Background: an optimization exercise with open tools, aiming at small area and a short achievable clock period. Do not read the settings as production practice. At most, simulation tests tie the RTL to the original design; equivalence was not proved. Some runs may be left out. An edit can pass the tests and still lose a function that they never use. The RTL of runs 6 and 7 was laid out without a check of its function.

File: flow/design.v
`timescale 1ns / 1ps
module final_main #(
    parameter integer CLK_FREQUENCY_HZ = 20000
) (
    input             clk,
    input             reset,
    input       [5:0] pBtns,
    output      [9:0] bike_col_position,
    output      [9:0] left_car_row, left_car_column,
    output      [9:0] right_car_row, right_car_column,
    output      [9:0] middle_car_row, middle_car_column,
    output reg  [2:0] left_car_icon_num, right_car_icon_num, middle_car_icon_num,
    output reg  [2:0] background_num,
    output      [1:0] speed_hunds,
    output      [3:0] speed_tens, speed_ones,
    output reg  [3:0] dist_ones, dist_tens, dist_hunds, dist_thous,
    output reg  [1:0] dist_tenthous
);
    reg [6:0] c;           
    reg [2:0] h8;          
    reg [2:0] d5, e5;      
    reg       tick50hz;
    reg       bg_step;
    wire [1:0] speed_range;    
    wire       speed_zero;
    wire w100 = (c == 7'd99);
    wire d4   = (d5 == 3'd4);
    wire ev50 = w100 & (h8[1:0] == 2'd3);
    wire ev40 = w100 & d4;
    wire ev20 = w100 & d4 & h8[0];
    wire ev10 = w100 & d4 & (h8[1:0] == 2'd3);
    wire ev5  = w100 & d4 & (h8 == 3'd7);
    wire ev1  = ev5 & (e5 == 3'd4);
    always @(posedge clk) begin
        if (reset) begin
            c  <= 7'd0;
            h8 <= 3'd0;
            d5 <= 3'd0;
            e5 <= 3'd0;
        end else if (w100) begin
            c  <= 7'd0;
            h8 <= h8 + 3'd1;
            d5 <= d4 ? 3'd0 : d5 + 3'd1;
            if (d4) e5 <= (e5 == 3'd4) ? 3'd0 : e5 + 3'd1;
        end else begin
            c <= c + 7'd1;
        end
    end
    always @(posedge clk) begin
        if (reset) begin
            tick50hz <= 1'b0;
            bg_step  <= 1'b0;
        end else begin
            tick50hz <= ev50;
            bg_step  <= ~speed_zero &
                        ((speed_range == 2'd0) ? ev5  :
                         (speed_range == 2'd1) ? ev10 :
                         (speed_range == 2'd2) ? ev20 : ev40);
        end
    end
    reg [1:0] sec_cnt;
    reg [1:0] count_init;
    reg [3:0] obst;
    always @(posedge clk) begin
        if (reset) begin
            sec_cnt    <= 2'd0;
            count_init <= 2'd2;
            obst       <= 4'd11;
        end else if (ev1) begin
            sec_cnt <= sec_cnt + 2'd1;
            if (sec_cnt == 2'd3) begin
                if (count_init[1] == count_init[0]) begin
                    obst       <= obst + 4'd7;
                    count_init <= 2'd3;
                end else begin
                    count_init <= count_init - 2'd1;
                end
            end
        end
    end
    wire obst_active          = (count_init == 2'd3) & (sec_cnt == 2'd0);
    wire left_obstacle_flag   = obst_active & obst[3] & ~(obst[2] & obst[1]);
    wire right_obstacle_flag  = obst_active & obst[2] & ~(obst[3] & obst[1]);
    wire middle_obstacle_flag = obst_active & obst[1] & ~(obst[3] & obst[2]);
    reg [7:0] acceleration;
    reg       acceleration_flag, deceleration_flag;
    always @(posedge clk) begin
        if (reset) begin
            acceleration      <= 8'd0;
            acceleration_flag <= 1'b0;
            deceleration_flag <= 1'b0;
        end else if (tick50hz) begin
            if (pBtns[1] | pBtns[3]) begin
                if (acceleration[7:6] != 2'b11)
                    acceleration <= acceleration + 8'd1;
                acceleration_flag <= ~pBtns[1];
                deceleration_flag <= pBtns[1];
            end else begin
                acceleration      <= 8'd0;
                acceleration_flag <= 1'b0;
                deceleration_flag <= 1'b1;
            end
        end
    end
    bcd_module SPEED (
        .clk(clk), .reset(reset), .tick(tick50hz),
        .decelerate(deceleration_flag), .accelerate(acceleration_flag),
        .acceleration_range(acceleration[7:6]),
        .speed_hunds(speed_hunds), .speed_tens(speed_tens), .speed_ones(speed_ones),
        .speed_range(speed_range), .speed_zero(speed_zero)
    );
    wire [4:0] dist_add = (speed_range == 2'b00) ? 5'd1 :
                          (speed_range == 2'b01) ? 5'd2 :
                          (speed_range == 2'b10) ? 5'd4 : 5'd8;
    wire [4:0] ones_sum = dist_add + dist_ones;
    wire       c0 = (ones_sum >= 5'd10);
    wire       c1 = c0 & (dist_tens == 4'd9);
    wire       c2 = c1 & (dist_hunds == 4'd9);
    wire       c3 = c2 & (dist_thous == 4'd9);
    wire       dist_sat = dist_tenthous[1] &
                          (dist_tenthous[0] | (dist_thous == 4'd9) & (dist_hunds == 4'd9) &
                           (dist_tens == 4'd9) & (dist_ones >= 4'd2));
    always @(posedge clk) begin
        if (reset) begin
            dist_ones     <= 4'd0;
            dist_tens     <= 4'd0;
            dist_hunds    <= 4'd0;
            dist_thous    <= 4'd0;
            dist_tenthous <= 2'd0;
        end else if (tick50hz) begin
            if (dist_sat) begin
                dist_ones     <= 4'd0;
                dist_tens     <= 4'd0;
                dist_hunds    <= 4'd0;
                dist_thous    <= 4'd0;
                dist_tenthous <= 2'd3;
            end else begin
                dist_ones <= c0 ? ones_sum - 5'd10 : ones_sum[3:0];
                if (c0) dist_tens  <= c1 ? 4'd0 : dist_tens + 4'd1;
                if (c1) dist_hunds <= c2 ? 4'd0 : dist_hunds + 4'd1;
                if (c2) dist_thous <= c3 ? 4'd0 : dist_thous + 4'd1;
                if (c3) dist_tenthous <= dist_tenthous + 2'd1;
            end
        end
    end
    always @(posedge clk) begin
        if (reset)
            background_num <= 3'd0;
        else if (bg_step)
            background_num <= background_num + 3'd1;
    end
    reg [9:1] bike_col;
    assign bike_col_position = {bike_col, 1'b0};
    wire [9:1] bike_right = (bike_col >= 9'd450) ? 9'd454 : bike_col + 9'd4;
    wire [9:1] bike_left  = (bike_col <= 9'd4)   ? 9'd0   : bike_col - 9'd4;
    always @(posedge clk) begin
        if (reset) begin
            bike_col <= 9'd227;
        end else if (tick50hz) begin
            if (pBtns[2])
                bike_col <= bike_right;
            else if (pBtns[4])
                bike_col <= bike_left;
        end
    end
    reg [9:0] lrow;
    reg [9:0] lcol;
    assign left_car_row    = lrow;
    assign left_car_column = lcol;
    wire [6:0] lm    = lrow[6:0];
    wire       lhold = lrow[9];
    reg [3:0] ldelta;
    reg [2:0] licon;
    always @(posedge clk) begin
        if (reset) begin
            lrow              <= 10'd767;
            lcol              <= 10'd1023;
            left_car_icon_num <= 3'd0;
        end else if (tick50hz) begin
            if (left_obstacle_flag) begin
                lrow              <= 10'd400;
                lcol              <= 10'd500;
                left_car_icon_num <= 3'd0;
            end else if (lhold) begin
                left_car_icon_num <= 3'd0;
            end else begin
                lrow[6:0] <= lm + 7'd1;
                if (lm == 7'd127) lrow[9:7] <= 3'b100;
                lcol <= lcol - ldelta;
                left_car_icon_num <= licon;
            end
        end
    end
    always @(*) begin
        if (lm < 7'd31)       begin ldelta = 4'd3;  licon = 3'd2; end
        else if (lm == 7'd31) begin ldelta = 4'd15; licon = 3'd3; end
        else if (lm < 7'd46)  begin ldelta = 4'd4;  licon = 3'd3; end
        else if (lm < 7'd86)  begin ldelta = (lm == 7'd46) ? 4'd4 : 4'd5; licon = 3'd4; end
        else                  begin ldelta = 4'd6;  licon = 3'd5; end
    end
    reg [9:8] rrow_hi;
    reg [6:0] rm;
    reg [8:0] rcol;
    assign right_car_row    = {rrow_hi, 1'b1, rm};
    assign right_car_column = {1'b1, rcol};
    wire rhold = ((rcol[8:3] == 6'b111111) & (rcol[2] | (rcol[1] & rcol[0])));
    reg [2:0] rdelta;
    reg [2:0] ricon;
    always @(posedge clk) begin
        if (reset) begin
            rrow_hi            <= 2'b10;
            rm                 <= 7'd127;
            rcol               <= 9'd511;
            right_car_icon_num <= 3'd0;
        end else if (tick50hz) begin
            if (right_obstacle_flag) begin
                rrow_hi            <= 2'b01;
                rm                 <= 7'd16;
                rcol               <= 9'd12;
                right_car_icon_num <= 3'd0;
            end else if (rhold) begin
                right_car_icon_num <= 3'd0;
            end else begin
                rm <= rm + 7'd1;
                rcol <= rcol + rdelta;
                right_car_icon_num <= ricon;
            end
        end
    end
    always @(*) begin
        if (rm < 7'd31)      begin rdelta = 3'd3; ricon = 3'd2; end
        else if (rm < 7'd46) begin rdelta = 3'd4; ricon = 3'd3; end
        else if (rm < 7'd86) begin rdelta = 3'd5; ricon = 3'd4; end
        else                 begin rdelta = 3'd6; ricon = 3'd5; end
    end
    reg       mrow_hi;     
    reg [6:0] mm;
    reg       mcol7, mcol5, mcol4;
    assign middle_car_row    = {~mrow_hi, mrow_hi, mrow_hi, mm};
    assign middle_car_column = {2'b01, mcol7, 1'b1, mcol5, mcol4, 4'b1111};
    always @(posedge clk) begin
        if (reset) begin
            mrow_hi             <= 1'b1;
            mm                  <= 7'd16;
            {mcol7, mcol5, mcol4} <= 3'b110;
            middle_car_icon_num <= 3'd0;
        end else if (tick50hz) begin
            if (middle_obstacle_flag) begin
                mrow_hi             <= 1'b1;
                mm                  <= 7'd16;
                {mcol7, mcol5, mcol4} <= 3'b110;
                middle_car_icon_num <= 3'd0;
            end else if (!mrow_hi) begin
                middle_car_icon_num <= 3'd0;
            end else begin
                mm <= mm + 7'd1;
                if (mm == 7'd127) mrow_hi <= 1'b0;
                if (mm < 7'd31) begin
                    {mcol7, mcol5, mcol4} <= 3'b110;
                    middle_car_icon_num   <= 3'd2;
                end else if (mm < 7'd46) begin
                    {mcol7, mcol5, mcol4} <= 3'b101;
                    middle_car_icon_num   <= 3'd3;
                end else if (mm < 7'd86) begin
                    {mcol7, mcol5, mcol4} <= 3'b011;
                    middle_car_icon_num   <= 3'd4;
                end else begin
                    {mcol7, mcol5, mcol4} <= 3'b011;
                    middle_car_icon_num   <= 3'd5;
                end
            end
        end else begin
            middle_car_icon_num <= 3'd0;
        end
    end
endmodule
`timescale 1ns / 1ps
module bcd_module (
    input            clk,
    input            reset,
    input            tick,
    input            decelerate,
    input            accelerate,
    input      [1:0] acceleration_range,
    output reg [1:0] speed_hunds,
    output reg [3:0] speed_tens,
    output reg [3:0] speed_ones,
    output     [1:0] speed_range,
    output           speed_zero
);
    wire [1:0] h = speed_hunds;
    wire [3:0] t = speed_tens;
    wire [3:0] o = speed_ones;
    wire above8   = (h != 2'd0) | (t != 4'd0) | (o == 4'd9);
    wire below248 = ~h[1] | (t < 4'd4) | ((t == 4'd4) & (o < 4'd8));
    wire below64  = (h == 2'd0) & ((t < 4'd6) | ((t == 4'd6) & (o < 4'd4)));
    wire below128 = (h == 2'd0) | ((h == 2'd1) & ((t < 4'd2) | ((t == 4'd2) & (o < 4'd8))));
    wire below192 = (h == 2'd0) | ((h == 2'd1) & ((t < 4'd9) | (o < 4'd2)));
    assign speed_range = below64 ? 2'd0 : below128 ? 2'd1 : below192 ? 2'd2 : 2'd3;
    assign speed_zero  = (h == 2'd0) & (t == 4'd0) & (o == 4'd0);
    wire [3:0] up   = (acceleration_range == 2'd3) ? 4'd8 :
                      (acceleration_range == 2'd2) ? 4'd4 :
                      (acceleration_range == 2'd1) ? 4'd2 : 4'd1;
    wire [1:0] down = (acceleration_range != 2'd0) ? 2'd2 : 2'd1;
    wire [4:0] o_up = o + up;
    wire       carry  = (o_up >= 5'd10);
    wire       borrow = (o < {2'b00, down});
    wire [3:0] o_inc  = carry ? o_up[3:0] - 4'd10 : o_up[3:0];
    wire [3:0] o_dec  = borrow ? o + 4'd10 - {2'b00, down} : o - {2'b00, down};
    wire [3:0] t_inc  = (t == 4'd9) ? 4'd0 : t + 4'd1;
    wire [3:0] t_dec  = (t == 4'd0) ? 4'd9 : t - 4'd1;
    always @(posedge clk) begin
        if (reset) begin
            speed_hunds <= 2'd0;
            speed_tens  <= 4'd0;
            speed_ones  <= 4'd0;
        end else if (tick) begin
            if (decelerate) begin
                if (above8) begin
                    speed_ones <= o_dec;
                    if (borrow) begin
                        speed_tens <= t_dec;
                        if (t == 4'd0) speed_hunds <= h - 2'd1;
                    end
                end else begin
                    speed_hunds <= 2'd0;
                    speed_tens  <= 4'd0;
                    speed_ones  <= 4'd0;
                end
            end else if (accelerate) begin
                if (below248) begin
                    speed_ones <= o_inc;
                    if (carry) begin
                        speed_tens <= t_inc;
                        if (t == 4'd9) speed_hunds <= h + 2'd1;
                    end
                end else begin
                    speed_hunds <= 2'd2;
                    speed_tens  <= 4'd5;
                    speed_ones  <= 4'd5;
                end
            end
        end
    end
endmodule
module pwm_audio #(
    parameter integer CLK_FREQUENCY_HZ = 20000
) (
    input            clk,
    input            reset,
    input      [9:0] speed,        
    input      [7:0] duty_cycle,
    output reg       pwm_audio_out
);
    reg  [5:0] clk_cnt;
    reg        tickhz;
    reg  [7:0] counter;
    wire [9:0] min_speed;
    pwm_min_speed LUT (.cnt(clk_cnt), .min_speed(min_speed));
    wire top_reached = ~less10(speed, min_speed);
    wire duty_high   = ~less10({2'b00, duty_cycle}, {2'b00, counter});
    function less10;             
        input [9:0] a, b;
        integer i;
        begin
            less10 = 1'b0;
            for (i = 0; i < 10; i = i + 1)
                less10 = (~a[i] & b[i]) | (~(a[i] ^ b[i]) & less10);
        end
    endfunction
    always @(posedge clk) begin
        if (reset) begin
            clk_cnt <= 6'd0;
            tickhz  <= 1'b0;
        end else if (top_reached) begin
            clk_cnt <= 6'd0;
            tickhz  <= 1'b1;
        end else begin
            clk_cnt <= clk_cnt + 6'd1;
            tickhz  <= 1'b0;
        end
    end
    always @(posedge clk) begin
        if (reset) begin
            pwm_audio_out <= 1'b0;
            counter       <= 8'd0;
        end else if (tickhz) begin
            counter       <= counter + 8'd1;
            pwm_audio_out <= (duty_cycle != 8'd0) & duty_high;
        end
    end
endmodule
module pwm_min_speed (
    input  [5:0] cnt,
    output [9:0] min_speed
);
  wire new_n17, new_n18, new_n19, new_n21, new_n22, new_n24, new_n26,
    new_n27, new_n28, new_n29, new_n30, new_n31, new_n32, new_n33, new_n35,
    new_n36, new_n37, new_n38, new_n39, new_n40, new_n41, new_n43, new_n44,
    new_n45, new_n46, new_n47, new_n48, new_n49, new_n50, new_n51, new_n52,
    new_n54, new_n55, new_n56, new_n57, new_n58, new_n59, new_n60, new_n61,
    new_n62, new_n63, new_n64, new_n65, new_n67, new_n68, new_n69, new_n70,
    new_n71, new_n72, new_n73, new_n74, new_n75, new_n76, new_n77, new_n78,
    new_n79, new_n81, new_n82, new_n83, new_n84, new_n85, new_n86, new_n87,
    new_n88, new_n89, new_n90, new_n91, new_n92, new_n93, new_n94, new_n95,
    new_n96, new_n97, new_n98, new_n99, new_n100, new_n101, new_n102,
    new_n104, new_n105, new_n106, new_n107, new_n108, new_n109, new_n110,
    new_n111, new_n112, new_n113, new_n114, new_n115, new_n116, new_n117,
    new_n118, new_n119, new_n120, new_n121, new_n122, new_n123, new_n124,
    new_n125, new_n126, new_n127, new_n128;
  assign new_n17 = ~cnt[3] & ~cnt[2];
  assign new_n18 = ~cnt[5] & ~cnt[1];
  assign new_n19 = ~cnt[4] & new_n18;
  assign min_speed[9] = new_n17 & new_n19;
  assign new_n21 = ~cnt[5] & ~cnt[4];
  assign new_n22 = cnt[1] & new_n17;
  assign min_speed[8] = new_n21 & new_n22;
  assign new_n24 = ~cnt[3] & cnt[2];
  assign min_speed[7] = new_n19 & new_n24;
  assign new_n26 = cnt[3] & cnt[2];
  assign new_n27 = cnt[1] & cnt[0];
  assign new_n28 = ~cnt[3] & cnt[0];
  assign new_n29 = ~new_n27 & ~new_n28;
  assign new_n30 = ~cnt[2] & ~new_n29;
  assign new_n31 = cnt[2] & ~cnt[1];
  assign new_n32 = new_n21 & ~new_n26;
  assign new_n33 = ~new_n31 & new_n32;
  assign min_speed[6] = ~new_n30 & new_n33;
  assign new_n35 = ~cnt[2] & ~new_n27;
  assign new_n36 = cnt[4] & ~new_n35;
  assign new_n37 = cnt[4] & ~cnt[3];
  assign new_n38 = ~cnt[3] & ~cnt[1];
  assign new_n39 = ~new_n35 & ~new_n38;
  assign new_n40 = ~new_n37 & ~new_n39;
  assign new_n41 = ~cnt[5] & ~new_n36;
  assign min_speed[5] = ~new_n40 & new_n41;
  assign new_n43 = ~cnt[4] & ~cnt[0];
  assign new_n44 = ~cnt[3] & ~new_n43;
  assign new_n45 = ~new_n36 & new_n44;
  assign new_n46 = ~cnt[4] & ~cnt[1];
  assign new_n47 = ~cnt[2] & ~new_n43;
  assign new_n48 = ~new_n46 & new_n47;
  assign new_n49 = new_n46 & ~new_n47;
  assign new_n50 = cnt[3] & ~new_n48;
  assign new_n51 = ~new_n49 & new_n50;
  assign new_n52 = ~cnt[5] & ~new_n45;
  assign min_speed[4] = ~new_n51 & new_n52;
  assign new_n54 = cnt[3] & cnt[1];
  assign new_n55 = ~new_n24 & ~new_n54;
  assign new_n56 = new_n36 & new_n55;
  assign new_n57 = cnt[2] & cnt[0];
  assign new_n58 = ~cnt[4] & cnt[0];
  assign new_n59 = ~cnt[2] & ~new_n58;
  assign new_n60 = new_n54 & ~new_n59;
  assign new_n61 = ~cnt[0] & ~new_n24;
  assign new_n62 = new_n46 & ~new_n61;
  assign new_n63 = ~new_n60 & ~new_n62;
  assign new_n64 = ~new_n57 & ~new_n63;
  assign new_n65 = ~new_n56 & ~new_n64;
  assign min_speed[3] = ~cnt[5] & ~new_n65;
  assign new_n67 = ~cnt[2] & cnt[1];
  assign new_n68 = new_n37 & ~new_n67;
  assign new_n69 = ~cnt[4] & new_n55;
  assign new_n70 = ~new_n68 & ~new_n69;
  assign new_n71 = ~cnt[0] & ~new_n70;
  assign new_n72 = ~new_n37 & ~new_n54;
  assign new_n73 = new_n57 & ~new_n72;
  assign new_n74 = ~new_n71 & ~new_n73;
  assign new_n75 = ~cnt[5] & ~new_n74;
  assign new_n76 = cnt[2] & new_n27;
  assign new_n77 = cnt[5] & ~cnt[3];
  assign new_n78 = ~cnt[4] & new_n77;
  assign new_n79 = ~new_n76 & new_n78;
  assign min_speed[2] = new_n75 | new_n79;
  assign new_n81 = cnt[3] & ~cnt[0];
  assign new_n82 = ~cnt[5] & ~new_n81;
  assign new_n83 = ~new_n17 & ~new_n26;
  assign new_n84 = new_n58 & new_n83;
  assign new_n85 = ~cnt[2] & new_n43;
  assign new_n86 = ~new_n84 & ~new_n85;
  assign new_n87 = ~new_n82 & ~new_n86;
  assign new_n88 = ~cnt[5] & cnt[0];
  assign new_n89 = new_n26 & new_n88;
  assign new_n90 = ~new_n87 & ~new_n89;
  assign new_n91 = cnt[1] & ~new_n90;
  assign new_n92 = ~cnt[3] & ~cnt[0];
  assign new_n93 = ~cnt[5] & ~new_n92;
  assign new_n94 = cnt[2] & ~new_n81;
  assign new_n95 = ~new_n93 & new_n94;
  assign new_n96 = ~new_n57 & new_n93;
  assign new_n97 = new_n46 & ~new_n95;
  assign new_n98 = ~new_n96 & new_n97;
  assign new_n99 = ~new_n28 & ~new_n83;
  assign new_n100 = cnt[4] & new_n18;
  assign new_n101 = ~new_n99 & new_n100;
  assign new_n102 = ~new_n98 & ~new_n101;
  assign min_speed[1] = new_n91 | ~new_n102;
  assign new_n104 = cnt[5] & ~new_n28;
  assign new_n105 = ~cnt[0] & new_n26;
  assign new_n106 = new_n104 & ~new_n105;
  assign new_n107 = ~new_n24 & new_n82;
  assign new_n108 = cnt[1] & ~new_n106;
  assign new_n109 = ~new_n107 & new_n108;
  assign new_n110 = ~new_n38 & ~new_n57;
  assign new_n111 = new_n104 & ~new_n110;
  assign new_n112 = cnt[5] & ~cnt[1];
  assign new_n113 = ~new_n28 & ~new_n112;
  assign new_n114 = ~cnt[2] & ~new_n77;
  assign new_n115 = ~new_n113 & new_n114;
  assign new_n116 = ~new_n111 & ~new_n115;
  assign new_n117 = ~new_n109 & new_n116;
  assign new_n118 = ~cnt[4] & ~new_n117;
  assign new_n119 = ~new_n22 & ~new_n26;
  assign new_n120 = new_n82 & ~new_n119;
  assign new_n121 = ~new_n83 & ~new_n112;
  assign new_n122 = cnt[5] & ~new_n17;
  assign new_n123 = ~cnt[0] & ~new_n122;
  assign new_n124 = ~new_n121 & new_n123;
  assign new_n125 = ~new_n120 & ~new_n124;
  assign new_n126 = cnt[4] & ~new_n125;
  assign new_n127 = new_n18 & new_n105;
  assign new_n128 = ~new_n126 & ~new_n127;
  assign min_speed[0] = new_n118 | ~new_n128;
endmodule
`timescale 1ns / 1ps
module roadrash_top (
    input         clk,
    input         reset,
    input  [5:0]  pBtns,
    input  [7:0]  duty_cycle,
    output [9:0]  bike_col_position,
    output [9:0]  left_car_row, left_car_column,
    output [9:0]  right_car_row, right_car_column,
    output [9:0]  middle_car_row, middle_car_column,
    output [2:0]  left_car_icon_num, right_car_icon_num, middle_car_icon_num,
    output [2:0]  background_num,
    output [3:0]  speed_hunds, speed_tens, speed_ones,
    output [3:0]  score_ones, score_tens, score_hunds,
    output [3:0]  score_thous, score_tenthous, score_hundthous,
    output        pwm_audio_out
    );
    localparam integer CLK_FREQUENCY_HZ = 20000;
    wire [1:0] dist_tenthous, speed_h;
    final_main #(.CLK_FREQUENCY_HZ(CLK_FREQUENCY_HZ)) CONTROLLER (
        .clk(clk), .reset(reset), .pBtns(pBtns),
        .bike_col_position(bike_col_position),
        .left_car_row(left_car_row), .left_car_column(left_car_column),
        .right_car_row(right_car_row), .right_car_column(right_car_column),
        .middle_car_row(middle_car_row), .middle_car_column(middle_car_column),
        .left_car_icon_num(left_car_icon_num), .right_car_icon_num(right_car_icon_num),
        .middle_car_icon_num(middle_car_icon_num), .background_num(background_num),
        .speed_hunds(speed_h), .speed_tens(speed_tens), .speed_ones(speed_ones),
        .dist_ones(score_ones), .dist_tens(score_tens), .dist_hunds(score_hunds),
        .dist_thous(score_thous), .dist_tenthous(dist_tenthous)
    );
    assign score_tenthous  = {2'b00, dist_tenthous};
    assign score_hundthous = 4'd0;
    assign speed_hunds = {2'b00, speed_h};
    pwm_audio #(.CLK_FREQUENCY_HZ(CLK_FREQUENCY_HZ)) AUDIO (
        .clk(clk), .reset(reset), .speed({speed_h, speed_tens, speed_ones}), .duty_cycle(duty_cycle),
        .pwm_audio_out(pwm_audio_out)
    );
endmodule
File: flow/flow/run.sh
#!/bin/bash
set -euo pipefail
rm -rf scripts_area
cp -r "$FLOW_HOME/scripts" scripts_area
cp flow/abc_area.script scripts_area/abc_area.script
SCRIPTS_DIR="$PWD/scripts_area" ADDER_MAP_FILE= bash standard.sh synth > synth.log 2>&1
BUFFER_PORTS_ARGS="-buffer_cell sky130_fd_sc_hd__buf_1" bash standard.sh finish > layout.log 2>&1
File: flow/flow/abc_area.script
strash
&get -n
&fraig -x
&put
dc2
strash
&get -n
&dch -f
&nf -R 1000
&put
topo
File: flow/standard.sh
#!/bin/bash
# synth_recipe.tcl (not shown) runs the flow's synth.tcl, then flattens the netlist and writes it again
# the make line also repeats each setting of config.mk as NAME=value (left out here)
make -C /OpenROAD-flow-scripts/flow DESIGN_CONFIG=/design/flow/config.mk WORK_HOME=/design/flow/orfs CLKGATE_MAP_FILE= SYNTH_SCRIPT=/design/flow/synth_recipe.tcl "${@:-finish}"
File: flow/config.mk
export PLATFORM = sky130hd
export DESIGN_NAME = roadrash_top
export DESIGN_NICKNAME = roadrash_top
export VERILOG_FILES = /design/flow/design.v
export SDC_FILE = /design/flow/constraint.sdc
export NUM_CORES = 4
export LEC_CHECK = 0
export ABC_AREA = 1
export CAP_MARGIN = 20
export CORE_MARGIN = 2
export CORE_UTILIZATION = 40
export CTS_BUF_LIST = sky130_fd_sc_hd__clkbuf_8
export CTS_CLUSTER_SIZE = 30
export SLEW_MARGIN = 20
File: flow/constraint.sdc
create_clock -name core_clock -period 80.0 [get_ports {clk}]
set_input_delay 16.0000 -clock core_clock [delete_from_list [all_inputs] [get_ports {clk}]]
set_output_delay 16.0000 -clock core_clock [all_outputs]
set_load 0.01 [all_outputs]
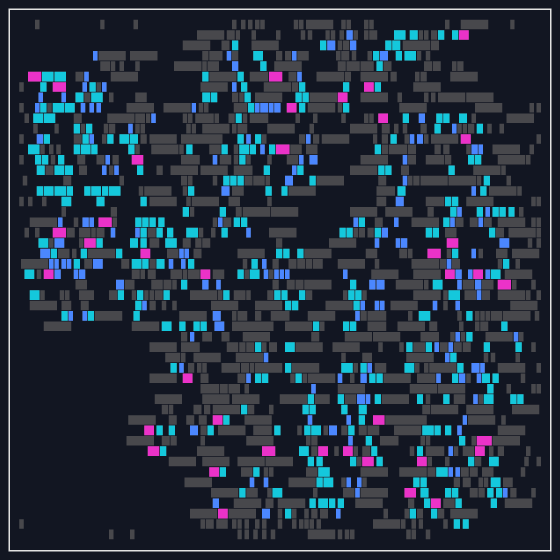
run_1/gates.png
- non-inverting ao/oa cells: magenta (cells 38; most used o21a_1; where all over the die)
- nand cells: blue (cells 152; most used nand2_1)
- aoi and oai cells: cyan (cells 273; most used a21oi_1; where all over the die)
Layout Cells excl Fill: 1358
fraction of area in multi-input gates: 50.53%
most common cell after layout, fill and taps aside: dfxtp_1

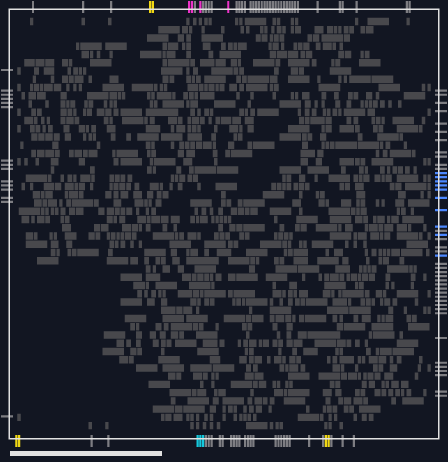
run_1/pinout.png
The bar under the picture is 50 µm long. Pins as bars across the die edge, other pins in grey.
- left_car_column: blue (pins 10; direction output; edge right)
- background_num: cyan (pins 3; direction output; edge bottom)
- pBtns: yellow (pins 6; direction input; edge 4 bottom, 2 top)
- score_thous: magenta (pins 4; direction output; edge top)
Die Ht: 141.2 µm
PortBufs: 114
Die X: 141.2 µm

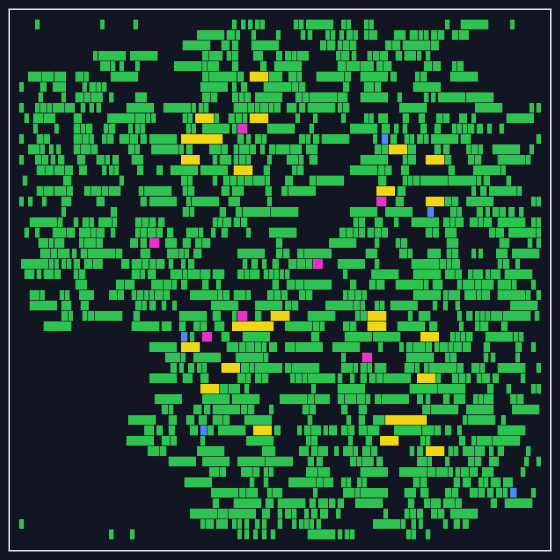
run_1/sizing.png
- x1 and smaller: green (cells 1089; share 97%; most used dfxtp_1)
- x6 and larger: yellow (cells 23; share 2.0%; most used clkbuf_8)
- x2: blue (cells 5; share 0.44%; most used clkinv_2)
- x3 and x4: magenta (cells 7; share 0.62%; most used buf_4)
Synth-to-Final Area Change: 13.92%
final worst-path setup slack: 62420 ps
post-route design area: 8573 µm²
Non-CTS buffers: 119

==> impl_metrics.yaml, run 1 <==
yosys:
  synth_mux_area_share_pct: 0.5819
  synth-compound-area-share_pct: 24.49
  yosys.area.top_type: "dfxtp_1"
  synth.distinct_cells: 53
  synthArstFlopShare_pct: 0
  yosysSeqAreaShare_pct: 39.90
  synth_edf_count: 0
  synthAdderAreaFrac_pct: 0.2660
  synth_ff_type: "dfxtp_1"
  synth_cells: 982
  yosys.area_share.simple_pct: 26.55
  synthTopCellsByArea: "dfxtp_1, a21oi_1, nor2_1, o21ai_0, nand2_1"
  netlist_area_um2: 7526
  synth_xor_area_share_pct: 4.771
  synth_top_family_by_area: "simple AND/OR/NAND/NOR gates"
  synth_top_area_share_pct: 39.90
  yosysWarnings: 3
  ys_seq_elements: 150
  syn_avg_cell_area_um2: 7.664
routing:
  drtIter0Drc: 375
  vias: 7313
  drc: 0
  detail_route.wl_per_cell_um: 13.92
  firstDrtPassIters: 5
  wl_um: 18900
  ant_nets: 0
  drt-vias-per-instance: 5.385
setup_path:
  startpoint_type: "input port"
  endpoint_kind: "flop"
  worstPathCellList: "buf_2 > clkinv_1 > buf_4 > and2_0 > o21ai_0 > a21oi_1"
  path_delay_family: "buffers and inverters"
  crit_slowest_cell: "clkinv_1"
  crit_arrival_ps: 17910
  critPathMaxStageDelay_ps: 680
  cp.required_ps: 80320
  worst-setup-path-type: "in2reg"
  crit_fanout: 23
  worst-path-buf-inv: 3
clock_network:
  cts_tree: "built"
  cts.htree.levels: 4
  cts.sinks: 150
  path_clk_slew_ps: 70
  cts_setup_buffers: 0
  cts_max_path_buffers: 2
  insertion_delay_ps: 450
  cts_root_buf: "clkbuf_8"
  cts_buffers: 17
  ctsHoldBuffers: 0
  cts_resized: 0
worst_hold_path:
  hold_path_class: "reg2reg"
timing:
  tns_ps: 0
  relSlewSlack_pct: 34.94
  finalCritPeriodShare_pct: 21.98
  rsz0062_at_grt: "false"
  min_period_ps: 17580
  hold_viol: 0
  worstMarginPinSlew_ps: 967.0
  setup_viol: 0
  finalMaxSlewViolations: 0
  fmax_mhz: 56.87
  finClkSkew_ps: 12.29
die:
  pin_count: 135
  core_area_um2: 18580
  initial_core_util_pct: 40.51
  row_count: 50
  dieArea_um2: 19930
final_layout:
  final-seq-area_um2: 3003
  final_cell_mix: "dfxtp_1, nor2_1, a21oi_1"
  drive_gt1_share_pct: 3.114
  n_antenna_cell: 0
  multiInputGateArea_um2: 4332
  final.fill_count: 1879
  nets: 1128
global_route:
  gr-total-overflow: 0
  grt_pass1_vias: 6365
  grt.total_usage_pct: 18.84
  grt_max_degree: 70
  antenna_found_initial: 0
  grt_first_pass_wirelength_um: 31060
run_status:
  status: "timing/DRC/antenna clean"
place:
  dpl_cell_area_um2: 8165
  dp_slack_ps: 61960
  place_congestion: 0.8473
  dpl.cell_count: 1327
  dp_hpwl_um: 13250
run:
  drv_cap: 0
[run 1: cell families after synthesis]
group,Yosys count
adders and majority gates,2
xor gates and xnor gates,41
DFF,150
and+or+nand+nor,429
AOI/OAI and AO/OA,311
muxes,4
buffers and inverters,43
other,2
[run 1: worst paths after layout]
| kind | start | to | slack, ps | cells past startpoint |
|---|---|---|---|---|
| min reg2reg | CONTROLLER.d5[2]$_SDFFE_PP0P_ | CONTROLLER.d5[2]$_SDFFE_PP0P_ | 450 | 1 |
| min | CONTROLLER.d5[2]$_SDFFE_PP0P_ | CONTROLLER.d5[2]$_SDFFE_PP0P_ | 450 | 1 |
| max reg2reg | CONTROLLER.SPEED.speed_ones[3]$_SDFFE_PP0P_ | CONTROLLER.dist_thous[2]$_SDFFE_PP0P_ | 76320 | 15 |
| max | reset | CONTROLLER.mm[1]$_SDFFE_PP0P_ | 62420 | 6 |
[run 1: layout make-up]
class,count,area share [%]
Clock buffer,20,3.211
Timing Repair Buffer,119,5.444
Sequential cell,150,35.03
Clock inverter,11,1.547
Multi-Input combinational cell,805,50.53
Tap cell,234,3.415
Inverter,19,0.8319
[run 1: through the flow]
stage | utilization, % | hold slack (ps)
after global placement | 43.95 | 429.0
after CTS | 46.14 | 453.2
final | 46.14 | 449.0
after detailed placement | 43.95 | 438.5
after floorplan | - | 421.6
after global routing | 46.14 | 464.8
[run 1: flip-flops by register name (all words and copies together) (netlist names), 4 cells and up]
name                         cells
CONTROLLER.c                     7
CONTROLLER.bike_col              9
CONTROLLER.mm                    7
CONTROLLER.rcol                  9
CONTROLLER.lrow                 10
CONTROLLER.lcol                 10
CONTROLLER.SPEED.speed_tens      4
CONTROLLER.acceleration          8
CONTROLLER.dist_tens             4
CONTROLLER.rm                    7
CONTROLLER.obst                  4
AUDIO.counter                    8
CONTROLLER.dist_hunds            4
CONTROLLER.dist_ones             4
AUDIO.clk_cnt                    6
CONTROLLER.SPEED.speed_ones      4
CONTROLLER.dist_thous            4
[run 1: Yosys cell counts (5+ instances only)]
master    number
nor2b_1       17
nand2b_1       8
and3_1        24
a22oi_1        6
nor2_1       129
a211oi_1       9
nand4_1        7
xor2_1        17
o31ai_1        8
a31oi_1       11
nand2_1      112
nand3b_1       5
nor3_1        61
buf_4         24
o21a_1        14
o21ai_0       88
nor4_1         5
a21oi_1      124
nand3_1       20
or3_1         12
a21o_1         7
clkinv_1      19
or2_0          9
and2_0        13
xnor2_1       24
dfxtp_1      150
[run 1: metal layers]
| metal | GRT usage [%] | share of wire (%) | up-vias |
|---|---|---|---|
| met5 | 0 | 0 | - |
| met4 | 6.474 | 1.4 | 0 |
| met3 | 3.770 | 4.7 | 15 |
| met2 | 29.64 | 45 | 165 |
| met1 | 25.82 | 49 | 3348 |
| li1 | - | - | 3785 |
run_1/congestion_map.png
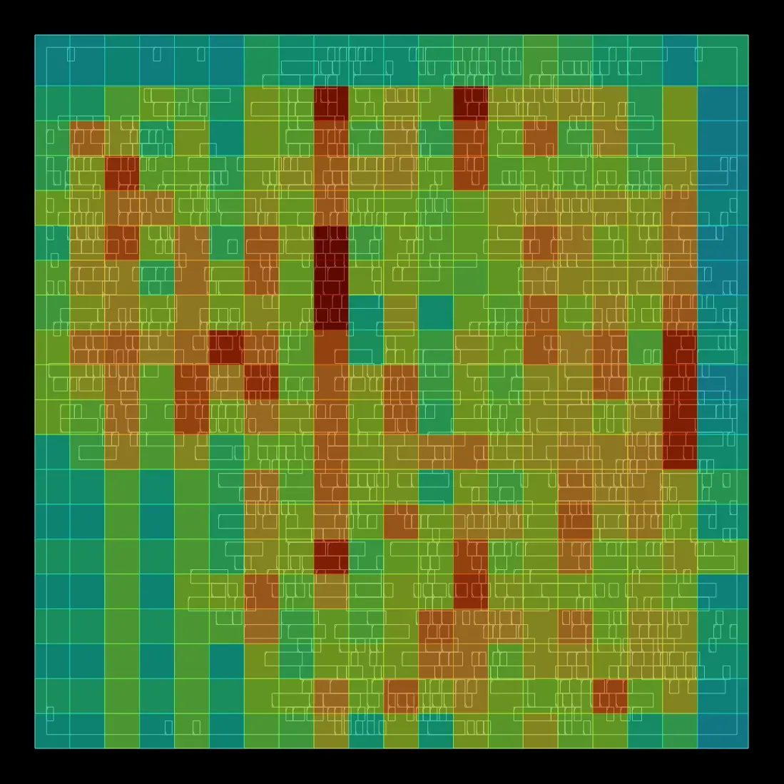

==> run 1 -> run 2 <==
==> flow/flow/abc_area.script (replaced) <==
strash
&get -n
&fraig -x
&put
dc2
strash
&get -n
&deepsyn -T 30
&put
strash
&get -n
&dch -f
&nf -R 1000
&put
topo
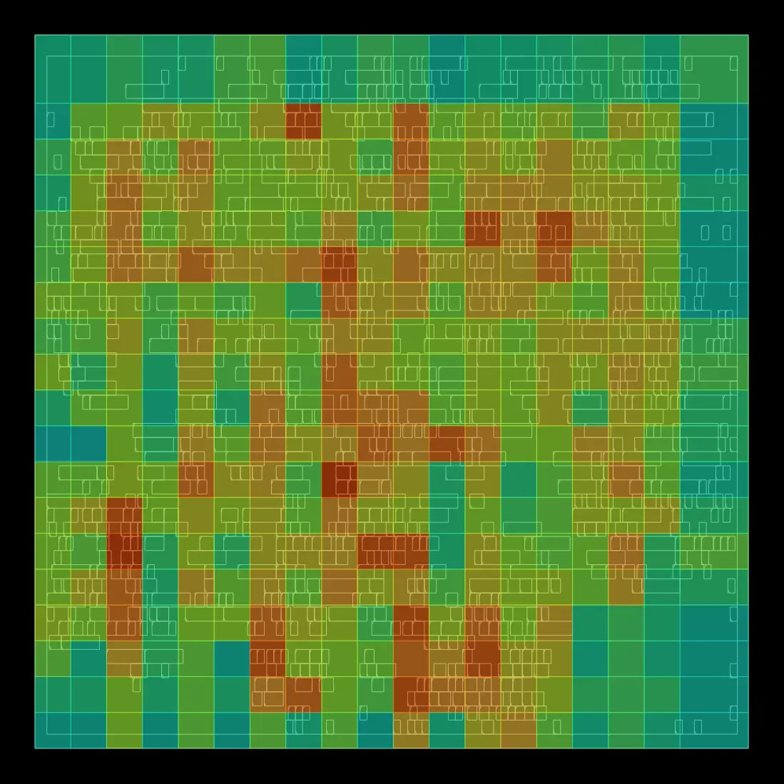
run_2/congestion_map.png
Routed wire per std cell: 13.40 µm
Most Crowded Layer GR: met2
grt met3 use: 4.746%
Layout Utilization: 46.97%

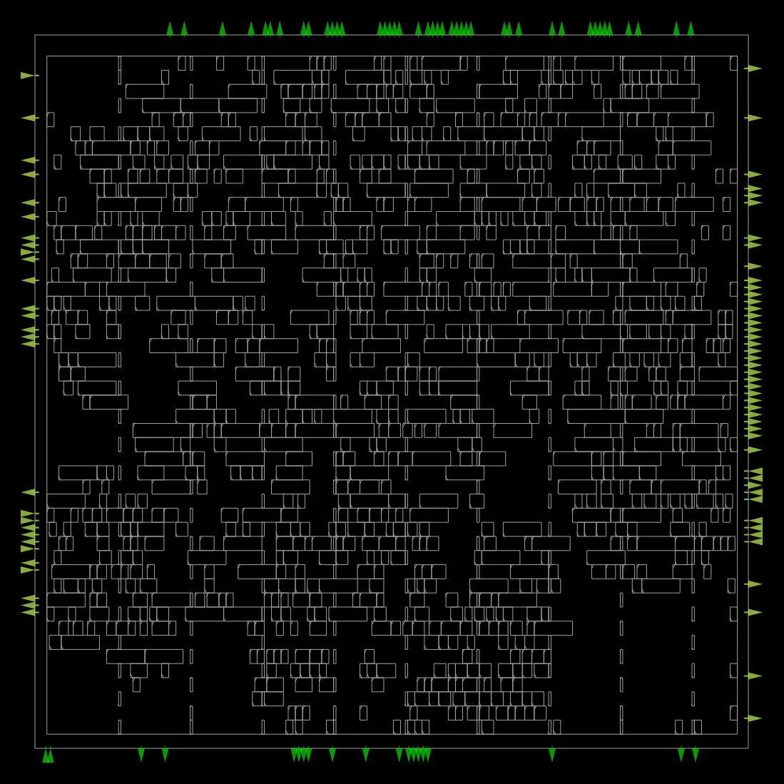
run_2/placed.png
seq_cells: 150
CORE AREA: 17360 µm²
Taps Inserted: 225
Layout Cells excl Fill: 1263
fillcell total: 1797

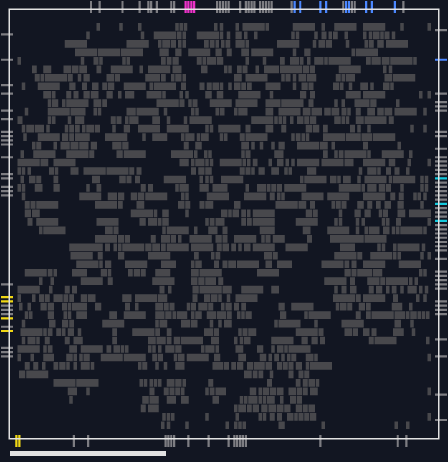
run_2/pinout.png
The bar under the picture is 50 µm long. Pins as bars across the die edge, other pins in grey.
- pBtns: yellow (pins 6; direction input; edge 4 left, 2 bottom)
- left_car_column: blue (pins 10; direction output; edge 9 top, 1 right)
- background_num: cyan (pins 3; direction output; edge right)
- score_thous: magenta (pins 4; direction output; edge top)
Die X: 137.4 µm
Die Ht: 137.4 µm

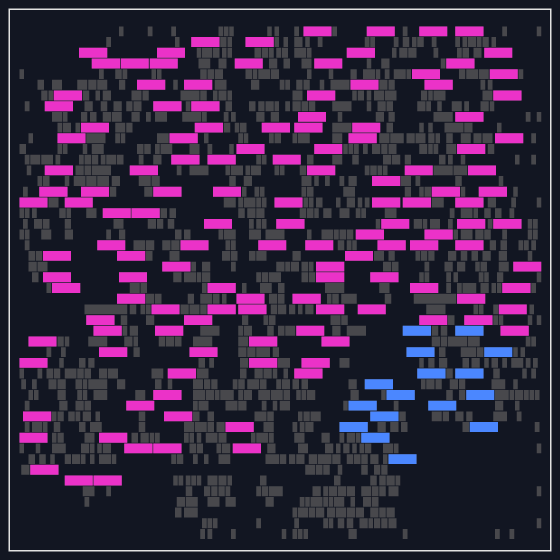
run_2/blocks.png
Other cells in grey.
- AUDIO: blue (sequential cells 16)
- CONTROLLER: magenta (sequential cells 134)
die area: 18870 µm²

==> run 2 against run 1 <==
Register-to-register slack better by 320 ps. Highest routed layer unchanged. Design area down 4.9%. Critical path type unchanged. Maximum frequency about the same. Clock skew down 1.5 ps. Synthesized area down 5.5%. Sequential cell count unchanged. Routed wire length down 10%. Synthesized cell count down 9.0%. First-iteration DRC count up 9.6%. Non-clock buffer count up 1.
==> impl_metrics.yaml, run 2 <==
yosys:
  yosysSeqAreaShare_pct: 42.22
  synth_cells: 894
  yosysWarnings: 3
  syn_avg_cell_area_um2: 7.956
  synth_ff_type: "dfxtp_1"
  synth.distinct_cells: 56
  synthTopCellsByArea: "dfxtp_1, nor2_1, a21oi_1, nand2_1, o21ai_0"
  yosys.area.top_type: "dfxtp_1"
  synthArstFlopShare_pct: 0
  synthTopCellsByCount: "dfxtp_1, nor2_1, nand2_1"
  synth_top_area_share_pct: 42.22
  netlist_area_um2: 7113
  yosysMostFrequentCell: "dfxtp_1"
  ys_seq_elements: 150
  synth_edf_count: 0
routing:
  drtIter0Drc: 411
  firstDrtPassIters: 5
  wl_um: 16920
  met1_length_um: 8364
  drc: 0
  wl_met2_um: 7624
  highest_layer: "met4"
  ant_nets: 0
  wl_met3_um: 734
  drt-vias-per-instance: 5.329
  vias: 6730
die:
  row_count: 48
  pin_count: 135
  initial_core_util_pct: 40.98
worst_hold_path:
  hold_path_class: "reg2reg"
  hold_path_startpoint: "CONTROLLER.rrow_hi[9]$_SDFFE_PP1P_"
  hold_path_end: "CONTROLLER.rrow_hi[9]$_SDFFE_PP1P_"
  hold_path_depth: 2
setup_path:
  startpoint_type: "input port"
  r2r-end: "CONTROLLER.dist_tenthous[0]$_SDFFE_PP0P_"
  crit_fanout: 48
  worst-setup-path-type: "in2reg"
  r2r_start: "CONTROLLER.SPEED.speed_ones[3]$_SDFFE_PP0P_"
  rr_worst_depth: 16
  cp.required_ps: 80330
  crit_arrival_ps: 17920
  endpoint_kind: "flop"
  r2r_setup_slack_ps: 76640
final_layout:
  drive_gt1_share_pct: 3.757
  n_antenna_cell: 0
  final_cell_mix: "dfxtp_1, nor2_1, buf_1"
  top_regs: "CONTROLLER.lcol (10), CONTROLLER.lrow (10)"
  area_growth_pct: 14.60
  layout_commonest_cell: "dfxtp_1"
  nets: 1041
clock_network:
  cts_root_buf: "clkbuf_8"
  insertion_delay_ps: 450
  cts_max_path_buffers: 2
  cts_resized: 0
  cts_tree: "built"
  cts_setup_buffers: 0
  path_clk_slew_ps: 80
  ctsHoldBuffers: 0
  cts.sinks: 150
  cts.htree.levels: 4
  cts_buffers: 17
global_route:
  grt_first_pass_wirelength_um: 28010
  grt_max_degree: 49
  grt_pass1_vias: 5839
  antenna_found_initial: 0
  grt.total_usage_pct: 18.41
  gr-total-overflow: 0
run:
  drv_cap: 0
place:
  port_buffers: 114
  dp_hpwl_um: 11930
  place_congestion: 0.8561
  dp_slack_ps: 61910
timing:
  finalCritPeriodShare_pct: 21.98
  finClkSkew_ps: 10.76
  hold_viol: 0
  worstMarginPinSlew_ps: 956.3
  finalMaxSlewViolations: 0
  setup_viol: 0
  hold_slack_ps: 448.2
  min_period_ps: 17580
  setup_ws_ps: 62420
  tns_ps: 0
  relSlewSlack_pct: 35.70
  fmax_mhz: 56.88
  rsz0062_at_grt: "false"
run_status:
  status: "timing/DRC/antenna clean"
==> run 2: cell count changes after synthesis, moves of 8 or more <==
cell     before  now
a21oi_1     124   80
and2_0       13   21
and3_1       24   37
nand2_1     112   90
nor2_1      129  114
nor3_1       61   52
o21ai_0      88   65
o31ai_1       8   19
xnor2_1      24   16
xor2_1       17    6
==> run 2: kinds of logic (layout without fill, tap and decap cells) <==
group,count (synthesis),in the layout,share of synthesized area (%)
xor+xnor,22,22,2.709
mux,3,3,0.4398
simple gates,409,409,27.99
fa+ha+maj,5,5,0.7036
buf+inv,49,177,3.852
other cells,2,18,0.1056
flops,150,150,42.22
compound gates,254,254,21.99
==> run 2: worst max-delay path, stage by stage <==
cell and delay, ps:
clkbuf_2 80, buf_4 460, clkinv_1 450, buf_4 390, and3_1 240, mux2_1 280
==> run 2: worst max path at each step <==
stage / start / to / cells after the start
floorplan: duty_cycle[0] / AUDIO.pwm_audio_out$_SDFFE_PP0P_ / 8
global route: reset / CONTROLLER.acceleration[5]$_SDFFE_PP0P_ / 7
CTS: reset / CONTROLLER.h8[2]$_SDFFE_PP0P_ / 6
global placement: reset / CONTROLLER.acceleration[5]$_SDFFE_PP0P_ / 7
detailed placement: reset / CONTROLLER.acceleration[5]$_SDFFE_PP0P_ / 7
finish: reset / CONTROLLER.h8[2]$_SDFFE_PP0P_ / 6
==> run 2: area by class of cell <==
cell class                      instances  area, µm²
Sequential cell                       150       3003
Clock inverter                         12      127.6
Tap cell                              225      281.5
Inverter                               25      93.84
Clock buffer                           20      275.3
Timing Repair Buffer                  120      474.2
Multi-Input combinational cell        711       3896
Fill cell                            1797       9205
==> run 2: per-layer routing <==
layer,track usage [%],vias up
li1,-,3502
met1,25.56,3072
met2,28.22,140
met3,4.746,16
met4,5.155,0
met5,0,-
==> run 2: per-stage QoR <==
step / cells / area, µm²
floorplan: 910 / 7173
CTS: 1263 / 8152
finish: 1263 / 8152
global placement: 1231 / 7749
global route: 1263 / 8152
detailed placement: 1231 / 7749
run_2/sizing.png
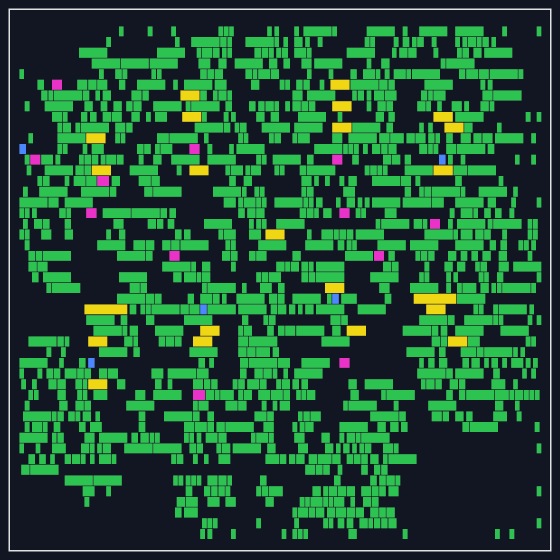

==> run 2 -> run 3 <==
==> flow/flow/abc_area.script (replaced) <==
strash
&get -n
&fraig -x
&put
dc2
strash
&get -n
&dch -f
&nf -R 1000
&put
topo
--- a/flow/config.mk
+++ b/flow/config.mk
@@ -10,5 +10,3 @@
 export CORE_MARGIN = 2
 export CORE_UTILIZATION = 40
-export CTS_BUF_LIST = sky130_fd_sc_hd__clkbuf_8
-export CTS_CLUSTER_SIZE = 30
 export SLEW_MARGIN = 20
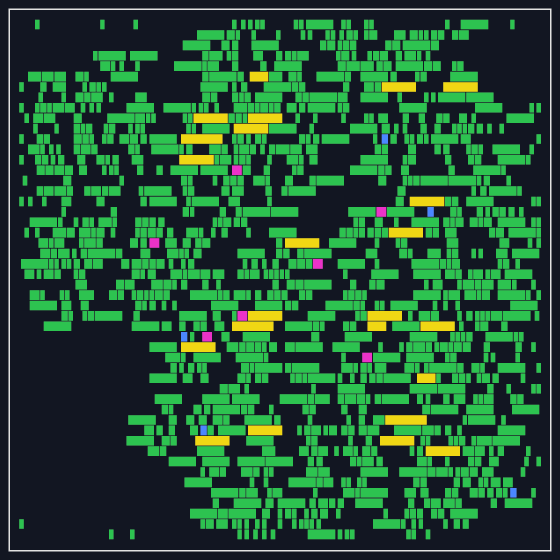
run_3/sizing.png
post-route design area: 8765 µm²
final worst-path setup slack: 62390 ps
Synth-to-Final Area Change: 16.46%

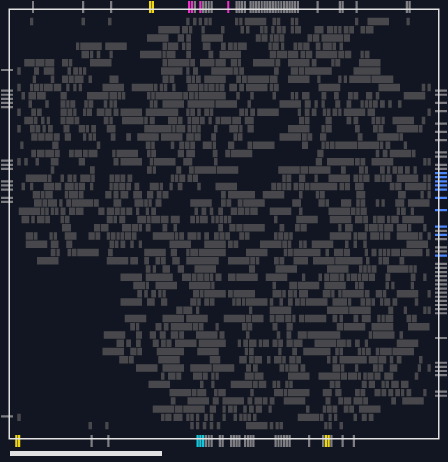
run_3/pinout.png
The bar under the picture is 50 µm long. Pins as bars across the die edge, other pins in grey.
- background_num: cyan (pins 3; direction output; edge bottom)
- pBtns: yellow (pins 6; direction input; edge 4 bottom, 2 top)
- score_thous: magenta (pins 4; direction output; edge top)
- left_car_column: blue (pins 10; direction output; edge right)
Die X: 141.2 µm
Die Ht: 141.2 µm

==> run 3 against run 2 <==
Maximum frequency down 0.14%. Worst hold slack about the same. Routed wire length up 12%. Critical path type unchanged. Setup slack worse by 25 ps. Design area up 7.5%. Utilization up 0.21 points. Still clean on timing, DRC and antenna. Critical endpoint is now CONTROLLER.mm[1]$_SDFFE_PP0P_.
==> impl_metrics.yaml, run 3 <==
timing:
  finalCritPeriodShare_pct: 22.01
  min_period_ps: 17610
  tns_ps: 0
  hold_slack_ps: 447.8
  worstMarginPinSlew_ps: 960.7
  rsz0062_at_grt: "false"
  finClkSkew_ps: 8.797
  hold_viol: 0
  relSlewSlack_pct: 35.36
  fmax_mhz: 56.80
yosys:
  synth_top_family_by_area: "simple AND/OR/NAND/NOR gates"
  synth_top_area_share_pct: 39.90
  synth_cells: 982
  yosys.area_share.simple_pct: 26.55
  synth.distinct_cells: 53
  synth_mux_area_share_pct: 0.5819
  ys_seq_elements: 150
  synthTopCellsByCount: "dfxtp_1, nor2_1, a21oi_1"
  yosysSeqAreaShare_pct: 39.90
  yosysMostFrequentCell: "dfxtp_1"
  synth_ff_type: "dfxtp_1"
  syn_avg_cell_area_um2: 7.664
  synth-compound-area-share_pct: 24.49
  yosys.area.top_type: "dfxtp_1"
  synth_xor_area_share_pct: 4.771
setup_path:
  worst-path-buf-inv: 3
  cp.required_ps: 80300
  path_delay_family: "buffers and inverters"
  crit_fanout: 23
  crit_slowest_cell: "clkinv_1"
  crit_arrival_ps: 17900
  worstPathCellList: "buf_2 > clkinv_1 > buf_4 > and2_0 > o21ai_0 > a21oi_1"
  startpoint_type: "input port"
clock_network:
  cts_max_path_buffers: 2
  cts.sinks: 150
  ctsHoldBuffers: 0
  cts_setup_buffers: 0
  path_clk_slew_ps: 60
  cts_resized: 0
  cts.htree.levels: 4
global_route:
  grt_pass1_vias: 6394
  grt_max_degree: 70
  gr-total-overflow: 0
  grt_first_pass_wirelength_um: 31140
routing:
  detail_route.wl_per_cell_um: 13.93
  wl_um: 18910
  firstDrtPassIters: 5
  ant_nets: 0
  drc: 0
final_layout:
  nets: 1128
  top_regs: "CONTROLLER.lcol (10), CONTROLLER.lrow (10)"
  multiInputGateArea_um2: 4332
die:
  pin_count: 135
  row_count: 50
  initial_core_util_pct: 40.51
run_status:
  status: "timing/DRC/antenna clean"
place:
  dpl.cell_count: 1327
  dp_slack_ps: 61960
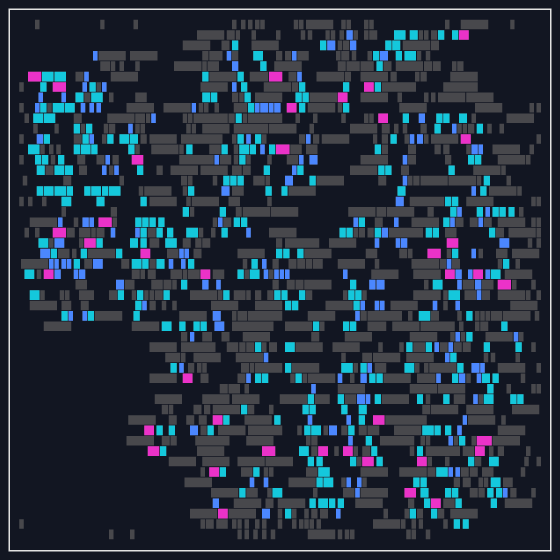
run_3/gates.png
fraction of area in multi-input gates: 49.42%
Layout Cells excl Fill: 1358

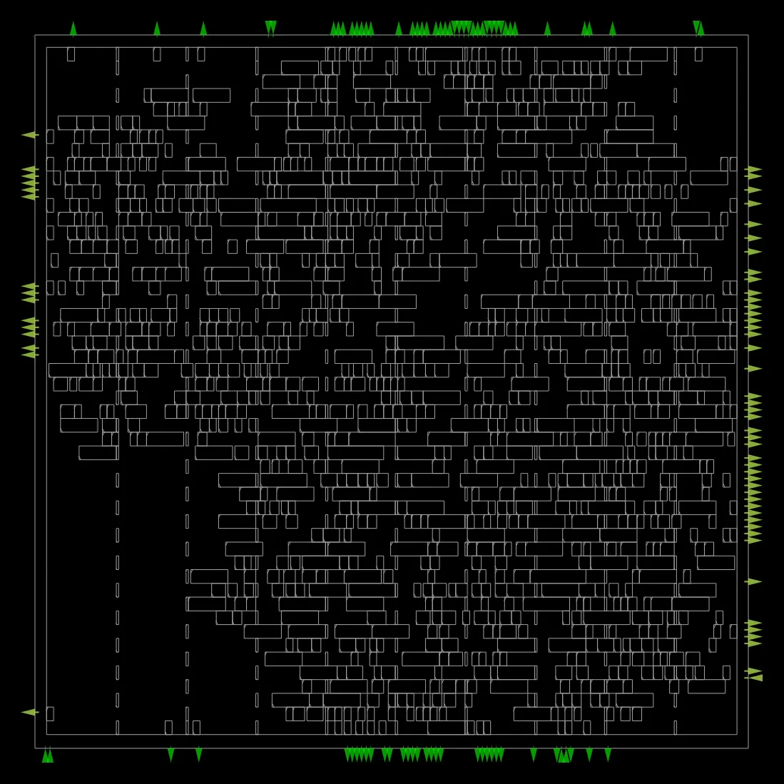
run_3/placed.png
Seq area share: 34.26%
fillcell total: 1865

[run 3: cell count changes in the layout (fill, tap and decap cells not counted), moves of 9 or more]
cell	delta
and3_1	-13
o31ai_1	-11
clkbuf_8	-17
o21ai_0	+22
nand2_1	+22
nor3_1	+9
clkbuf_16	+17
a21oi_1	+44
nor2_1	+15
xor2_1	+11
[run 3: worst paths after layout]
path	start	to	depth (start not counted)
min	CONTROLLER.d5[2]$_SDFFE_PP0P_	CONTROLLER.d5[2]$_SDFFE_PP0P_	1
min reg2reg	CONTROLLER.d5[2]$_SDFFE_PP0P_	CONTROLLER.d5[2]$_SDFFE_PP0P_	1
max	reset	CONTROLLER.mm[1]$_SDFFE_PP0P_	6
max reg2reg	CONTROLLER.SPEED.speed_ones[3]$_SDFFE_PP0P_	CONTROLLER.dist_thous[2]$_SDFFE_PP0P_	15
[run 3: cell families after synthesis]
group / count (synthesis)
buffers and inverters: 43
muxes: 4
DFF: 150
adders and majority gates: 2
and+or+nand+nor: 429
xor gates and xnor gates: 41
AOI/OAI and AO/OA: 311
other: 2
[run 3: cell type report]
type	instances	area share [%]
clock buffer	22	5.410
clock inverter	9	1.428
inverter	19	0.8137
multi-input combinational	805	49.42
sequential	150	34.26
tap	234	3.340
timing repair buffer	119	5.325
[run 3: metal layers]
| metal | vias up | part of all wire [%] | wire (µm) | GRT usage [%] |
|---|---|---|---|---|
| met3 | 19 | 4.9 | 918 | 4.450 |
| met4 | 0 | 1.1 | 209 | 6.211 |
| met1 | 3348 | 49 | 9221 | 25.92 |
| li1 | 3802 | - | - | - |
| met2 | 167 | 45 | 8563 | 29.38 |
| met5 | - | 0 | 0 | 0 |
[run 3: worst reg2reg max path, stage by stage, from the launching register on]
cell and delay (ps):
dfxtp_1 630, nor2_1 150, o211a_1 340, nor3_1 320, a21oi_1 120, nand2b_1 190, o21ai_0 300, xnor2_1 130
nor2_1 180, o21ai_0 150, nand2_1 150, nand2_1 130, nor2_1 360, and3_1 240, o21ai_0 80, a21oi_1 130
[run 3: per-stage QoR]
stage	cell area [µm²]	util [%]
after floorplan	7586	-
after global placement	8165	43.95
after detailed placement	8165	43.95
after CTS	8765	47.17
after global routing	8765	47.17
final	8765	47.17
run_3/congestion_map.png
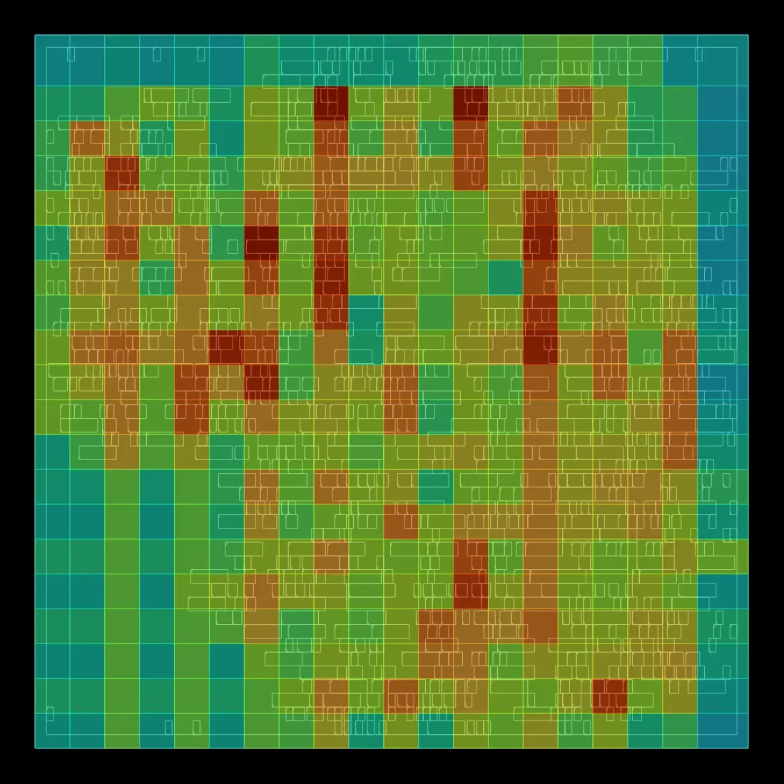

==> run 3 -> run 4 <==
==> flow/flow/abc_area.script (replaced) <==
strash
&get -n
&fraig -x
&put
dc2
strash
&get -n
&deepsyn -T 30
&put
strash
&get -n
&dch -f
&nf -R 1000
&put
topo
--- a/flow/config.mk
+++ b/flow/config.mk
@@ -9,4 +9,6 @@
 export CAP_MARGIN = 20
 export CORE_MARGIN = 2
-export CORE_UTILIZATION = 40
+export CORE_UTILIZATION = 65
+export CTS_BUF_LIST = sky130_fd_sc_hd__clkbuf_8
+export CTS_CLUSTER_SIZE = 30
 export SLEW_MARGIN = 20
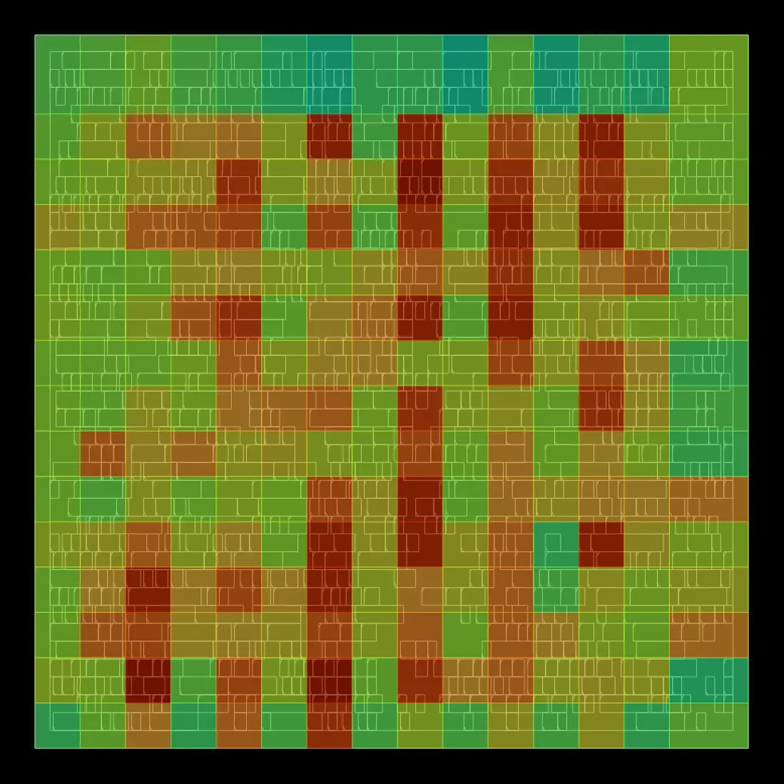
run_4/congestion_map.png
met2 GRT Util: 48.17%
grt met3 use: 5.380%
GRT Util Overall: 28.37%
Routed wire per std cell: 14.11 µm
Layout Utilization: 74.76%

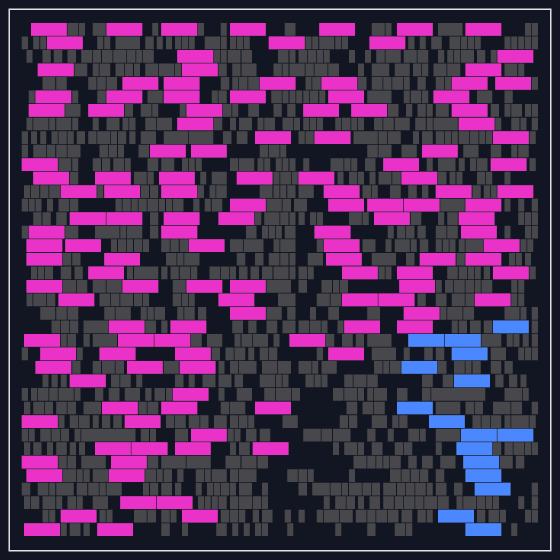
run_4/blocks.png
Other cells in grey.
- CONTROLLER: magenta (sequential cells 134; where all over the die)
- AUDIO: blue (sequential cells 16; where bottom right)
Layout Cells excl Fill: 1177
die area: 11800 µm²

==> run 4 against run 3 <==
Still clean. Synthesized area decreased by 5.5%. Sequential cell count did not move. Die area shrank 41%. Register-to-register slack better by 270 ps. Synthesized cell count down 9.0%. Worst hold slack worse by 2.8 ps. Setup slack improved by 160 ps. Non-clock buffer count unchanged. Count of clock-buffer cells in the layout decreased by 1. Design area shrank 8.4%. Critical path type unchanged. Critical endpoint is now AUDIO.pwm_audio_out$_SDFFE_PP0P_.
==> impl_metrics.yaml, run 4 <==
setup_path:
  startpoint_type: "input port"
  crit_slowest_cell: "maj3_1"
  r2r_start: "CONTROLLER.SPEED.speed_ones[2]$_SDFFE_PP0P_"
  worstPathCellList: "buf_1 > nor2b_1 > maj3_1 > maj3_1 > maj3_1 > o21ai_0 > a21oi_1 > a221oi_1 > o221a_1"
  cp.required_ps: 80380
  cp_common_cell: "maj3_1"
  r2r_setup_slack_ps: 76580
  crit_arrival_ps: 17830
  startpoint: "duty_cycle[0]"
  worst-setup-path-type: "in2reg"
  endpoint_kind: "flop"
  rr_worst_depth: 16
  r2r-end: "CONTROLLER.dist_tenthous[0]$_SDFFE_PP0P_"
  crit_fanout: 2
  critPathMaxStageDelay_ps: 360
final_layout:
  layout_commonest_cell: "dfxtp_1"
  nets: 1040
  final_cell_mix: "dfxtp_1, nor2_1, buf_1"
  final.fill_count: 818
  n_antenna_cell: 0
  top_regs: "CONTROLLER.lcol (10), CONTROLLER.lrow (10)"
  drive_gt1_share_pct: 3.182
global_route:
  grt_first_pass_wirelength_um: 27170
  grt_max_degree: 48
  antenna_found_initial: 0
  gr-total-overflow: 0
  grt_pass1_vias: 6127
clock_network:
  insertion_delay_ps: 440
  cts_root_buf: "clkbuf_8"
  path_clk_slew_ps: 80
  cts_buffers: 17
  cts_resized: 0
  cts.htree.levels: 4
  cts.sinks: 150
  cts_max_path_buffers: 2
  ctsHoldBuffers: 0
  cts_setup_buffers: 0
  cts_tree: "built"
timing:
  relSlewSlack_pct: 40.75
  min_period_ps: 17440
  setup_viol: 0
  hold_viol: 0
  finClkSkew_ps: 14.98
  finalMaxSlewViolations: 0
  tns_ps: 0
  fmax_mhz: 57.33
  finalCritPeriodShare_pct: 21.80
  worstMarginPinSlew_ps: 881.3
  rsz0062_at_grt: "false"
place:
  dpl_cell_area_um2: 7635
  place_congestion: 0.8805
  port_buffers: 114
  dp_hpwl_um: 11810
  dpl.cell_count: 1145
yosys:
  ys_seq_elements: 150
  synth.distinct_cells: 56
  synth_edf_count: 0
  netlist_area_um2: 7113
  synthTopCellsByArea: "dfxtp_1, nor2_1, a21oi_1, nand2_1, o21ai_0"
  yosysWarnings: 3
  synthArstFlopShare_pct: 0
  synthTopCellsByCount: "dfxtp_1, nor2_1, nand2_1"
  synth_top_area_share_pct: 42.22
  synth_cells: 894
  synth_ff_type: "dfxtp_1"
  yosys.area.top_type: "dfxtp_1"
  syn_avg_cell_area_um2: 7.956
  yosysSeqAreaShare_pct: 42.22
  yosysMostFrequentCell: "dfxtp_1"
die:
  die_height_um: 108.6
  pin_count: 135
  row_count: 38
  chipWidth_um: 108.6
  initial_core_util_pct: 66.20
  core_area_um2: 10750
routing:
  firstDrtPassIters: 5
  drc: 0
  vias: 6969
  wl_um: 16600
  ant_nets: 0
  drtIter0Drc: 560
  drt-vias-per-instance: 5.921
run_status:
  status: "timing/DRC/antenna clean"
worst_hold_path:
  hold_path_startpoint: "CONTROLLER.rrow_hi[9]$_SDFFE_PP1P_"
  hold_path_class: "reg2reg"
  hold_path_depth: 2
  hold_path_end: "CONTROLLER.rrow_hi[9]$_SDFFE_PP1P_"
run:
  drv_cap: 0
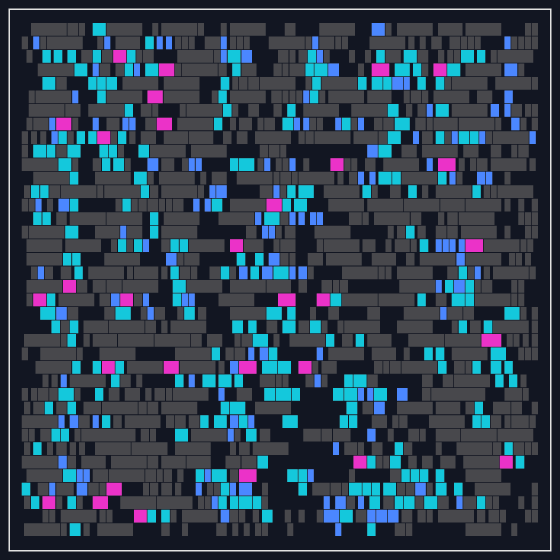
run_4/gates.png
- nand cells: blue (cells 129; most used nand2_1; where all over the die)
- aoi and oai cells: cyan (cells 224; most used a21oi_1; where all over the die)
- non-inverting ao/oa cells: magenta (cells 30; most used o21a_1; where all over the die)
fraction of area in multi-input gates: 48.50%

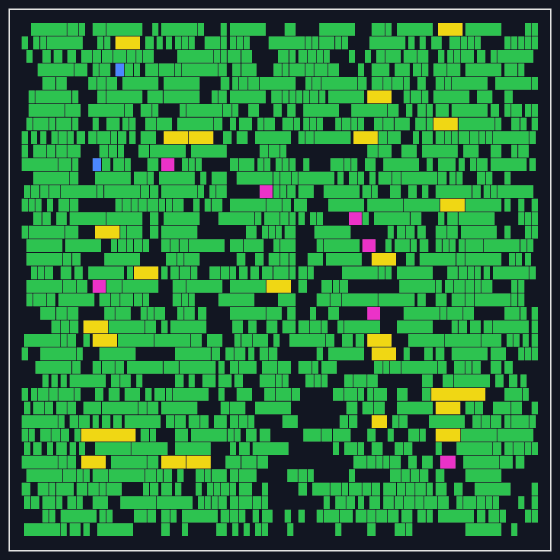
run_4/sizing.png
- x6 and larger: yellow (cells 24; share 2.3%; most used clkbuf_8)
- x2: blue (cells 2; share 0.19%)
- x1 and smaller: green (cells 1004; share 97%; most used dfxtp_1)
- x3 and x4: magenta (cells 7; share 0.68%; most used buf_4)
post-route design area: 8033 µm²
Synth-to-Final Area Change: 12.93%

-- run 4: changes by cell type after synthesis, moves of 9 or more --
| cell | previous run | this run |
|---|---|---|
| nand2_1 | 112 | 90 |
| nor3_1 | 61 | 52 |
| nor2_1 | 129 | 114 |
| o21ai_0 | 88 | 65 |
| a21oi_1 | 124 | 80 |
| xor2_1 | 17 | 6 |
| o31ai_1 | 8 | 19 |
| and3_1 | 24 | 37 |
-- run 4: kinds of logic (layout without fill, tap and decap cells) --
family	count (synthesis)	in the layout	synth area share, %
buffers and inverters	49	176	3.852
and+or+nand+nor	409	409	27.99
muxes	3	3	0.4398
adders and majority gates	5	5	0.7036
DFF	150	150	42.22
xor gates and xnor gates	22	22	2.709
other	2	18	0.1056
AOI/OAI and AO/OA	254	254	21.99
-- run 4: final cells by class --
cell class,instances,area [µm²],share of cell area [%]
Timing Repair Buffer,119,466.7,5.810
Inverter,25,93.84,1.168
Sequential cell,150,3003,37.38
Multi-Input combinational cell,711,3896,48.50
Clock inverter,11,108.9,1.355
Tap cell,140,175.2,2.181
Clock buffer,21,289.0,3.598
-- run 4: worst max path at each step --
stage,slack [ps],endpoint
global route,62400,AUDIO.pwm_audio_out$_SDFFE_PP0P_
finish,62560,AUDIO.pwm_audio_out$_SDFFE_PP0P_
floorplan,62330,AUDIO.pwm_audio_out$_SDFFE_PP0P_
global placement,62150,AUDIO.pwm_audio_out$_SDFFE_PP0P_
CTS,62600,AUDIO.pwm_audio_out$_SDFFE_PP0P_
detailed placement,62130,AUDIO.pwm_audio_out$_SDFFE_PP0P_
-- run 4: through the flow --
stage	hold WS [ps]	worst slack [ps]
after floorplan	441.6	62330
after detailed placement	438.1	62130
after CTS	447.7	62600
after global placement	429.9	62150
after global routing	468.1	62400
final	445.0	62560
-- run 4: worst max-delay path: cells and delay by family --
kind,cells,cell delay (ps)
AND/OR/NAND/NOR,1,60
buffers and inverters,1,100
AO/OA/AOI/OAI,4,620
adder cells (fa/ha/maj),3,1060
-- run 4: per-layer routing --
| layer | vias up | GRT usage, % | share of wire [%] |
|---|---|---|---|
| met5 | - | 0 | 0 |
| met4 | 0 | 11.81 | 1.6 |
| met3 | 23 | 5.380 | 6.2 |
| met2 | 262 | 48.17 | 48 |
| met1 | 3201 | 35.37 | 44 |
| li1 | 3483 | - | - |
run_4/placed.png
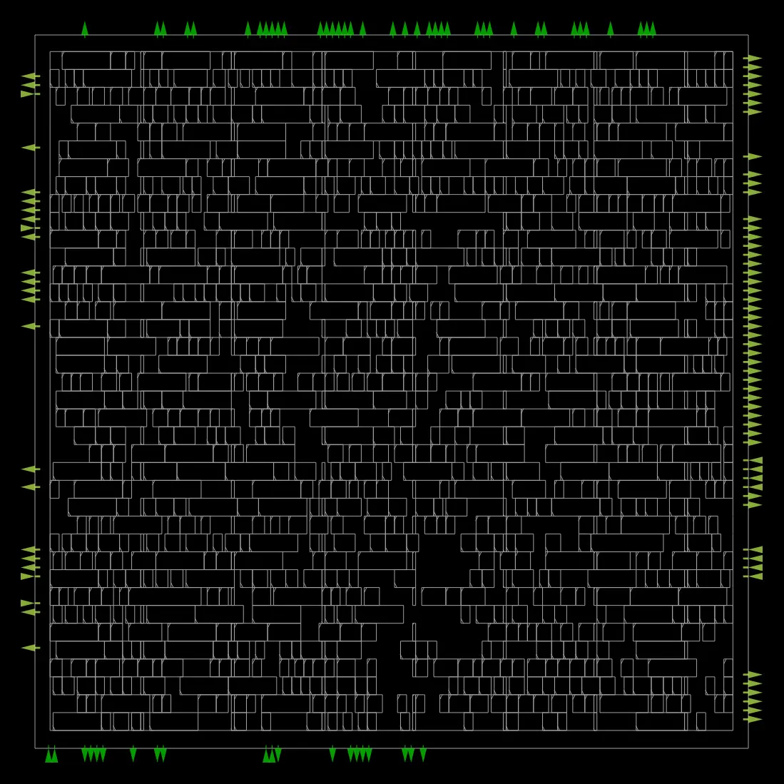

==> run 4 -> run 5 <==
==> flow/flow/run.sh (replaced) <==
#!/bin/bash
set -euo pipefail
rm -rf scripts_area
cp -r "$FLOW_HOME/scripts" scripts_area
cp flow/abc_area.script scripts_area/abc_area.script
SCRIPTS_DIR="$PWD/scripts_area" ADDER_MAP_FILE= bash standard.sh synth > synth.log 2>&1
SETUP_SLACK_MARGIN=63 BUFFER_PORTS_ARGS="-buffer_cell sky130_fd_sc_hd__buf_1" bash standard.sh finish > layout.log 2>&1
==> flow/flow/abc_area.script (replaced) <==
strash
&get -n
&fraig -x
&put
dc2
strash
&get -n
&dch -f
&nf -R 1000
&put
topo
--- a/flow/config.mk
+++ b/flow/config.mk
@@ -9,5 +9,5 @@
 export CAP_MARGIN = 20
 export CORE_MARGIN = 2
-export CORE_UTILIZATION = 65
+export CORE_UTILIZATION = 40
 export CTS_BUF_LIST = sky130_fd_sc_hd__clkbuf_8
 export CTS_CLUSTER_SIZE = 30
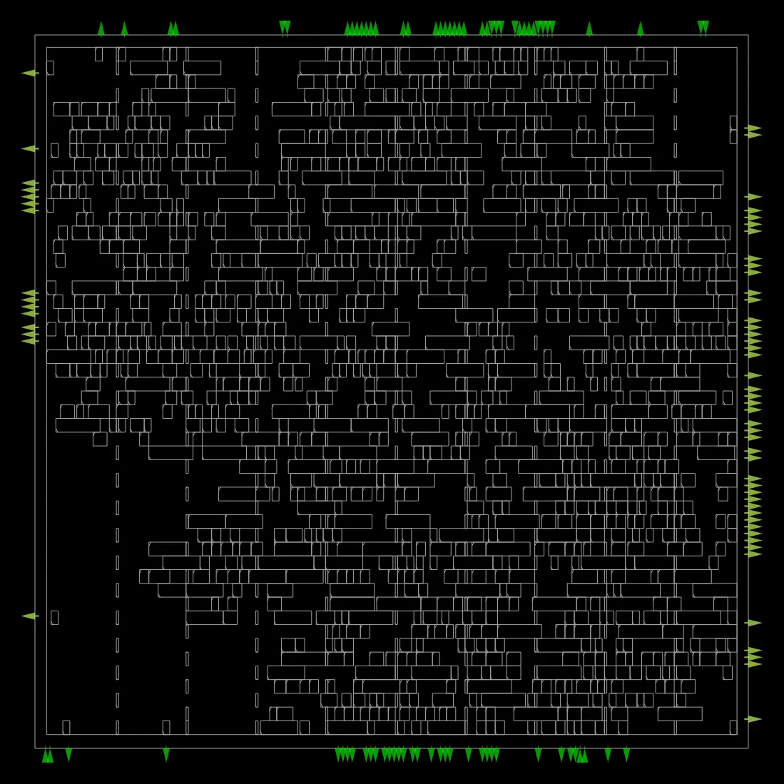
run_5/placed.png
CORE AREA: 18580 µm²
Taps Inserted: 234
fillcell total: 1839
Layout Cells excl Fill: 1426

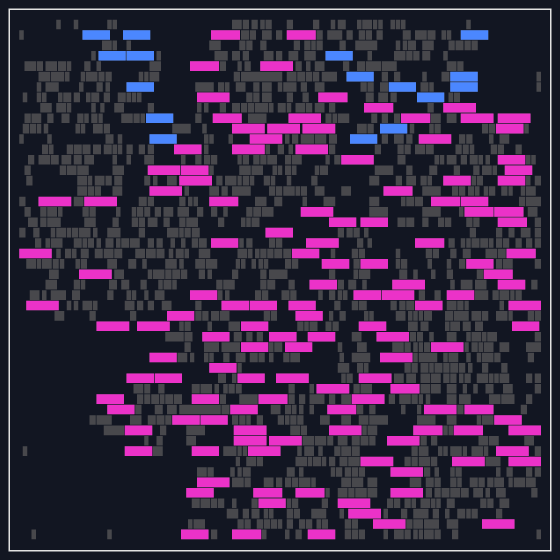
run_5/blocks.png
Other cells in grey.
- CONTROLLER: magenta (sequential cells 134; where all over the die)
- AUDIO: blue (sequential cells 16)
die area: 19930 µm²
Layout Utilization: 51.08%

==> run 5 against run 4 <==
Register-to-register slack got worse by 280 ps. Non-clock buffer count increased by 67. Worst hold slack improved by 4.6 ps. Sequential cell count unchanged. Largest cell class unchanged.
==> impl_metrics.yaml, run 5 <==
global_route:
  grt.total_usage_pct: 20.14
  gr-total-overflow: 0
  grt_first_pass_wirelength_um: 33110
  grt_use_met2_pct: 33.19
  gr-usage-met3_pct: 4.212
  use_met1_pct: 26.87
timing:
  finClkSkew_ps: 12.54
  hold_slack_ps: 449.6
  relSlewSlack_pct: 46.58
  rsz0062_at_grt: "true"
  min_period_ps: 17110
  finalMaxSlewViolations: 0
  fmax_mhz: 58.45
  finalCritPeriodShare_pct: 21.39
  worstMarginPinSlew_ps: 796.4
  hold_viol: 0
setup_path:
  worst-setup-path-type: "in2reg"
  crit_arrival_ps: 17480
  cp.required_ps: 80370
  critPathMaxStageDelay_ps: 300
  endpoint_kind: "flop"
  worstPathCellList: "buf_4 > clkinv_8 > maj3_2 > maj3_2 > a21oi_2 > a21oi_1 > a21oi_1 > a221oi_1 > o2bb2ai_1 > nand3_1 > a21oi_1"
  path_delay_family: "compound AO/OA/AOI/OAI gates"
  worst-path-buf-inv: 2
  cp_common_cell: "a21oi_1"
  startpoint_type: "input port"
  r2r_setup_slack_ps: 76300
  crit_slowest_cell: "maj3_2"
run_status:
  status: "timing/DRC/antenna clean"
place:
  dp_hpwl_um: 13340
  port_buffers: 114
  place_congestion: 0.8174
worst_hold_path:
  hold_path_class: "reg2reg"
routing:
  drc: 0
  ant_nets: 0
  detail_route.wl_per_cell_um: 14.38
  firstDrtPassIters: 9
  drtIter0Drc: 296
  drt-vias-per-instance: 5.400
die:
  pin_count: 135
  row_count: 50
  initial_core_util_pct: 40.51
  chipWidth_um: 141.2
  die_height_um: 141.2
yosys:
  yosysMostFrequentCell: "dfxtp_1"
  netlist_area_um2: 7526
  synthTopCellsByCount: "dfxtp_1, nor2_1, a21oi_1"
  synth_edf_count: 0
  synth_ff_type: "dfxtp_1"
  yosysWarnings: 3
  syn_avg_cell_area_um2: 7.664
  synth_top_area_share_pct: 39.90
  synthArstFlopShare_pct: 0
  yosysSeqAreaShare_pct: 39.90
  synthTopCellsByArea: "dfxtp_1, a21oi_1, nor2_1, o21ai_0, nand2_1"
  ys_seq_elements: 150
  yosys.area.top_type: "dfxtp_1"
  synth_cells: 982
final_layout:
  nets: 1195
  top_regs: "CONTROLLER.lcol (10), CONTROLLER.lrow (10)"
  drive_gt1_share_pct: 23.91
  n_antenna_cell: 0
  final_cell_mix: "nor2_1, a21oi_1, nand2_1"
clock_network:
  cts_buffers: 17
  cts_root_buf: "clkbuf_8"
  cts_tree: "built"
  ctsHoldBuffers: 0
  path_clk_slew_ps: 80
  cts.sinks: 150
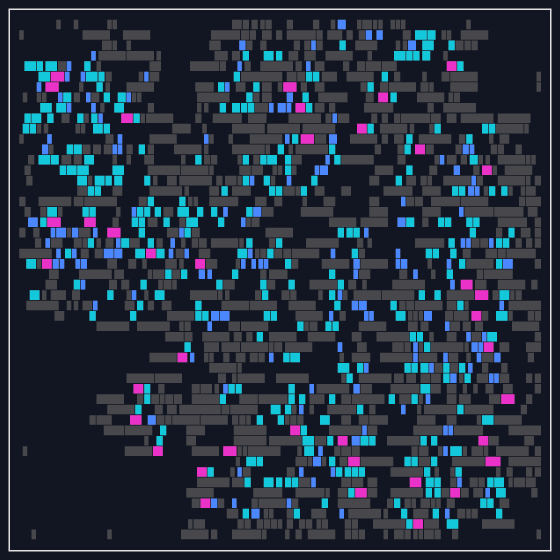
run_5/gates.png
- non-inverting ao/oa cells: magenta (cells 38; most used o21a_1; where all over the die)
- aoi and oai cells: cyan (cells 273; most used a21oi_1; where all over the die)
- nand cells: blue (cells 152; most used nand2_1; where all over the die)
most common cell after layout, fill and taps aside: nor2_1
fraction of area in multi-input gates: 45.70%

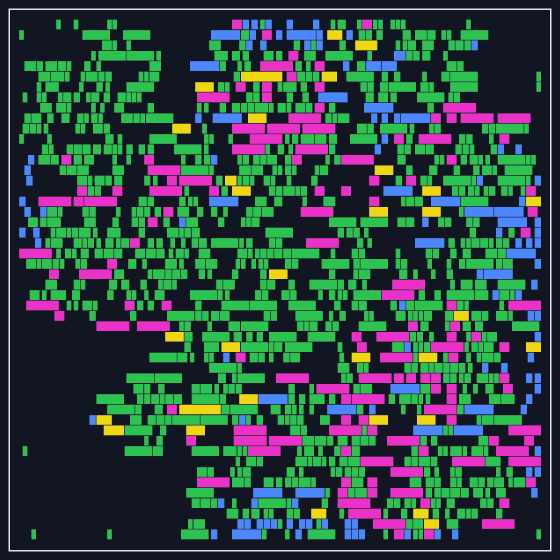
run_5/sizing.png
post-route design area: 9492 µm²
Synth-to-Final Area Change: 26.12%
final worst-path setup slack: 62890 ps
Non-CTS buffers: 186

[run 5: cell count changes after synthesis, moves of 7 or more]
cell,change
o31ai_1,-11
nor2_1,+15
o21ai_0,+23
a21oi_1,+44
a22o_1,-7
and3_1,-13
nand2_1,+22
and2_0,-8
nor3_1,+9
xnor2_1,+8
xor2_1,+11
[run 5: worst register-to-register path: cells and delay by family (launching register included)]
family | cells | cell delay (ps)
simple gates | 12 | 2160
buf+inv | 1 | 160
compound gates | 4 | 720
flops | 1 | 350
xor+xnor | 1 | 230
[run 5: what timing repair did]
action                     CTS  global route
setup buffers               18            49
setup endpoints to repair   92            78
resized for setup          172            83
pin swaps                    1             1
[run 5: cell type report]
type / count / area, µm² / share of cell area (%)
Clock buffer: 17 / 234.0 / 2.465
Clock inverter: 15 / 137.6 / 1.450
Inverter: 19 / 86.33 / 0.9096
Multi-Input combinational cell: 805 / 4338 / 45.70
Sequential cell: 150 / 3241 / 34.14
Tap cell: 234 / 292.8 / 3.085
Timing Repair Buffer: 186 / 1162 / 12.25
[run 5: path summary, 6_finish.rpt]
check	start	endpoint	cells past startpoint
worst max-delay path	duty_cycle[1]	AUDIO.pwm_audio_out$_SDFFE_PP0P_	11
worst min-delay path	CONTROLLER.rrow_hi[9]$_SDFFE_PP1P_	CONTROLLER.rrow_hi[9]$_SDFFE_PP1P_	2
worst max register to register	CONTROLLER.SPEED.speed_tens[0]$_SDFFE_PP0P_	CONTROLLER.dist_thous[2]$_SDFFE_PP0P_	18
worst min register to register	CONTROLLER.rrow_hi[9]$_SDFFE_PP1P_	CONTROLLER.rrow_hi[9]$_SDFFE_PP1P_	2
[run 5: through the flow]
stage               instance area [µm²]  cells  setup WS [ps]  util (%)
global route                       9492   1426          62830     51.08
finish                             9492   1426          62890     51.08
floorplan                          7606    998          62730         -
CTS                                8954   1377          62890     48.19
detailed placement                 8185   1327          62290     44.05
global placement                   8185   1327          62290     44.05
[run 5: cell families after synthesis]
| family | synth area share (%) |
|---|---|
| XOR/XNOR | 4.771 |
| adder cells (fa/ha/maj) | 0.2660 |
| AND/OR/NAND/NOR | 26.55 |
| other | 0.09979 |
| AO/OA/AOI/OAI | 24.49 |
| buffers and inverters | 3.342 |
| multiplexers | 0.5819 |
| flip-flops | 39.90 |
[run 5: per-layer routing]
metal | up-vias | wire [µm]
met5 | - | 0
met4 | 0 | 184
met3 | 18 | 904
met2 | 179 | 9735
met1 | 3596 | 9674
li1 | 3907 | -
run_5/pinout.png
The bar under the picture is 50 µm long. Pins as bars across the die edge, other pins in grey.
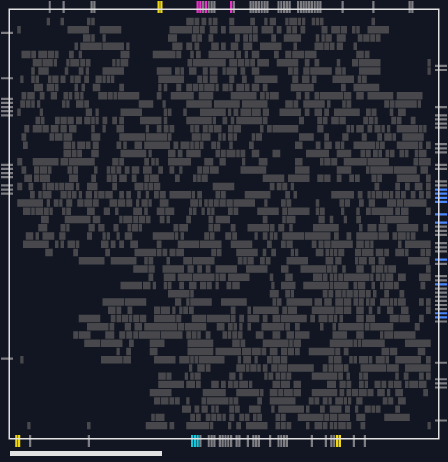

==> run 5 -> run 6 <==
--- a/flow/design.v
+++ b/flow/design.v
@@ -164,20 +164,20 @@
         end
     end
-    reg [9:0] lrow;
+    reg [8:0] lrow;
     reg [9:0] lcol;
-    assign left_car_row    = lrow;
+    assign left_car_row    = {~lrow[8], lrow};
     assign left_car_column = lcol;
     wire [6:0] lm    = lrow[6:0];
-    wire       lhold = lrow[9];
+    wire       lhold = ~lrow[8];
     reg [3:0] ldelta;
     reg [2:0] licon;
     always @(posedge clk) begin
         if (reset) begin
-            lrow              <= 10'd767;
+            lrow              <= 9'h0ff;        
             lcol              <= 10'd1023;
             left_car_icon_num <= 3'd0;
         end else if (tick50hz) begin
             if (left_obstacle_flag) begin
-                lrow              <= 10'd400;
+                lrow              <= 9'h190;        
                 lcol              <= 10'd500;
                 left_car_icon_num <= 3'd0;
@@ -186,5 +186,5 @@
             end else begin
                 lrow[6:0] <= lm + 7'd1;
-                if (lm == 7'd127) lrow[9:7] <= 3'b100;
+                if (lm == 7'd127) lrow[8:7] <= 2'b00;    
                 lcol <= lcol - ldelta;
                 left_car_icon_num <= licon;
@@ -199,8 +199,8 @@
         else                  begin ldelta = 4'd6;  licon = 3'd5; end
     end
-    reg [9:8] rrow_hi;
+    reg       rrow8;
     reg [6:0] rm;
     reg [8:0] rcol;
-    assign right_car_row    = {rrow_hi, 1'b1, rm};
+    assign right_car_row    = {~rrow8, rrow8, 1'b1, rm};
     assign right_car_column = {1'b1, rcol};
     wire rhold = ((rcol[8:3] == 6'b111111) & (rcol[2] | (rcol[1] & rcol[0])));
@@ -209,5 +209,5 @@
     always @(posedge clk) begin
         if (reset) begin
-            rrow_hi            <= 2'b10;
+            rrow8              <= 1'b0;
             rm                 <= 7'd127;
             rcol               <= 9'd511;
@@ -215,5 +215,5 @@
         end else if (tick50hz) begin
             if (right_obstacle_flag) begin
-                rrow_hi            <= 2'b01;
+                rrow8              <= 1'b1;
                 rm                 <= 7'd16;
                 rcol               <= 9'd12;
==> flow/flow/run.sh (replaced) <==
#!/bin/bash
set -euo pipefail
rm -rf scripts_area
cp -r "$FLOW_HOME/scripts" scripts_area
cp flow/abc_area.script scripts_area/abc_area.script
SCRIPTS_DIR="$PWD/scripts_area" ADDER_MAP_FILE= bash standard.sh synth > synth.log 2>&1
BUFFER_PORTS_ARGS="-buffer_cell sky130_fd_sc_hd__buf_1" bash standard.sh finish > layout.log 2>&1
==> flow/flow/abc_area.script (replaced) <==
strash
&get -n
&fraig -x
&put
dc2
strash
&get -n
&deepsyn -T 30
&put
strash
&get -n
&dch -f
&nf -R 1000
&put
topo
--- a/flow/config.mk
+++ b/flow/config.mk
@@ -9,5 +9,5 @@
 export CAP_MARGIN = 20
 export CORE_MARGIN = 2
-export CORE_UTILIZATION = 40
+export CORE_UTILIZATION = 65
 export CTS_BUF_LIST = sky130_fd_sc_hd__clkbuf_8
 export CTS_CLUSTER_SIZE = 30
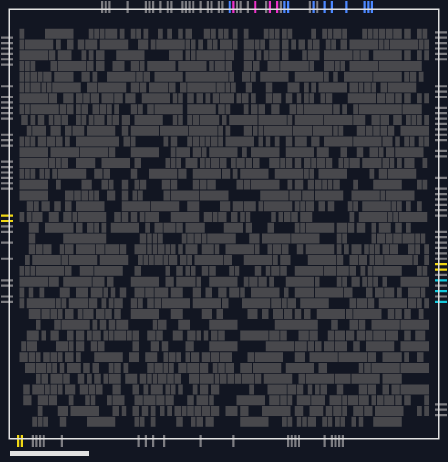
run_6/pinout.png
The bar under the picture is 20 µm long. Pins as bars across the die edge, other pins in grey.
Die Ht: 108.0 µm
Die X: 108.0 µm

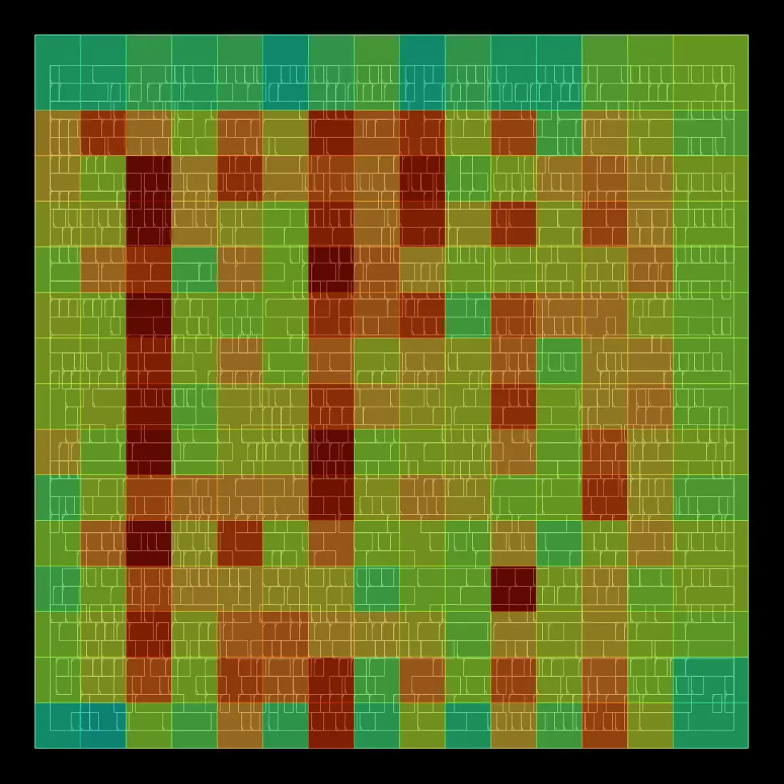
run_6/congestion_map.png
met2 GRT Util: 47.44%
grt met3 use: 6.872%
GRT Util Overall: 28.95%
routing usage on met1: 37.75%

==> run 6 against run 5 <==
Synthesized area is 6.6% lower. Final cell count down 17%. Sequential cell count down 2. Critical path type unchanged. Worst hold slack better by 8.1 ps. Setup slack got worse by 400 ps. Routed wire length down 20%. Via count shrank 10%. Count of clock-buffer cells in the layout is the same.
==> impl_metrics.yaml, run 6 <==
run_status:
  status: "timing/DRC/antenna clean"
yosys:
  syn_avg_cell_area_um2: 7.816
  synthAdderAreaFrac_pct: 0.4274
  yosys.area.top_type: "dfxtp_1"
  yosysSeqAreaShare_pct: 42.17
  ys_seq_elements: 148
  synthTopCellsByArea: "dfxtp_1, a21oi_1, nand2_1, nor2_1, o21ai_0"
  synth_top_area_share_pct: 42.17
  yosysMostFrequentCell: "dfxtp_1"
  synth_ff_type: "dfxtp_1"
  synth.distinct_cells: 56
  synthTopCellsByCount: "dfxtp_1, nand2_1, nor2_1"
  yosysWarnings: 3
  synth_top_family_by_area: "simple AND/OR/NAND/NOR gates"
  netlist_area_um2: 7027
  synth_cells: 899
  synth_xor_area_share_pct: 2.368
  yosys.area_share.simple_pct: 27.53
  synthArstFlopShare_pct: 0
  synth_mux_area_share_pct: 0.1425
  synth_edf_count: 0
  synth-compound-area-share_pct: 23.52
timing:
  setup_ws_ps: 62490
  setup_viol: 0
  finalMaxSlewViolations: 0
  hold_viol: 0
  tns_ps: 0
  finClkSkew_ps: 12.67
  worstMarginPinSlew_ps: 965.3
  rsz0062_at_grt: "false"
  finalCritPeriodShare_pct: 21.88
  hold_slack_ps: 457.7
  fmax_mhz: 57.12
  relSlewSlack_pct: 35.34
  min_period_ps: 17510
setup_path:
  critPathMaxStageDelay_ps: 360
  startpoint_type: "input port"
  worstPathCellList: "buf_1 > nand2b_1 > maj3_1 > maj3_1 > maj3_1 > o21ai_0 > a22oi_1 > o21a_1 > o221a_1"
  crit_slowest_cell: "maj3_1"
  crit_arrival_ps: 17860
  crit_fanout: 2
  endpoint_kind: "flop"
  cp.required_ps: 80350
  r2r_setup_slack_ps: 76390
  cp_common_cell: "maj3_1"
  worst-setup-path-type: "in2reg"
final_layout:
  layout_commonest_cell: "dfxtp_1"
  final_cell_mix: "dfxtp_1, nand2_1, buf_1"
  area_growth_pct: 14.30
  nets: 1045
  largest_reg_flops: 10
  top_register: "CONTROLLER.lcol"
  n_antenna_cell: 0
  finalInstanceArea_um2: 8031
  drive_gt1_share_pct: 3.551
clock_network:
  cts_buffers: 17
  ctsHoldBuffers: 0
  cts_tree: "built"
  cts_root_buf: "clkbuf_8"
  cts_resized: 0
  path_clk_slew_ps: 80
  insertion_delay_ps: 460
  cts.htree.levels: 4
  cts_setup_buffers: 0
  cts_max_path_buffers: 2
  cts.sinks: 148
routing:
  firstDrtPassIters: 6
  drc: 0
  drt-vias-per-instance: 5.867
  wl_um: 16440
  vias: 6911
  detail_route.wl_per_cell_um: 13.96
  ant_nets: 0
  drtIter0Drc: 641
die:
  row_count: 37
  initial_core_util_pct: 67.46
  pin_count: 135
  core_area_um2: 10420
global_route:
  antenna_found_initial: 0
  grt_pass1_vias: 6069
  gr-total-overflow: 0
  grt_max_degree: 58
  grt_first_pass_wirelength_um: 27360
place:
  place_congestion: 0.9297
  dp_hpwl_um: 11040
  port_buffers: 114
  dpl_cell_area_um2: 7543
  dp_slack_ps: 62030
worst_hold_path:
  hold_path_class: "reg2reg"
run:
  drv_cap: 0
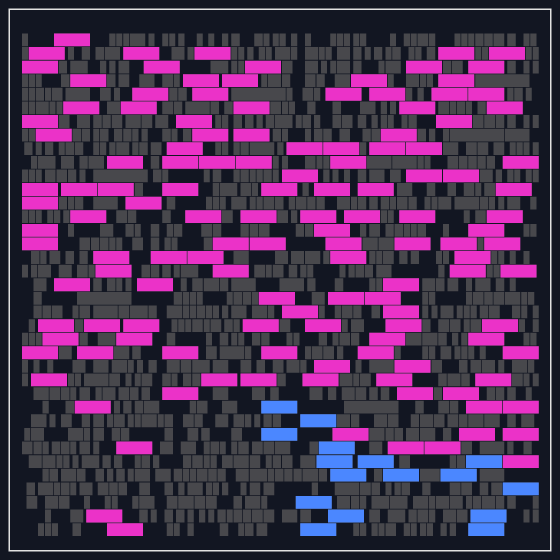
run_6/blocks.png
Other cells in grey.
die area: 11660 µm²
Layout Utilization: 77.11%

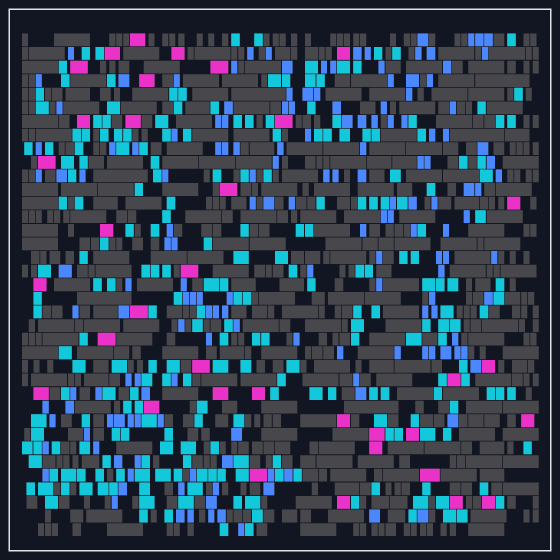
run_6/gates.png
fraction of area in multi-input gates: 48.08%
Layout Cells excl Fill: 1178

run 6: logic make-up (layout without fill, tap and decap cells):
logic type	count (synthesis)	in the layout
AO/OA/AOI/OAI	271	271
AND/OR/NAND/NOR	409	409
multiplexers	1	1
buffers and inverters	46	173
other	2	18
adder cells (fa/ha/maj)	3	3
flip-flops	148	148
XOR/XNOR	19	19
run 6: final timing paths:
kind | startpoint | endpoint | cells after the start
min reg2reg | CONTROLLER.bike_col[1]$_SDFFE_PP1P_ | CONTROLLER.bike_col[1]$_SDFFE_PP1P_ | 2
max reg2reg | CONTROLLER.tick50hz$_SDFF_PP0_ | CONTROLLER.lcol[9]$_SDFFE_PP1P_ | 15
max | duty_cycle[0] | AUDIO.pwm_audio_out$_SDFFE_PP0P_ | 9
min | CONTROLLER.bike_col[1]$_SDFFE_PP1P_ | CONTROLLER.bike_col[1]$_SDFFE_PP1P_ | 2
run 6: worst max-delay path: cells and delay by family:
| family | cells | cell delay [ps] |
|---|---|---|
| adder cells (fa/ha/maj) | 3 | 1050 |
| buffers and inverters | 1 | 80 |
| AO/OA/AOI/OAI | 4 | 580 |
| AND/OR/NAND/NOR | 1 | 140 |
run 6: area by class of cell:
| cell class | instances | area (µm²) |
|---|---|---|
| flip-flops and latches | 148 | 2963 |
| inverters | 22 | 82.58 |
| multi-input cells | 721 | 3861 |
| fillers | 824 | 2385 |
| well taps | 136 | 170.2 |
| clock inverters | 15 | 254.0 |
| clock buffers | 17 | 234.0 |
| repair buffers | 119 | 466.7 |
run 6: through the flow:
step,cells
finish,1178
global route,1178
CTS,1178
detailed placement,1146
global placement,1146
floorplan,915
run 6: routing by layer:
metal | vias to the layer above | share of wire [%] | track usage (%)
met3 | 23 | 6.4 | 6.872
met1 | 3148 | 46 | 37.75
li1 | 3494 | - | -
met4 | 0 | 1.7 | 9.615
met5 | - | 0 | 0
met2 | 246 | 46 | 47.44
run_6/placed.png
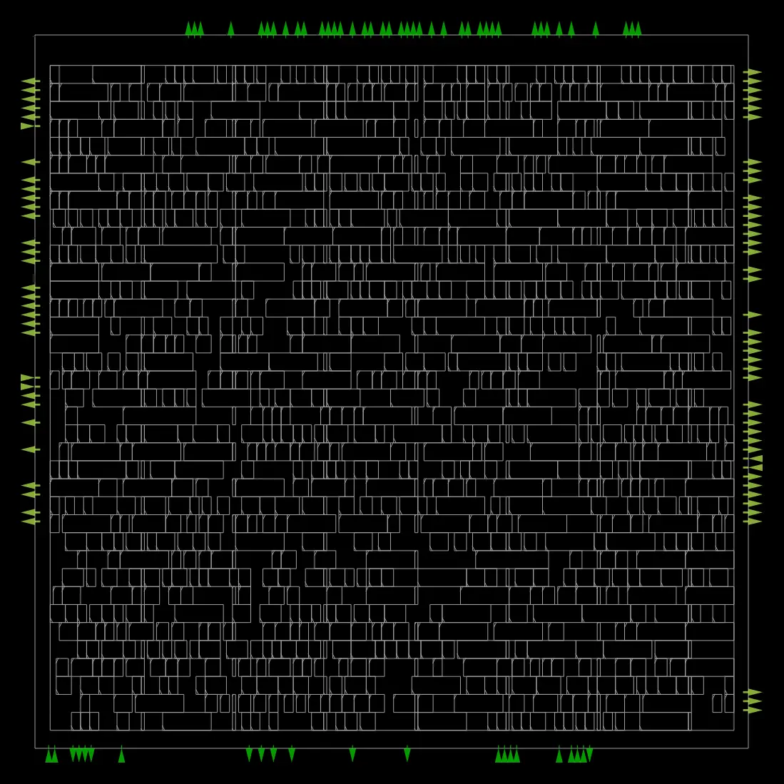

==> run 6 -> run 7 <==
==> flow/flow/run.sh (replaced) <==
#!/bin/bash
set -euo pipefail
rm -rf scripts_area
cp -r "$FLOW_HOME/scripts" scripts_area
cp flow/abc_area.script scripts_area/abc_area.script
SCRIPTS_DIR="$PWD/scripts_area" ADDER_MAP_FILE= bash standard.sh synth > synth.log 2>&1
SETUP_SLACK_MARGIN=62.75 BUFFER_PORTS_ARGS="-buffer_cell sky130_fd_sc_hd__buf_1" bash standard.sh finish > layout.log 2>&1
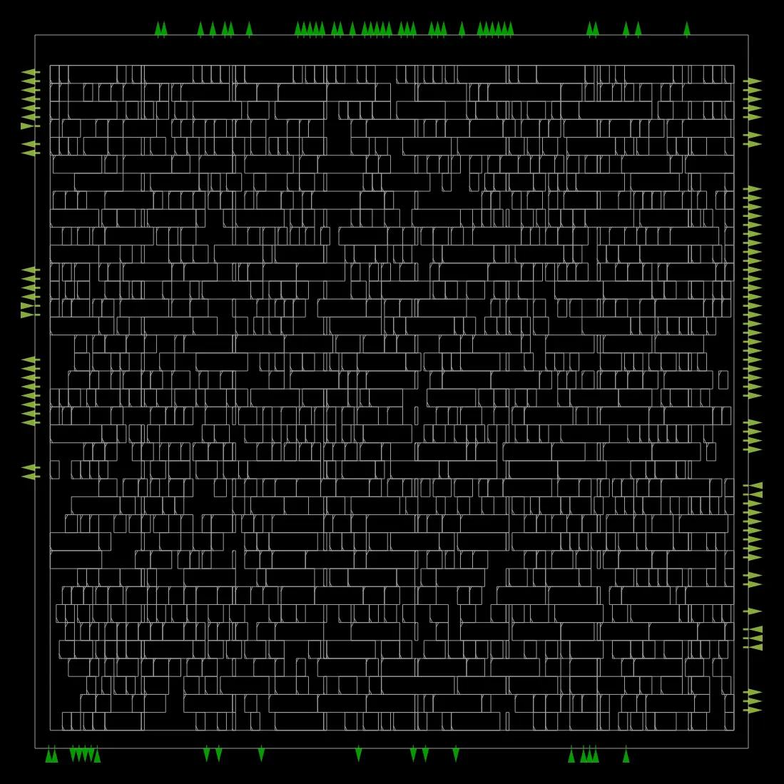
run_7/placed.png
row count: 37
Seq area share: 36.93%
CORE AREA: 10420 µm²

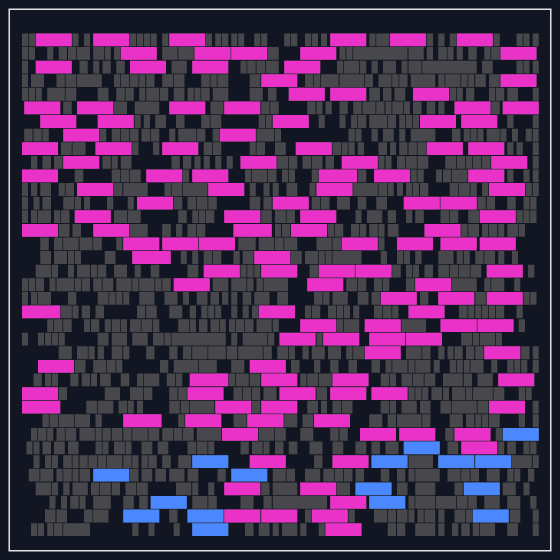
run_7/blocks.png
Other cells in grey.
Layout Utilization: 77.25%
Layout Cells excl Fill: 1177

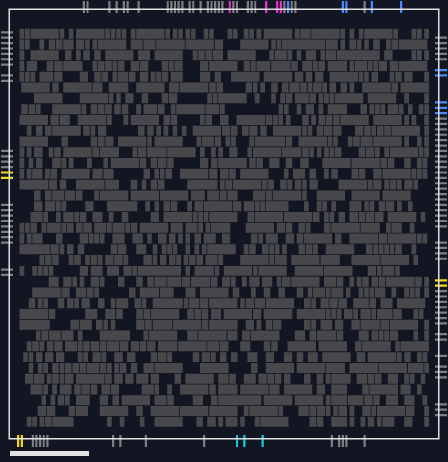
run_7/pinout.png
The bar under the picture is 20 µm long. Pins as bars across the die edge, other pins in grey.

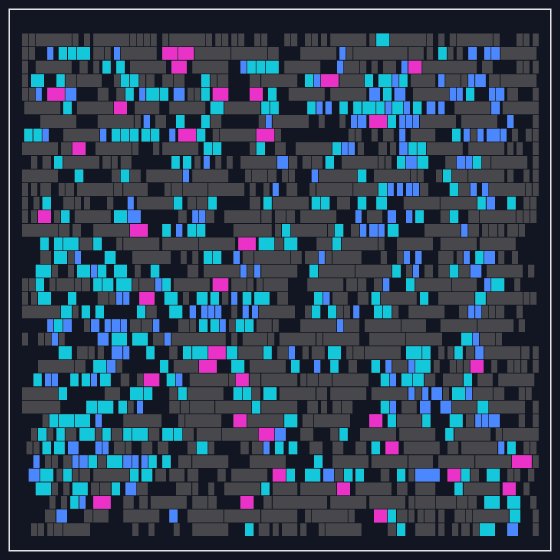
run_7/gates.png
- nand cells: blue (cells 163; most used nand2_1; where all over the die)
- aoi and oai cells: cyan (cells 236; most used a21oi_1; where all over the die)
- non-inverting ao/oa cells: magenta (cells 35; most used o21a_1; where all over the die)
fraction of area in multi-input gates: 48.47%
most common cell after layout, fill and taps aside: dfxtp_1

==> run 7 against run 6 <==
Clock skew decreased by 6.3 ps. Count of clock-buffer cells in the layout rose by 3. Sequential cell count did not move. Die area unchanged. Maximum frequency is 1.3% higher. Register-to-register slack barely moved. Synthesized cell count stayed put. Worst hold slack better by 2.7 ps. Via count hardly changed. Highest routed layer unchanged.
==> impl_metrics.yaml, run 7 <==
yosys:
  yosysWarnings: 3
  netlist_area_um2: 7027
  synth_ff_type: "dfxtp_1"
  synthTopCellsByArea: "dfxtp_1, a21oi_1, nand2_1, nor2_1, o21ai_0"
  synth_top_area_share_pct: 42.17
  yosysMostFrequentCell: "dfxtp_1"
  synth.distinct_cells: 56
  ys_seq_elements: 148
  yosysSeqAreaShare_pct: 42.17
  synthArstFlopShare_pct: 0
  synth_cells: 899
timing:
  finalMaxSlewViolations: 0
  tns_ps: 0
  relSlewSlack_pct: 31.97
  fmax_mhz: 57.89
  setup_viol: 0
  finalCritPeriodShare_pct: 21.59
  hold_slack_ps: 460.4
  finClkSkew_ps: 6.417
  min_period_ps: 17270
  hold_viol: 0
clock_network:
  path_clk_slew_ps: 70
  cts.sinks: 148
  cts_root_buf: "clkbuf_8"
  cts.htree.levels: 4
  cts_buffers: 17
  cts_setup_buffers: 0
  ctsHoldBuffers: 0
  cts_max_path_buffers: 2
die:
  initial_core_util_pct: 67.46
  chipWidth_um: 108.0
  pin_count: 135
routing:
  ant_nets: 0
  firstDrtPassIters: 5
  vias: 6917
  drtIter0Drc: 501
  drt-vias-per-instance: 5.877
  detail_route.wl_per_cell_um: 13.82
  wl_um: 16270
final_layout:
  nets: 1044
  final.fill_count: 810
  drive_gt1_share_pct: 5.572
  final_cell_mix: "dfxtp_1, nand2_1, buf_1"
  largest_reg_flops: 10
global_route:
  antenna_found_initial: 0
  grt.total_usage_pct: 28.26
  grt_pass1_vias: 5913
  grt_first_pass_wirelength_um: 26760
  grt_max_degree: 58
  gr-total-overflow: 0
run:
  drv_cap: 0
setup_path:
  crit_fanout: 2
  r2r_start: "AUDIO.clk_cnt[4]$_SDFF_PP0_"
  endpoint_kind: "flop"
  cp.required_ps: 80330
  worst-setup-path-type: "in2reg"
place:
  port_buffers: 114
worst_hold_path:
  hold_path_startpoint: "CONTROLLER.lrow[7]$_SDFFE_PP1P_"
  hold_path_class: "reg2reg"
run_status:
  status: "timing/DRC/antenna clean"
==> run 7: through the flow <==
step | utilization [%] | worst slack [ps] | instances | instance area (µm²)
floorplan | - | 62440 | 915 | 7111
global placement | 72.58 | 61710 | 1145 | 7560
detailed placement | 72.58 | 61670 | 1145 | 7560
CTS | 76.91 | 62720 | 1177 | 8011
global route | 77.25 | 62670 | 1177 | 8046
finish | 77.25 | 62730 | 1177 | 8046
==> run 7: worst paths after layout <==
path | end | slack, ps | cells past startpoint
setup / recovery | AUDIO.pwm_audio_out$_SDFFE_PP0P_ | 62730 | 9
hold / removal | CONTROLLER.lrow[7]$_SDFFE_PP1P_ | 460 | 2
setup reg to reg | AUDIO.clk_cnt[4]$_SDFF_PP0_ | 76390 | 16
hold reg to reg | CONTROLLER.lrow[7]$_SDFFE_PP1P_ | 460 | 2
==> run 7: layer usage <==
metal,GRT usage [%],routed length [µm]
met5,0,0
met4,10.53,256
met3,5.907,1126
met2,44.74,7322
met1,38.22,7565
==> run 7: logic make-up (layout without fill, tap and decap cells) <==
group / count (synthesis) / after routing / synth area share [%]
flops: 148 / 148 / 42.17
simple gates: 409 / 409 / 27.53
compound gates: 271 / 271 / 23.52
xor+xnor: 19 / 19 / 2.368
mux: 1 / 1 / 0.1425
buf+inv: 46 / 172 / 3.739
other cells: 2 / 18 / 0.1069
fa+ha+maj: 3 / 3 / 0.4274
==> run 7: layout make-up <==
cell class                 instances  area [µm²]  share of cell area (%)
clock inverter                    12       158.9                   1.975
sequential                       148        2972                   36.93
timing repair buffer             118       475.5                   5.909
multi-input combinational        721        3900                   48.47
clock buffer                      20       275.3                   3.421
tap                              136       170.2                   2.115
inverter                          22       95.09                   1.182
==> run 7: worst max-delay path, cell delays in order <==
cell and delay [ps]:
buf_6 90, nand2b_4 120, maj3_2 290, maj3_2 290, maj3_2 310, o21ai_2 60, a22oi_1 70, o21a_1 170
o221a_1 200
==> run 7: repair_timing <==
action,4_1_cts,5_1_grt
hold endpoints to repair,0,0
pin swaps,1,0
gates resized for setup,5,15
setup endpoints to repair,34,13
cloned,0,0
run_7/congestion_map.png
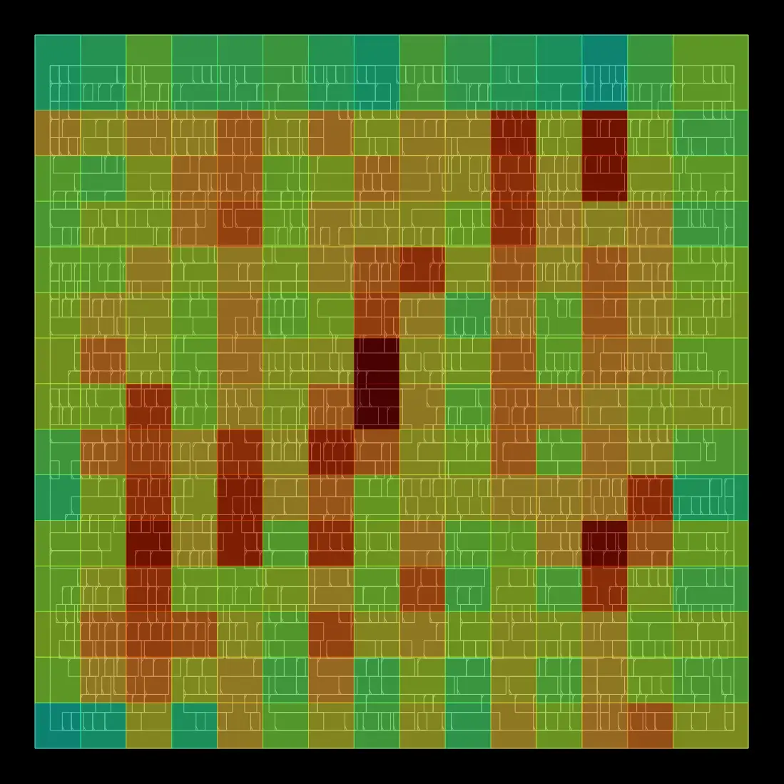

==> run 7 -> run 8 <==
--- a/flow/design.v
+++ b/flow/design.v
@@ -359,5 +359,17 @@
     pwm_min_speed LUT (.cnt(clk_cnt), .min_speed(min_speed));
     wire top_reached = ~less10(speed, min_speed);
-    wire duty_high   = ~less10({2'b00, duty_cycle}, {2'b00, counter});
+    wire duty_lo_less = less4(duty_cycle[3:0], counter[3:0]);
+    wire duty_hi_less = less4(duty_cycle[7:4], counter[7:4]);
+    wire duty_hi_eq   = (duty_cycle[7:4] == counter[7:4]);
+    wire duty_high    = ~(duty_hi_less | (duty_hi_eq & duty_lo_less));
+    function less4;              
+        input [3:0] a, b;
+        integer i;
+        begin
+            less4 = 1'b0;
+            for (i = 0; i < 4; i = i + 1)
+                less4 = (~a[i] & b[i]) | (~(a[i] ^ b[i]) & less4);
+        end
+    endfunction
     function less10;             
         input [9:0] a, b;
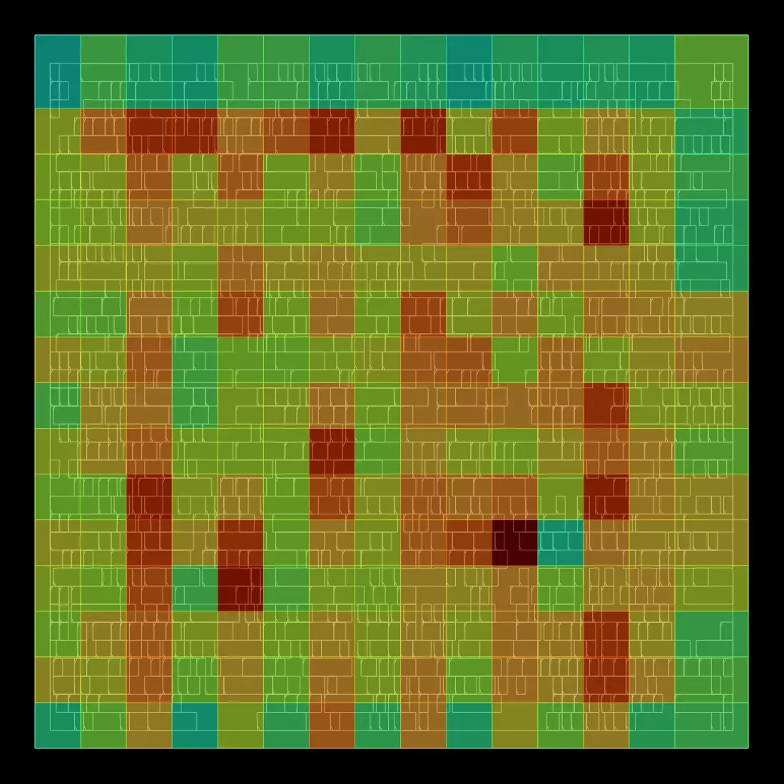
run_8/congestion_map.png
grt met3 use: 7.203%
routing usage on met1: 36.44%
met2 GRT Util: 45.46%
Layout Utilization: 76.69%

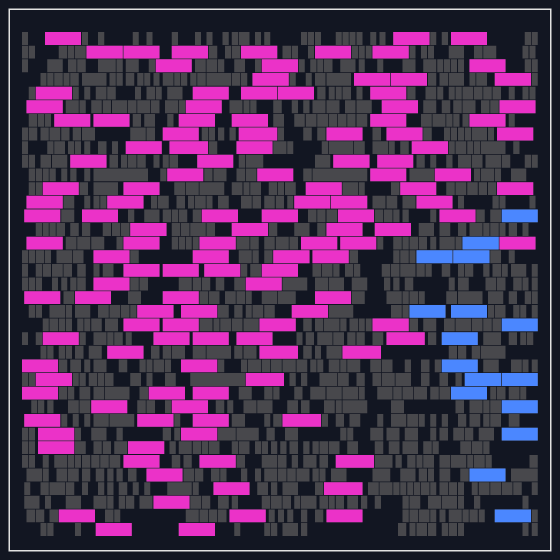
run_8/blocks.png
Other cells in grey.
- CONTROLLER: magenta (sequential cells 132; where all over the die)
- AUDIO: blue (sequential cells 16)
die area: 11600 µm²
Layout Cells excl Fill: 1174

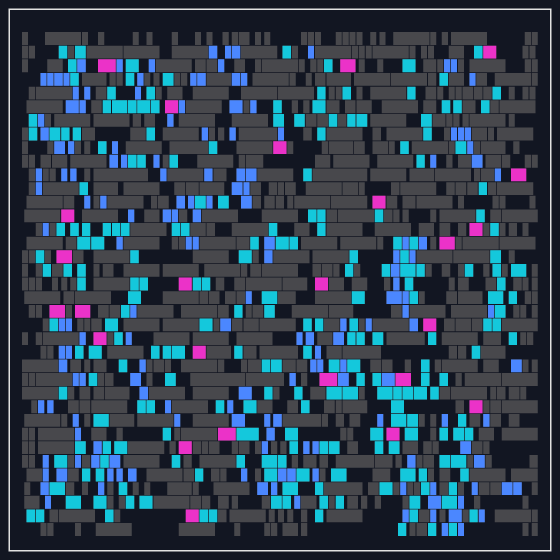
run_8/gates.png
fraction of area in multi-input gates: 48.08%

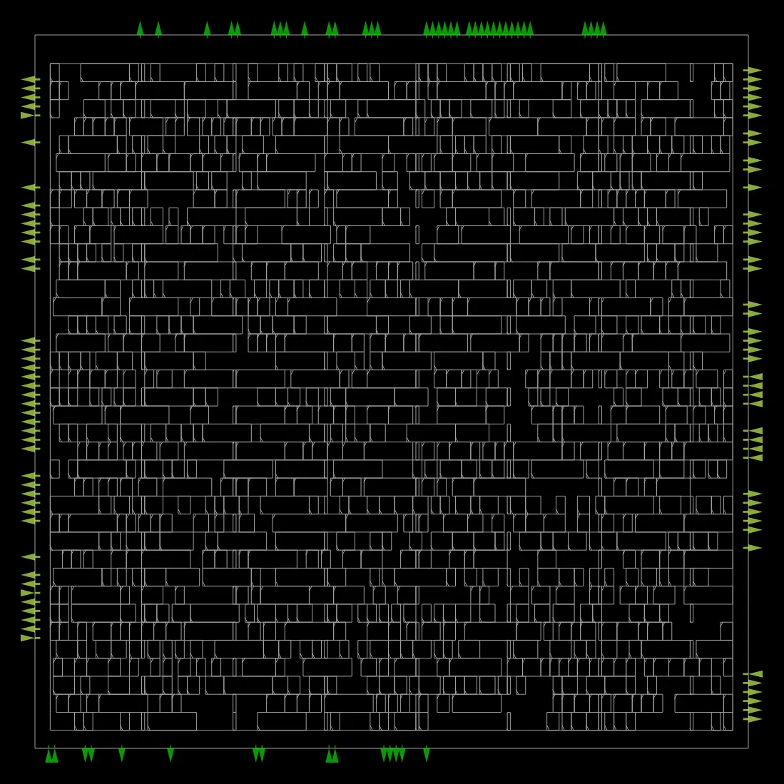
run_8/placed.png
Taps Inserted: 136
CORE AREA: 10370 µm²

==> run 8 against run 7 <==
Critical path type is now reg2out. Final cell count shrank 0.25%. Largest cell class unchanged. Non-clock buffer count grew 2. Count of clock-buffer cells in the layout shrank 3. Design area shrank 1.2%. Synthesized area shrank 0.55%. Still clean on timing, DRC and antenna. Die area shrank 0.53%. First-iteration DRC count shrank 15%. Via count shrank 0.75%. Setup slack gained 110 ps.
==> impl_metrics.yaml, run 8 <==
run_status:
  status: "timing/DRC/antenna clean"
setup_path:
  critPathMaxStageDelay_ps: 520
  startpoint_type: "flop"
  worst-path-buf-inv: 1
  r2r-end: "AUDIO.clk_cnt[2]$_SDFF_PP0_"
  worst-setup-path-type: "reg2out"
  endpoint_kind: "output port"
  path_delay_family: "flip-flops"
  cp.required_ps: 64000
  crit_arrival_ps: 1160
  r2r_start: "AUDIO.clk_cnt[1]$_SDFF_PP0_"
  startpoint: "CONTROLLER.SPEED.speed_ones[1]$_SDFFE_PP0P_"
  worstPathCellList: "buf_1"
  crit_fanout: 11
  rr_worst_depth: 17
  crit_slowest_cell: "dfxtp_1"
  r2r_setup_slack_ps: 76450
final_layout:
  final.fill_count: 785
  top_register: "CONTROLLER.lcol"
  multiInputGateArea_um2: 3824
  nets: 1041
  drive_gt1_share_pct: 4.624
  area_growth_pct: 13.80
  largest_reg_flops: 10
  finalInstanceArea_um2: 7953
  n_antenna_cell: 0
  final_cell_mix: "dfxtp_1, nor2_1, buf_1"
  final-seq-area_um2: 2974
  layout_commonest_cell: "dfxtp_1"
worst_hold_path:
  hold_path_class: "reg2reg"
  hold_path_startpoint: "CONTROLLER.bike_col[1]$_SDFFE_PP1P_"
  hold_path_depth: 2
  hold_path_end: "CONTROLLER.bike_col[1]$_SDFFE_PP1P_"
yosys:
  synth_cells: 894
  synth_ff_type: "dfxtp_1"
  synthTopCellsByArea: "dfxtp_1, a21oi_1, nor2_1, nand2_1, o21ai_0"
  yosysWarnings: 3
  synthArstFlopShare_pct: 0
  netlist_area_um2: 6988
  syn_avg_cell_area_um2: 7.817
  yosysMostFrequentCell: "dfxtp_1"
  ys_seq_elements: 148
  synth_edf_count: 0
  yosys.area.top_type: "dfxtp_1"
  synthTopCellsByCount: "dfxtp_1, nor2_1, nand2_1"
  synth_top_area_share_pct: 42.40
  yosysSeqAreaShare_pct: 42.40
  synth.distinct_cells: 54
routing:
  drc: 0
  drt-vias-per-instance: 5.848
  drtIter0Drc: 427
  firstDrtPassIters: 5
  detail_route.wl_per_cell_um: 13.71
  ant_nets: 0
  wl_um: 16100
  vias: 6865
place:
  port_buffers: 114
  place_congestion: 0.8580
  dp_hpwl_um: 10910
  dpl.cell_count: 1142
  dpl_cell_area_um2: 7512
clock_network:
  path_clk_slew_ps: 80
  cts.htree.levels: 4
  cts_root_buf: "clkbuf_8"
  cts_buffers: 17
  cts_tree: "built"
  insertion_delay_ps: 460
  cts.sinks: 148
  cts_max_path_buffers: 2
  ctsHoldBuffers: 0
run:
  drv_cap: 0
timing:
  rsz0062_at_grt: "false"
  setup_viol: 0
  worstMarginPinSlew_ps: 994.7
  relSlewSlack_pct: 32.78
  finalCritPeriodShare_pct: 21.45
  hold_viol: 0
  finalMaxSlewViolations: 0
  finClkSkew_ps: 11.66
  fmax_mhz: 58.27
  min_period_ps: 17160
  tns_ps: 0
die:
  row_count: 37
  chipWidth_um: 107.7
  pin_count: 135
  initial_core_util_pct: 67.39
  die_height_um: 107.7
global_route:
  antenna_found_initial: 0
  grt_max_degree: 59
  grt_pass1_vias: 5938
  gr-total-overflow: 0
  grt_first_pass_wirelength_um: 26360
  grt.total_usage_pct: 28.06
run 8: changes by cell type after synthesis, moves of 5 or more:
| cell | previous run | this run |
|---|---|---|
| xnor2_1 | 8 | 15 |
| nand2_1 | 121 | 111 |
| nand3_1 | 19 | 30 |
| a21oi_1 | 100 | 93 |
| o21ai_0 | 67 | 59 |
| nor2b_1 | 16 | 9 |
| nor2_1 | 102 | 114 |
| nand3b_1 | 2 | 7 |
run 8: final cells by class:
| type | instances | area share (%) |
|---|---|---|
| clock inverter | 15 | 2.297 |
| timing repair buffer | 120 | 6.057 |
| sequential | 148 | 37.40 |
| inverter | 23 | 1.086 |
| tap | 136 | 2.140 |
| multi-input combinational | 715 | 48.08 |
| clock buffer | 17 | 2.942 |
run 8: worst max path at each step:
stage	slack, ps	endpoint	depth (start not counted)
2_1_floorplan	62780	CONTROLLER.acceleration[2]$_SDFFE_PP0P_	4
3_3_place_gp	62150	CONTROLLER.SPEED.speed_ones[1]$_SDFFE_PP0P_	7
3_5_place_dp	62140	CONTROLLER.SPEED.speed_ones[1]$_SDFFE_PP0P_	7
4_1_cts	62770	speed_tens[1]	1
5_1_grt	62750	speed_ones[1]	1
6_report	62840	speed_ones[1]	1
run 8: cells by family (layout without fill, tap and decap cells):
family          Yosys count  after routing  share of synthesized area [%]
xor+xnor                 23             23                          2.883
mux                       1              1                         0.1432
buf+inv                  47            175                          3.814
flops                   148            148                          42.40
fa+ha+maj                 3              3                         0.4297
simple gates            420            420                          28.72
compound gates          250            250                          21.50
other cells               2             18                         0.1075
run 8: worst min-delay path: stages (launching register included):
cell and delay, ps:
dfxtp_1 320, nand2_1 50, nand2_1 50
run 8: timing repair:
| item | CTS | global route |
|---|---|---|
| endpoints found under the hold margin | 0 | 0 |
| gates resized for setup | 4 | 10 |
| endpoints found under the setup margin | 13 | 15 |
| buffers inserted | 0 | 0 |
run 8: metrics by stage:
| step | hold WS, ps | utilization, % | setup WS, ps |
|---|---|---|---|
| 5_1_grt | 473.8 | 76.69 | 62750 |
| 2_1_floorplan | 434.3 | - | 62780 |
| 3_5_place_dp | 435.4 | 72.44 | 62140 |
| 3_3_place_gp | 436.7 | 72.44 | 62150 |
| 6_report | 452.7 | 76.69 | 62840 |
| 4_1_cts | 450.0 | 76.52 | 62770 |
run 8: routing by layer:
metal | share of wire [%] | up-vias | GRT usage [%] | routed length [µm]
met5 | 0 | - | 0 | 0
met4 | 1.2 | 0 | 9.524 | 192
met3 | 7.2 | 20 | 7.203 | 1167
met2 | 46 | 252 | 45.46 | 7376
met1 | 46 | 3121 | 36.44 | 7364
li1 | - | 3472 | - | -

## re-timing with driven ports
Ports are ideal in the flow. The routed layouts listed here were re-timed in OpenROAD. Step 1 (the two cells are an assumption about what drives the block):
set clk [get_ports {clk}]
set_driving_cell -lib_cell sky130_fd_sc_hd__clkbuf_16 $clk
set_driving_cell -lib_cell sky130_fd_sc_hd__buf_2 [delete_from_list [all_inputs] $clk]
Step 2 moves the port delays by t, midway between the first and last clock arrival at a register: inputs arrive t later, outputs are due t later. That takes back most of the time a late clock gives input paths. Slacks: ideal ports / drivers / drivers and shift; pairs: ideal ports / drivers.
run	shift t [ns]	setup WS [ns]	worst register clock-pin slew, ns
run 1	0.483	62.417 / 62.432 / 61.949	0.08 / 0.08
run 2	0.479	62.418 / 62.428 / 61.949	0.09 / 0.09
run 3	0.458	62.394 / 62.406 / 61.948	0.06 / 0.06
run 4	0.472	62.557 / 62.572 / 62.100	0.08 / 0.08
run 5	0.476	62.890 / 62.906 / 62.430	0.09 / 0.09
run 6	0.489	62.493 / 62.507 / 62.017	0.09 / 0.09
run 7	0.477	62.726 / 62.731 / 62.253	0.08 / 0.08
run 8	0.486	62.839 / 62.804 / 62.464	0.09 / 0.09
After both steps every run listed still meets setup and hold. For run 6, which loses most, drivers alone change the setup slack by +0.014 ns; drivers and shift together by -0.476 ns.
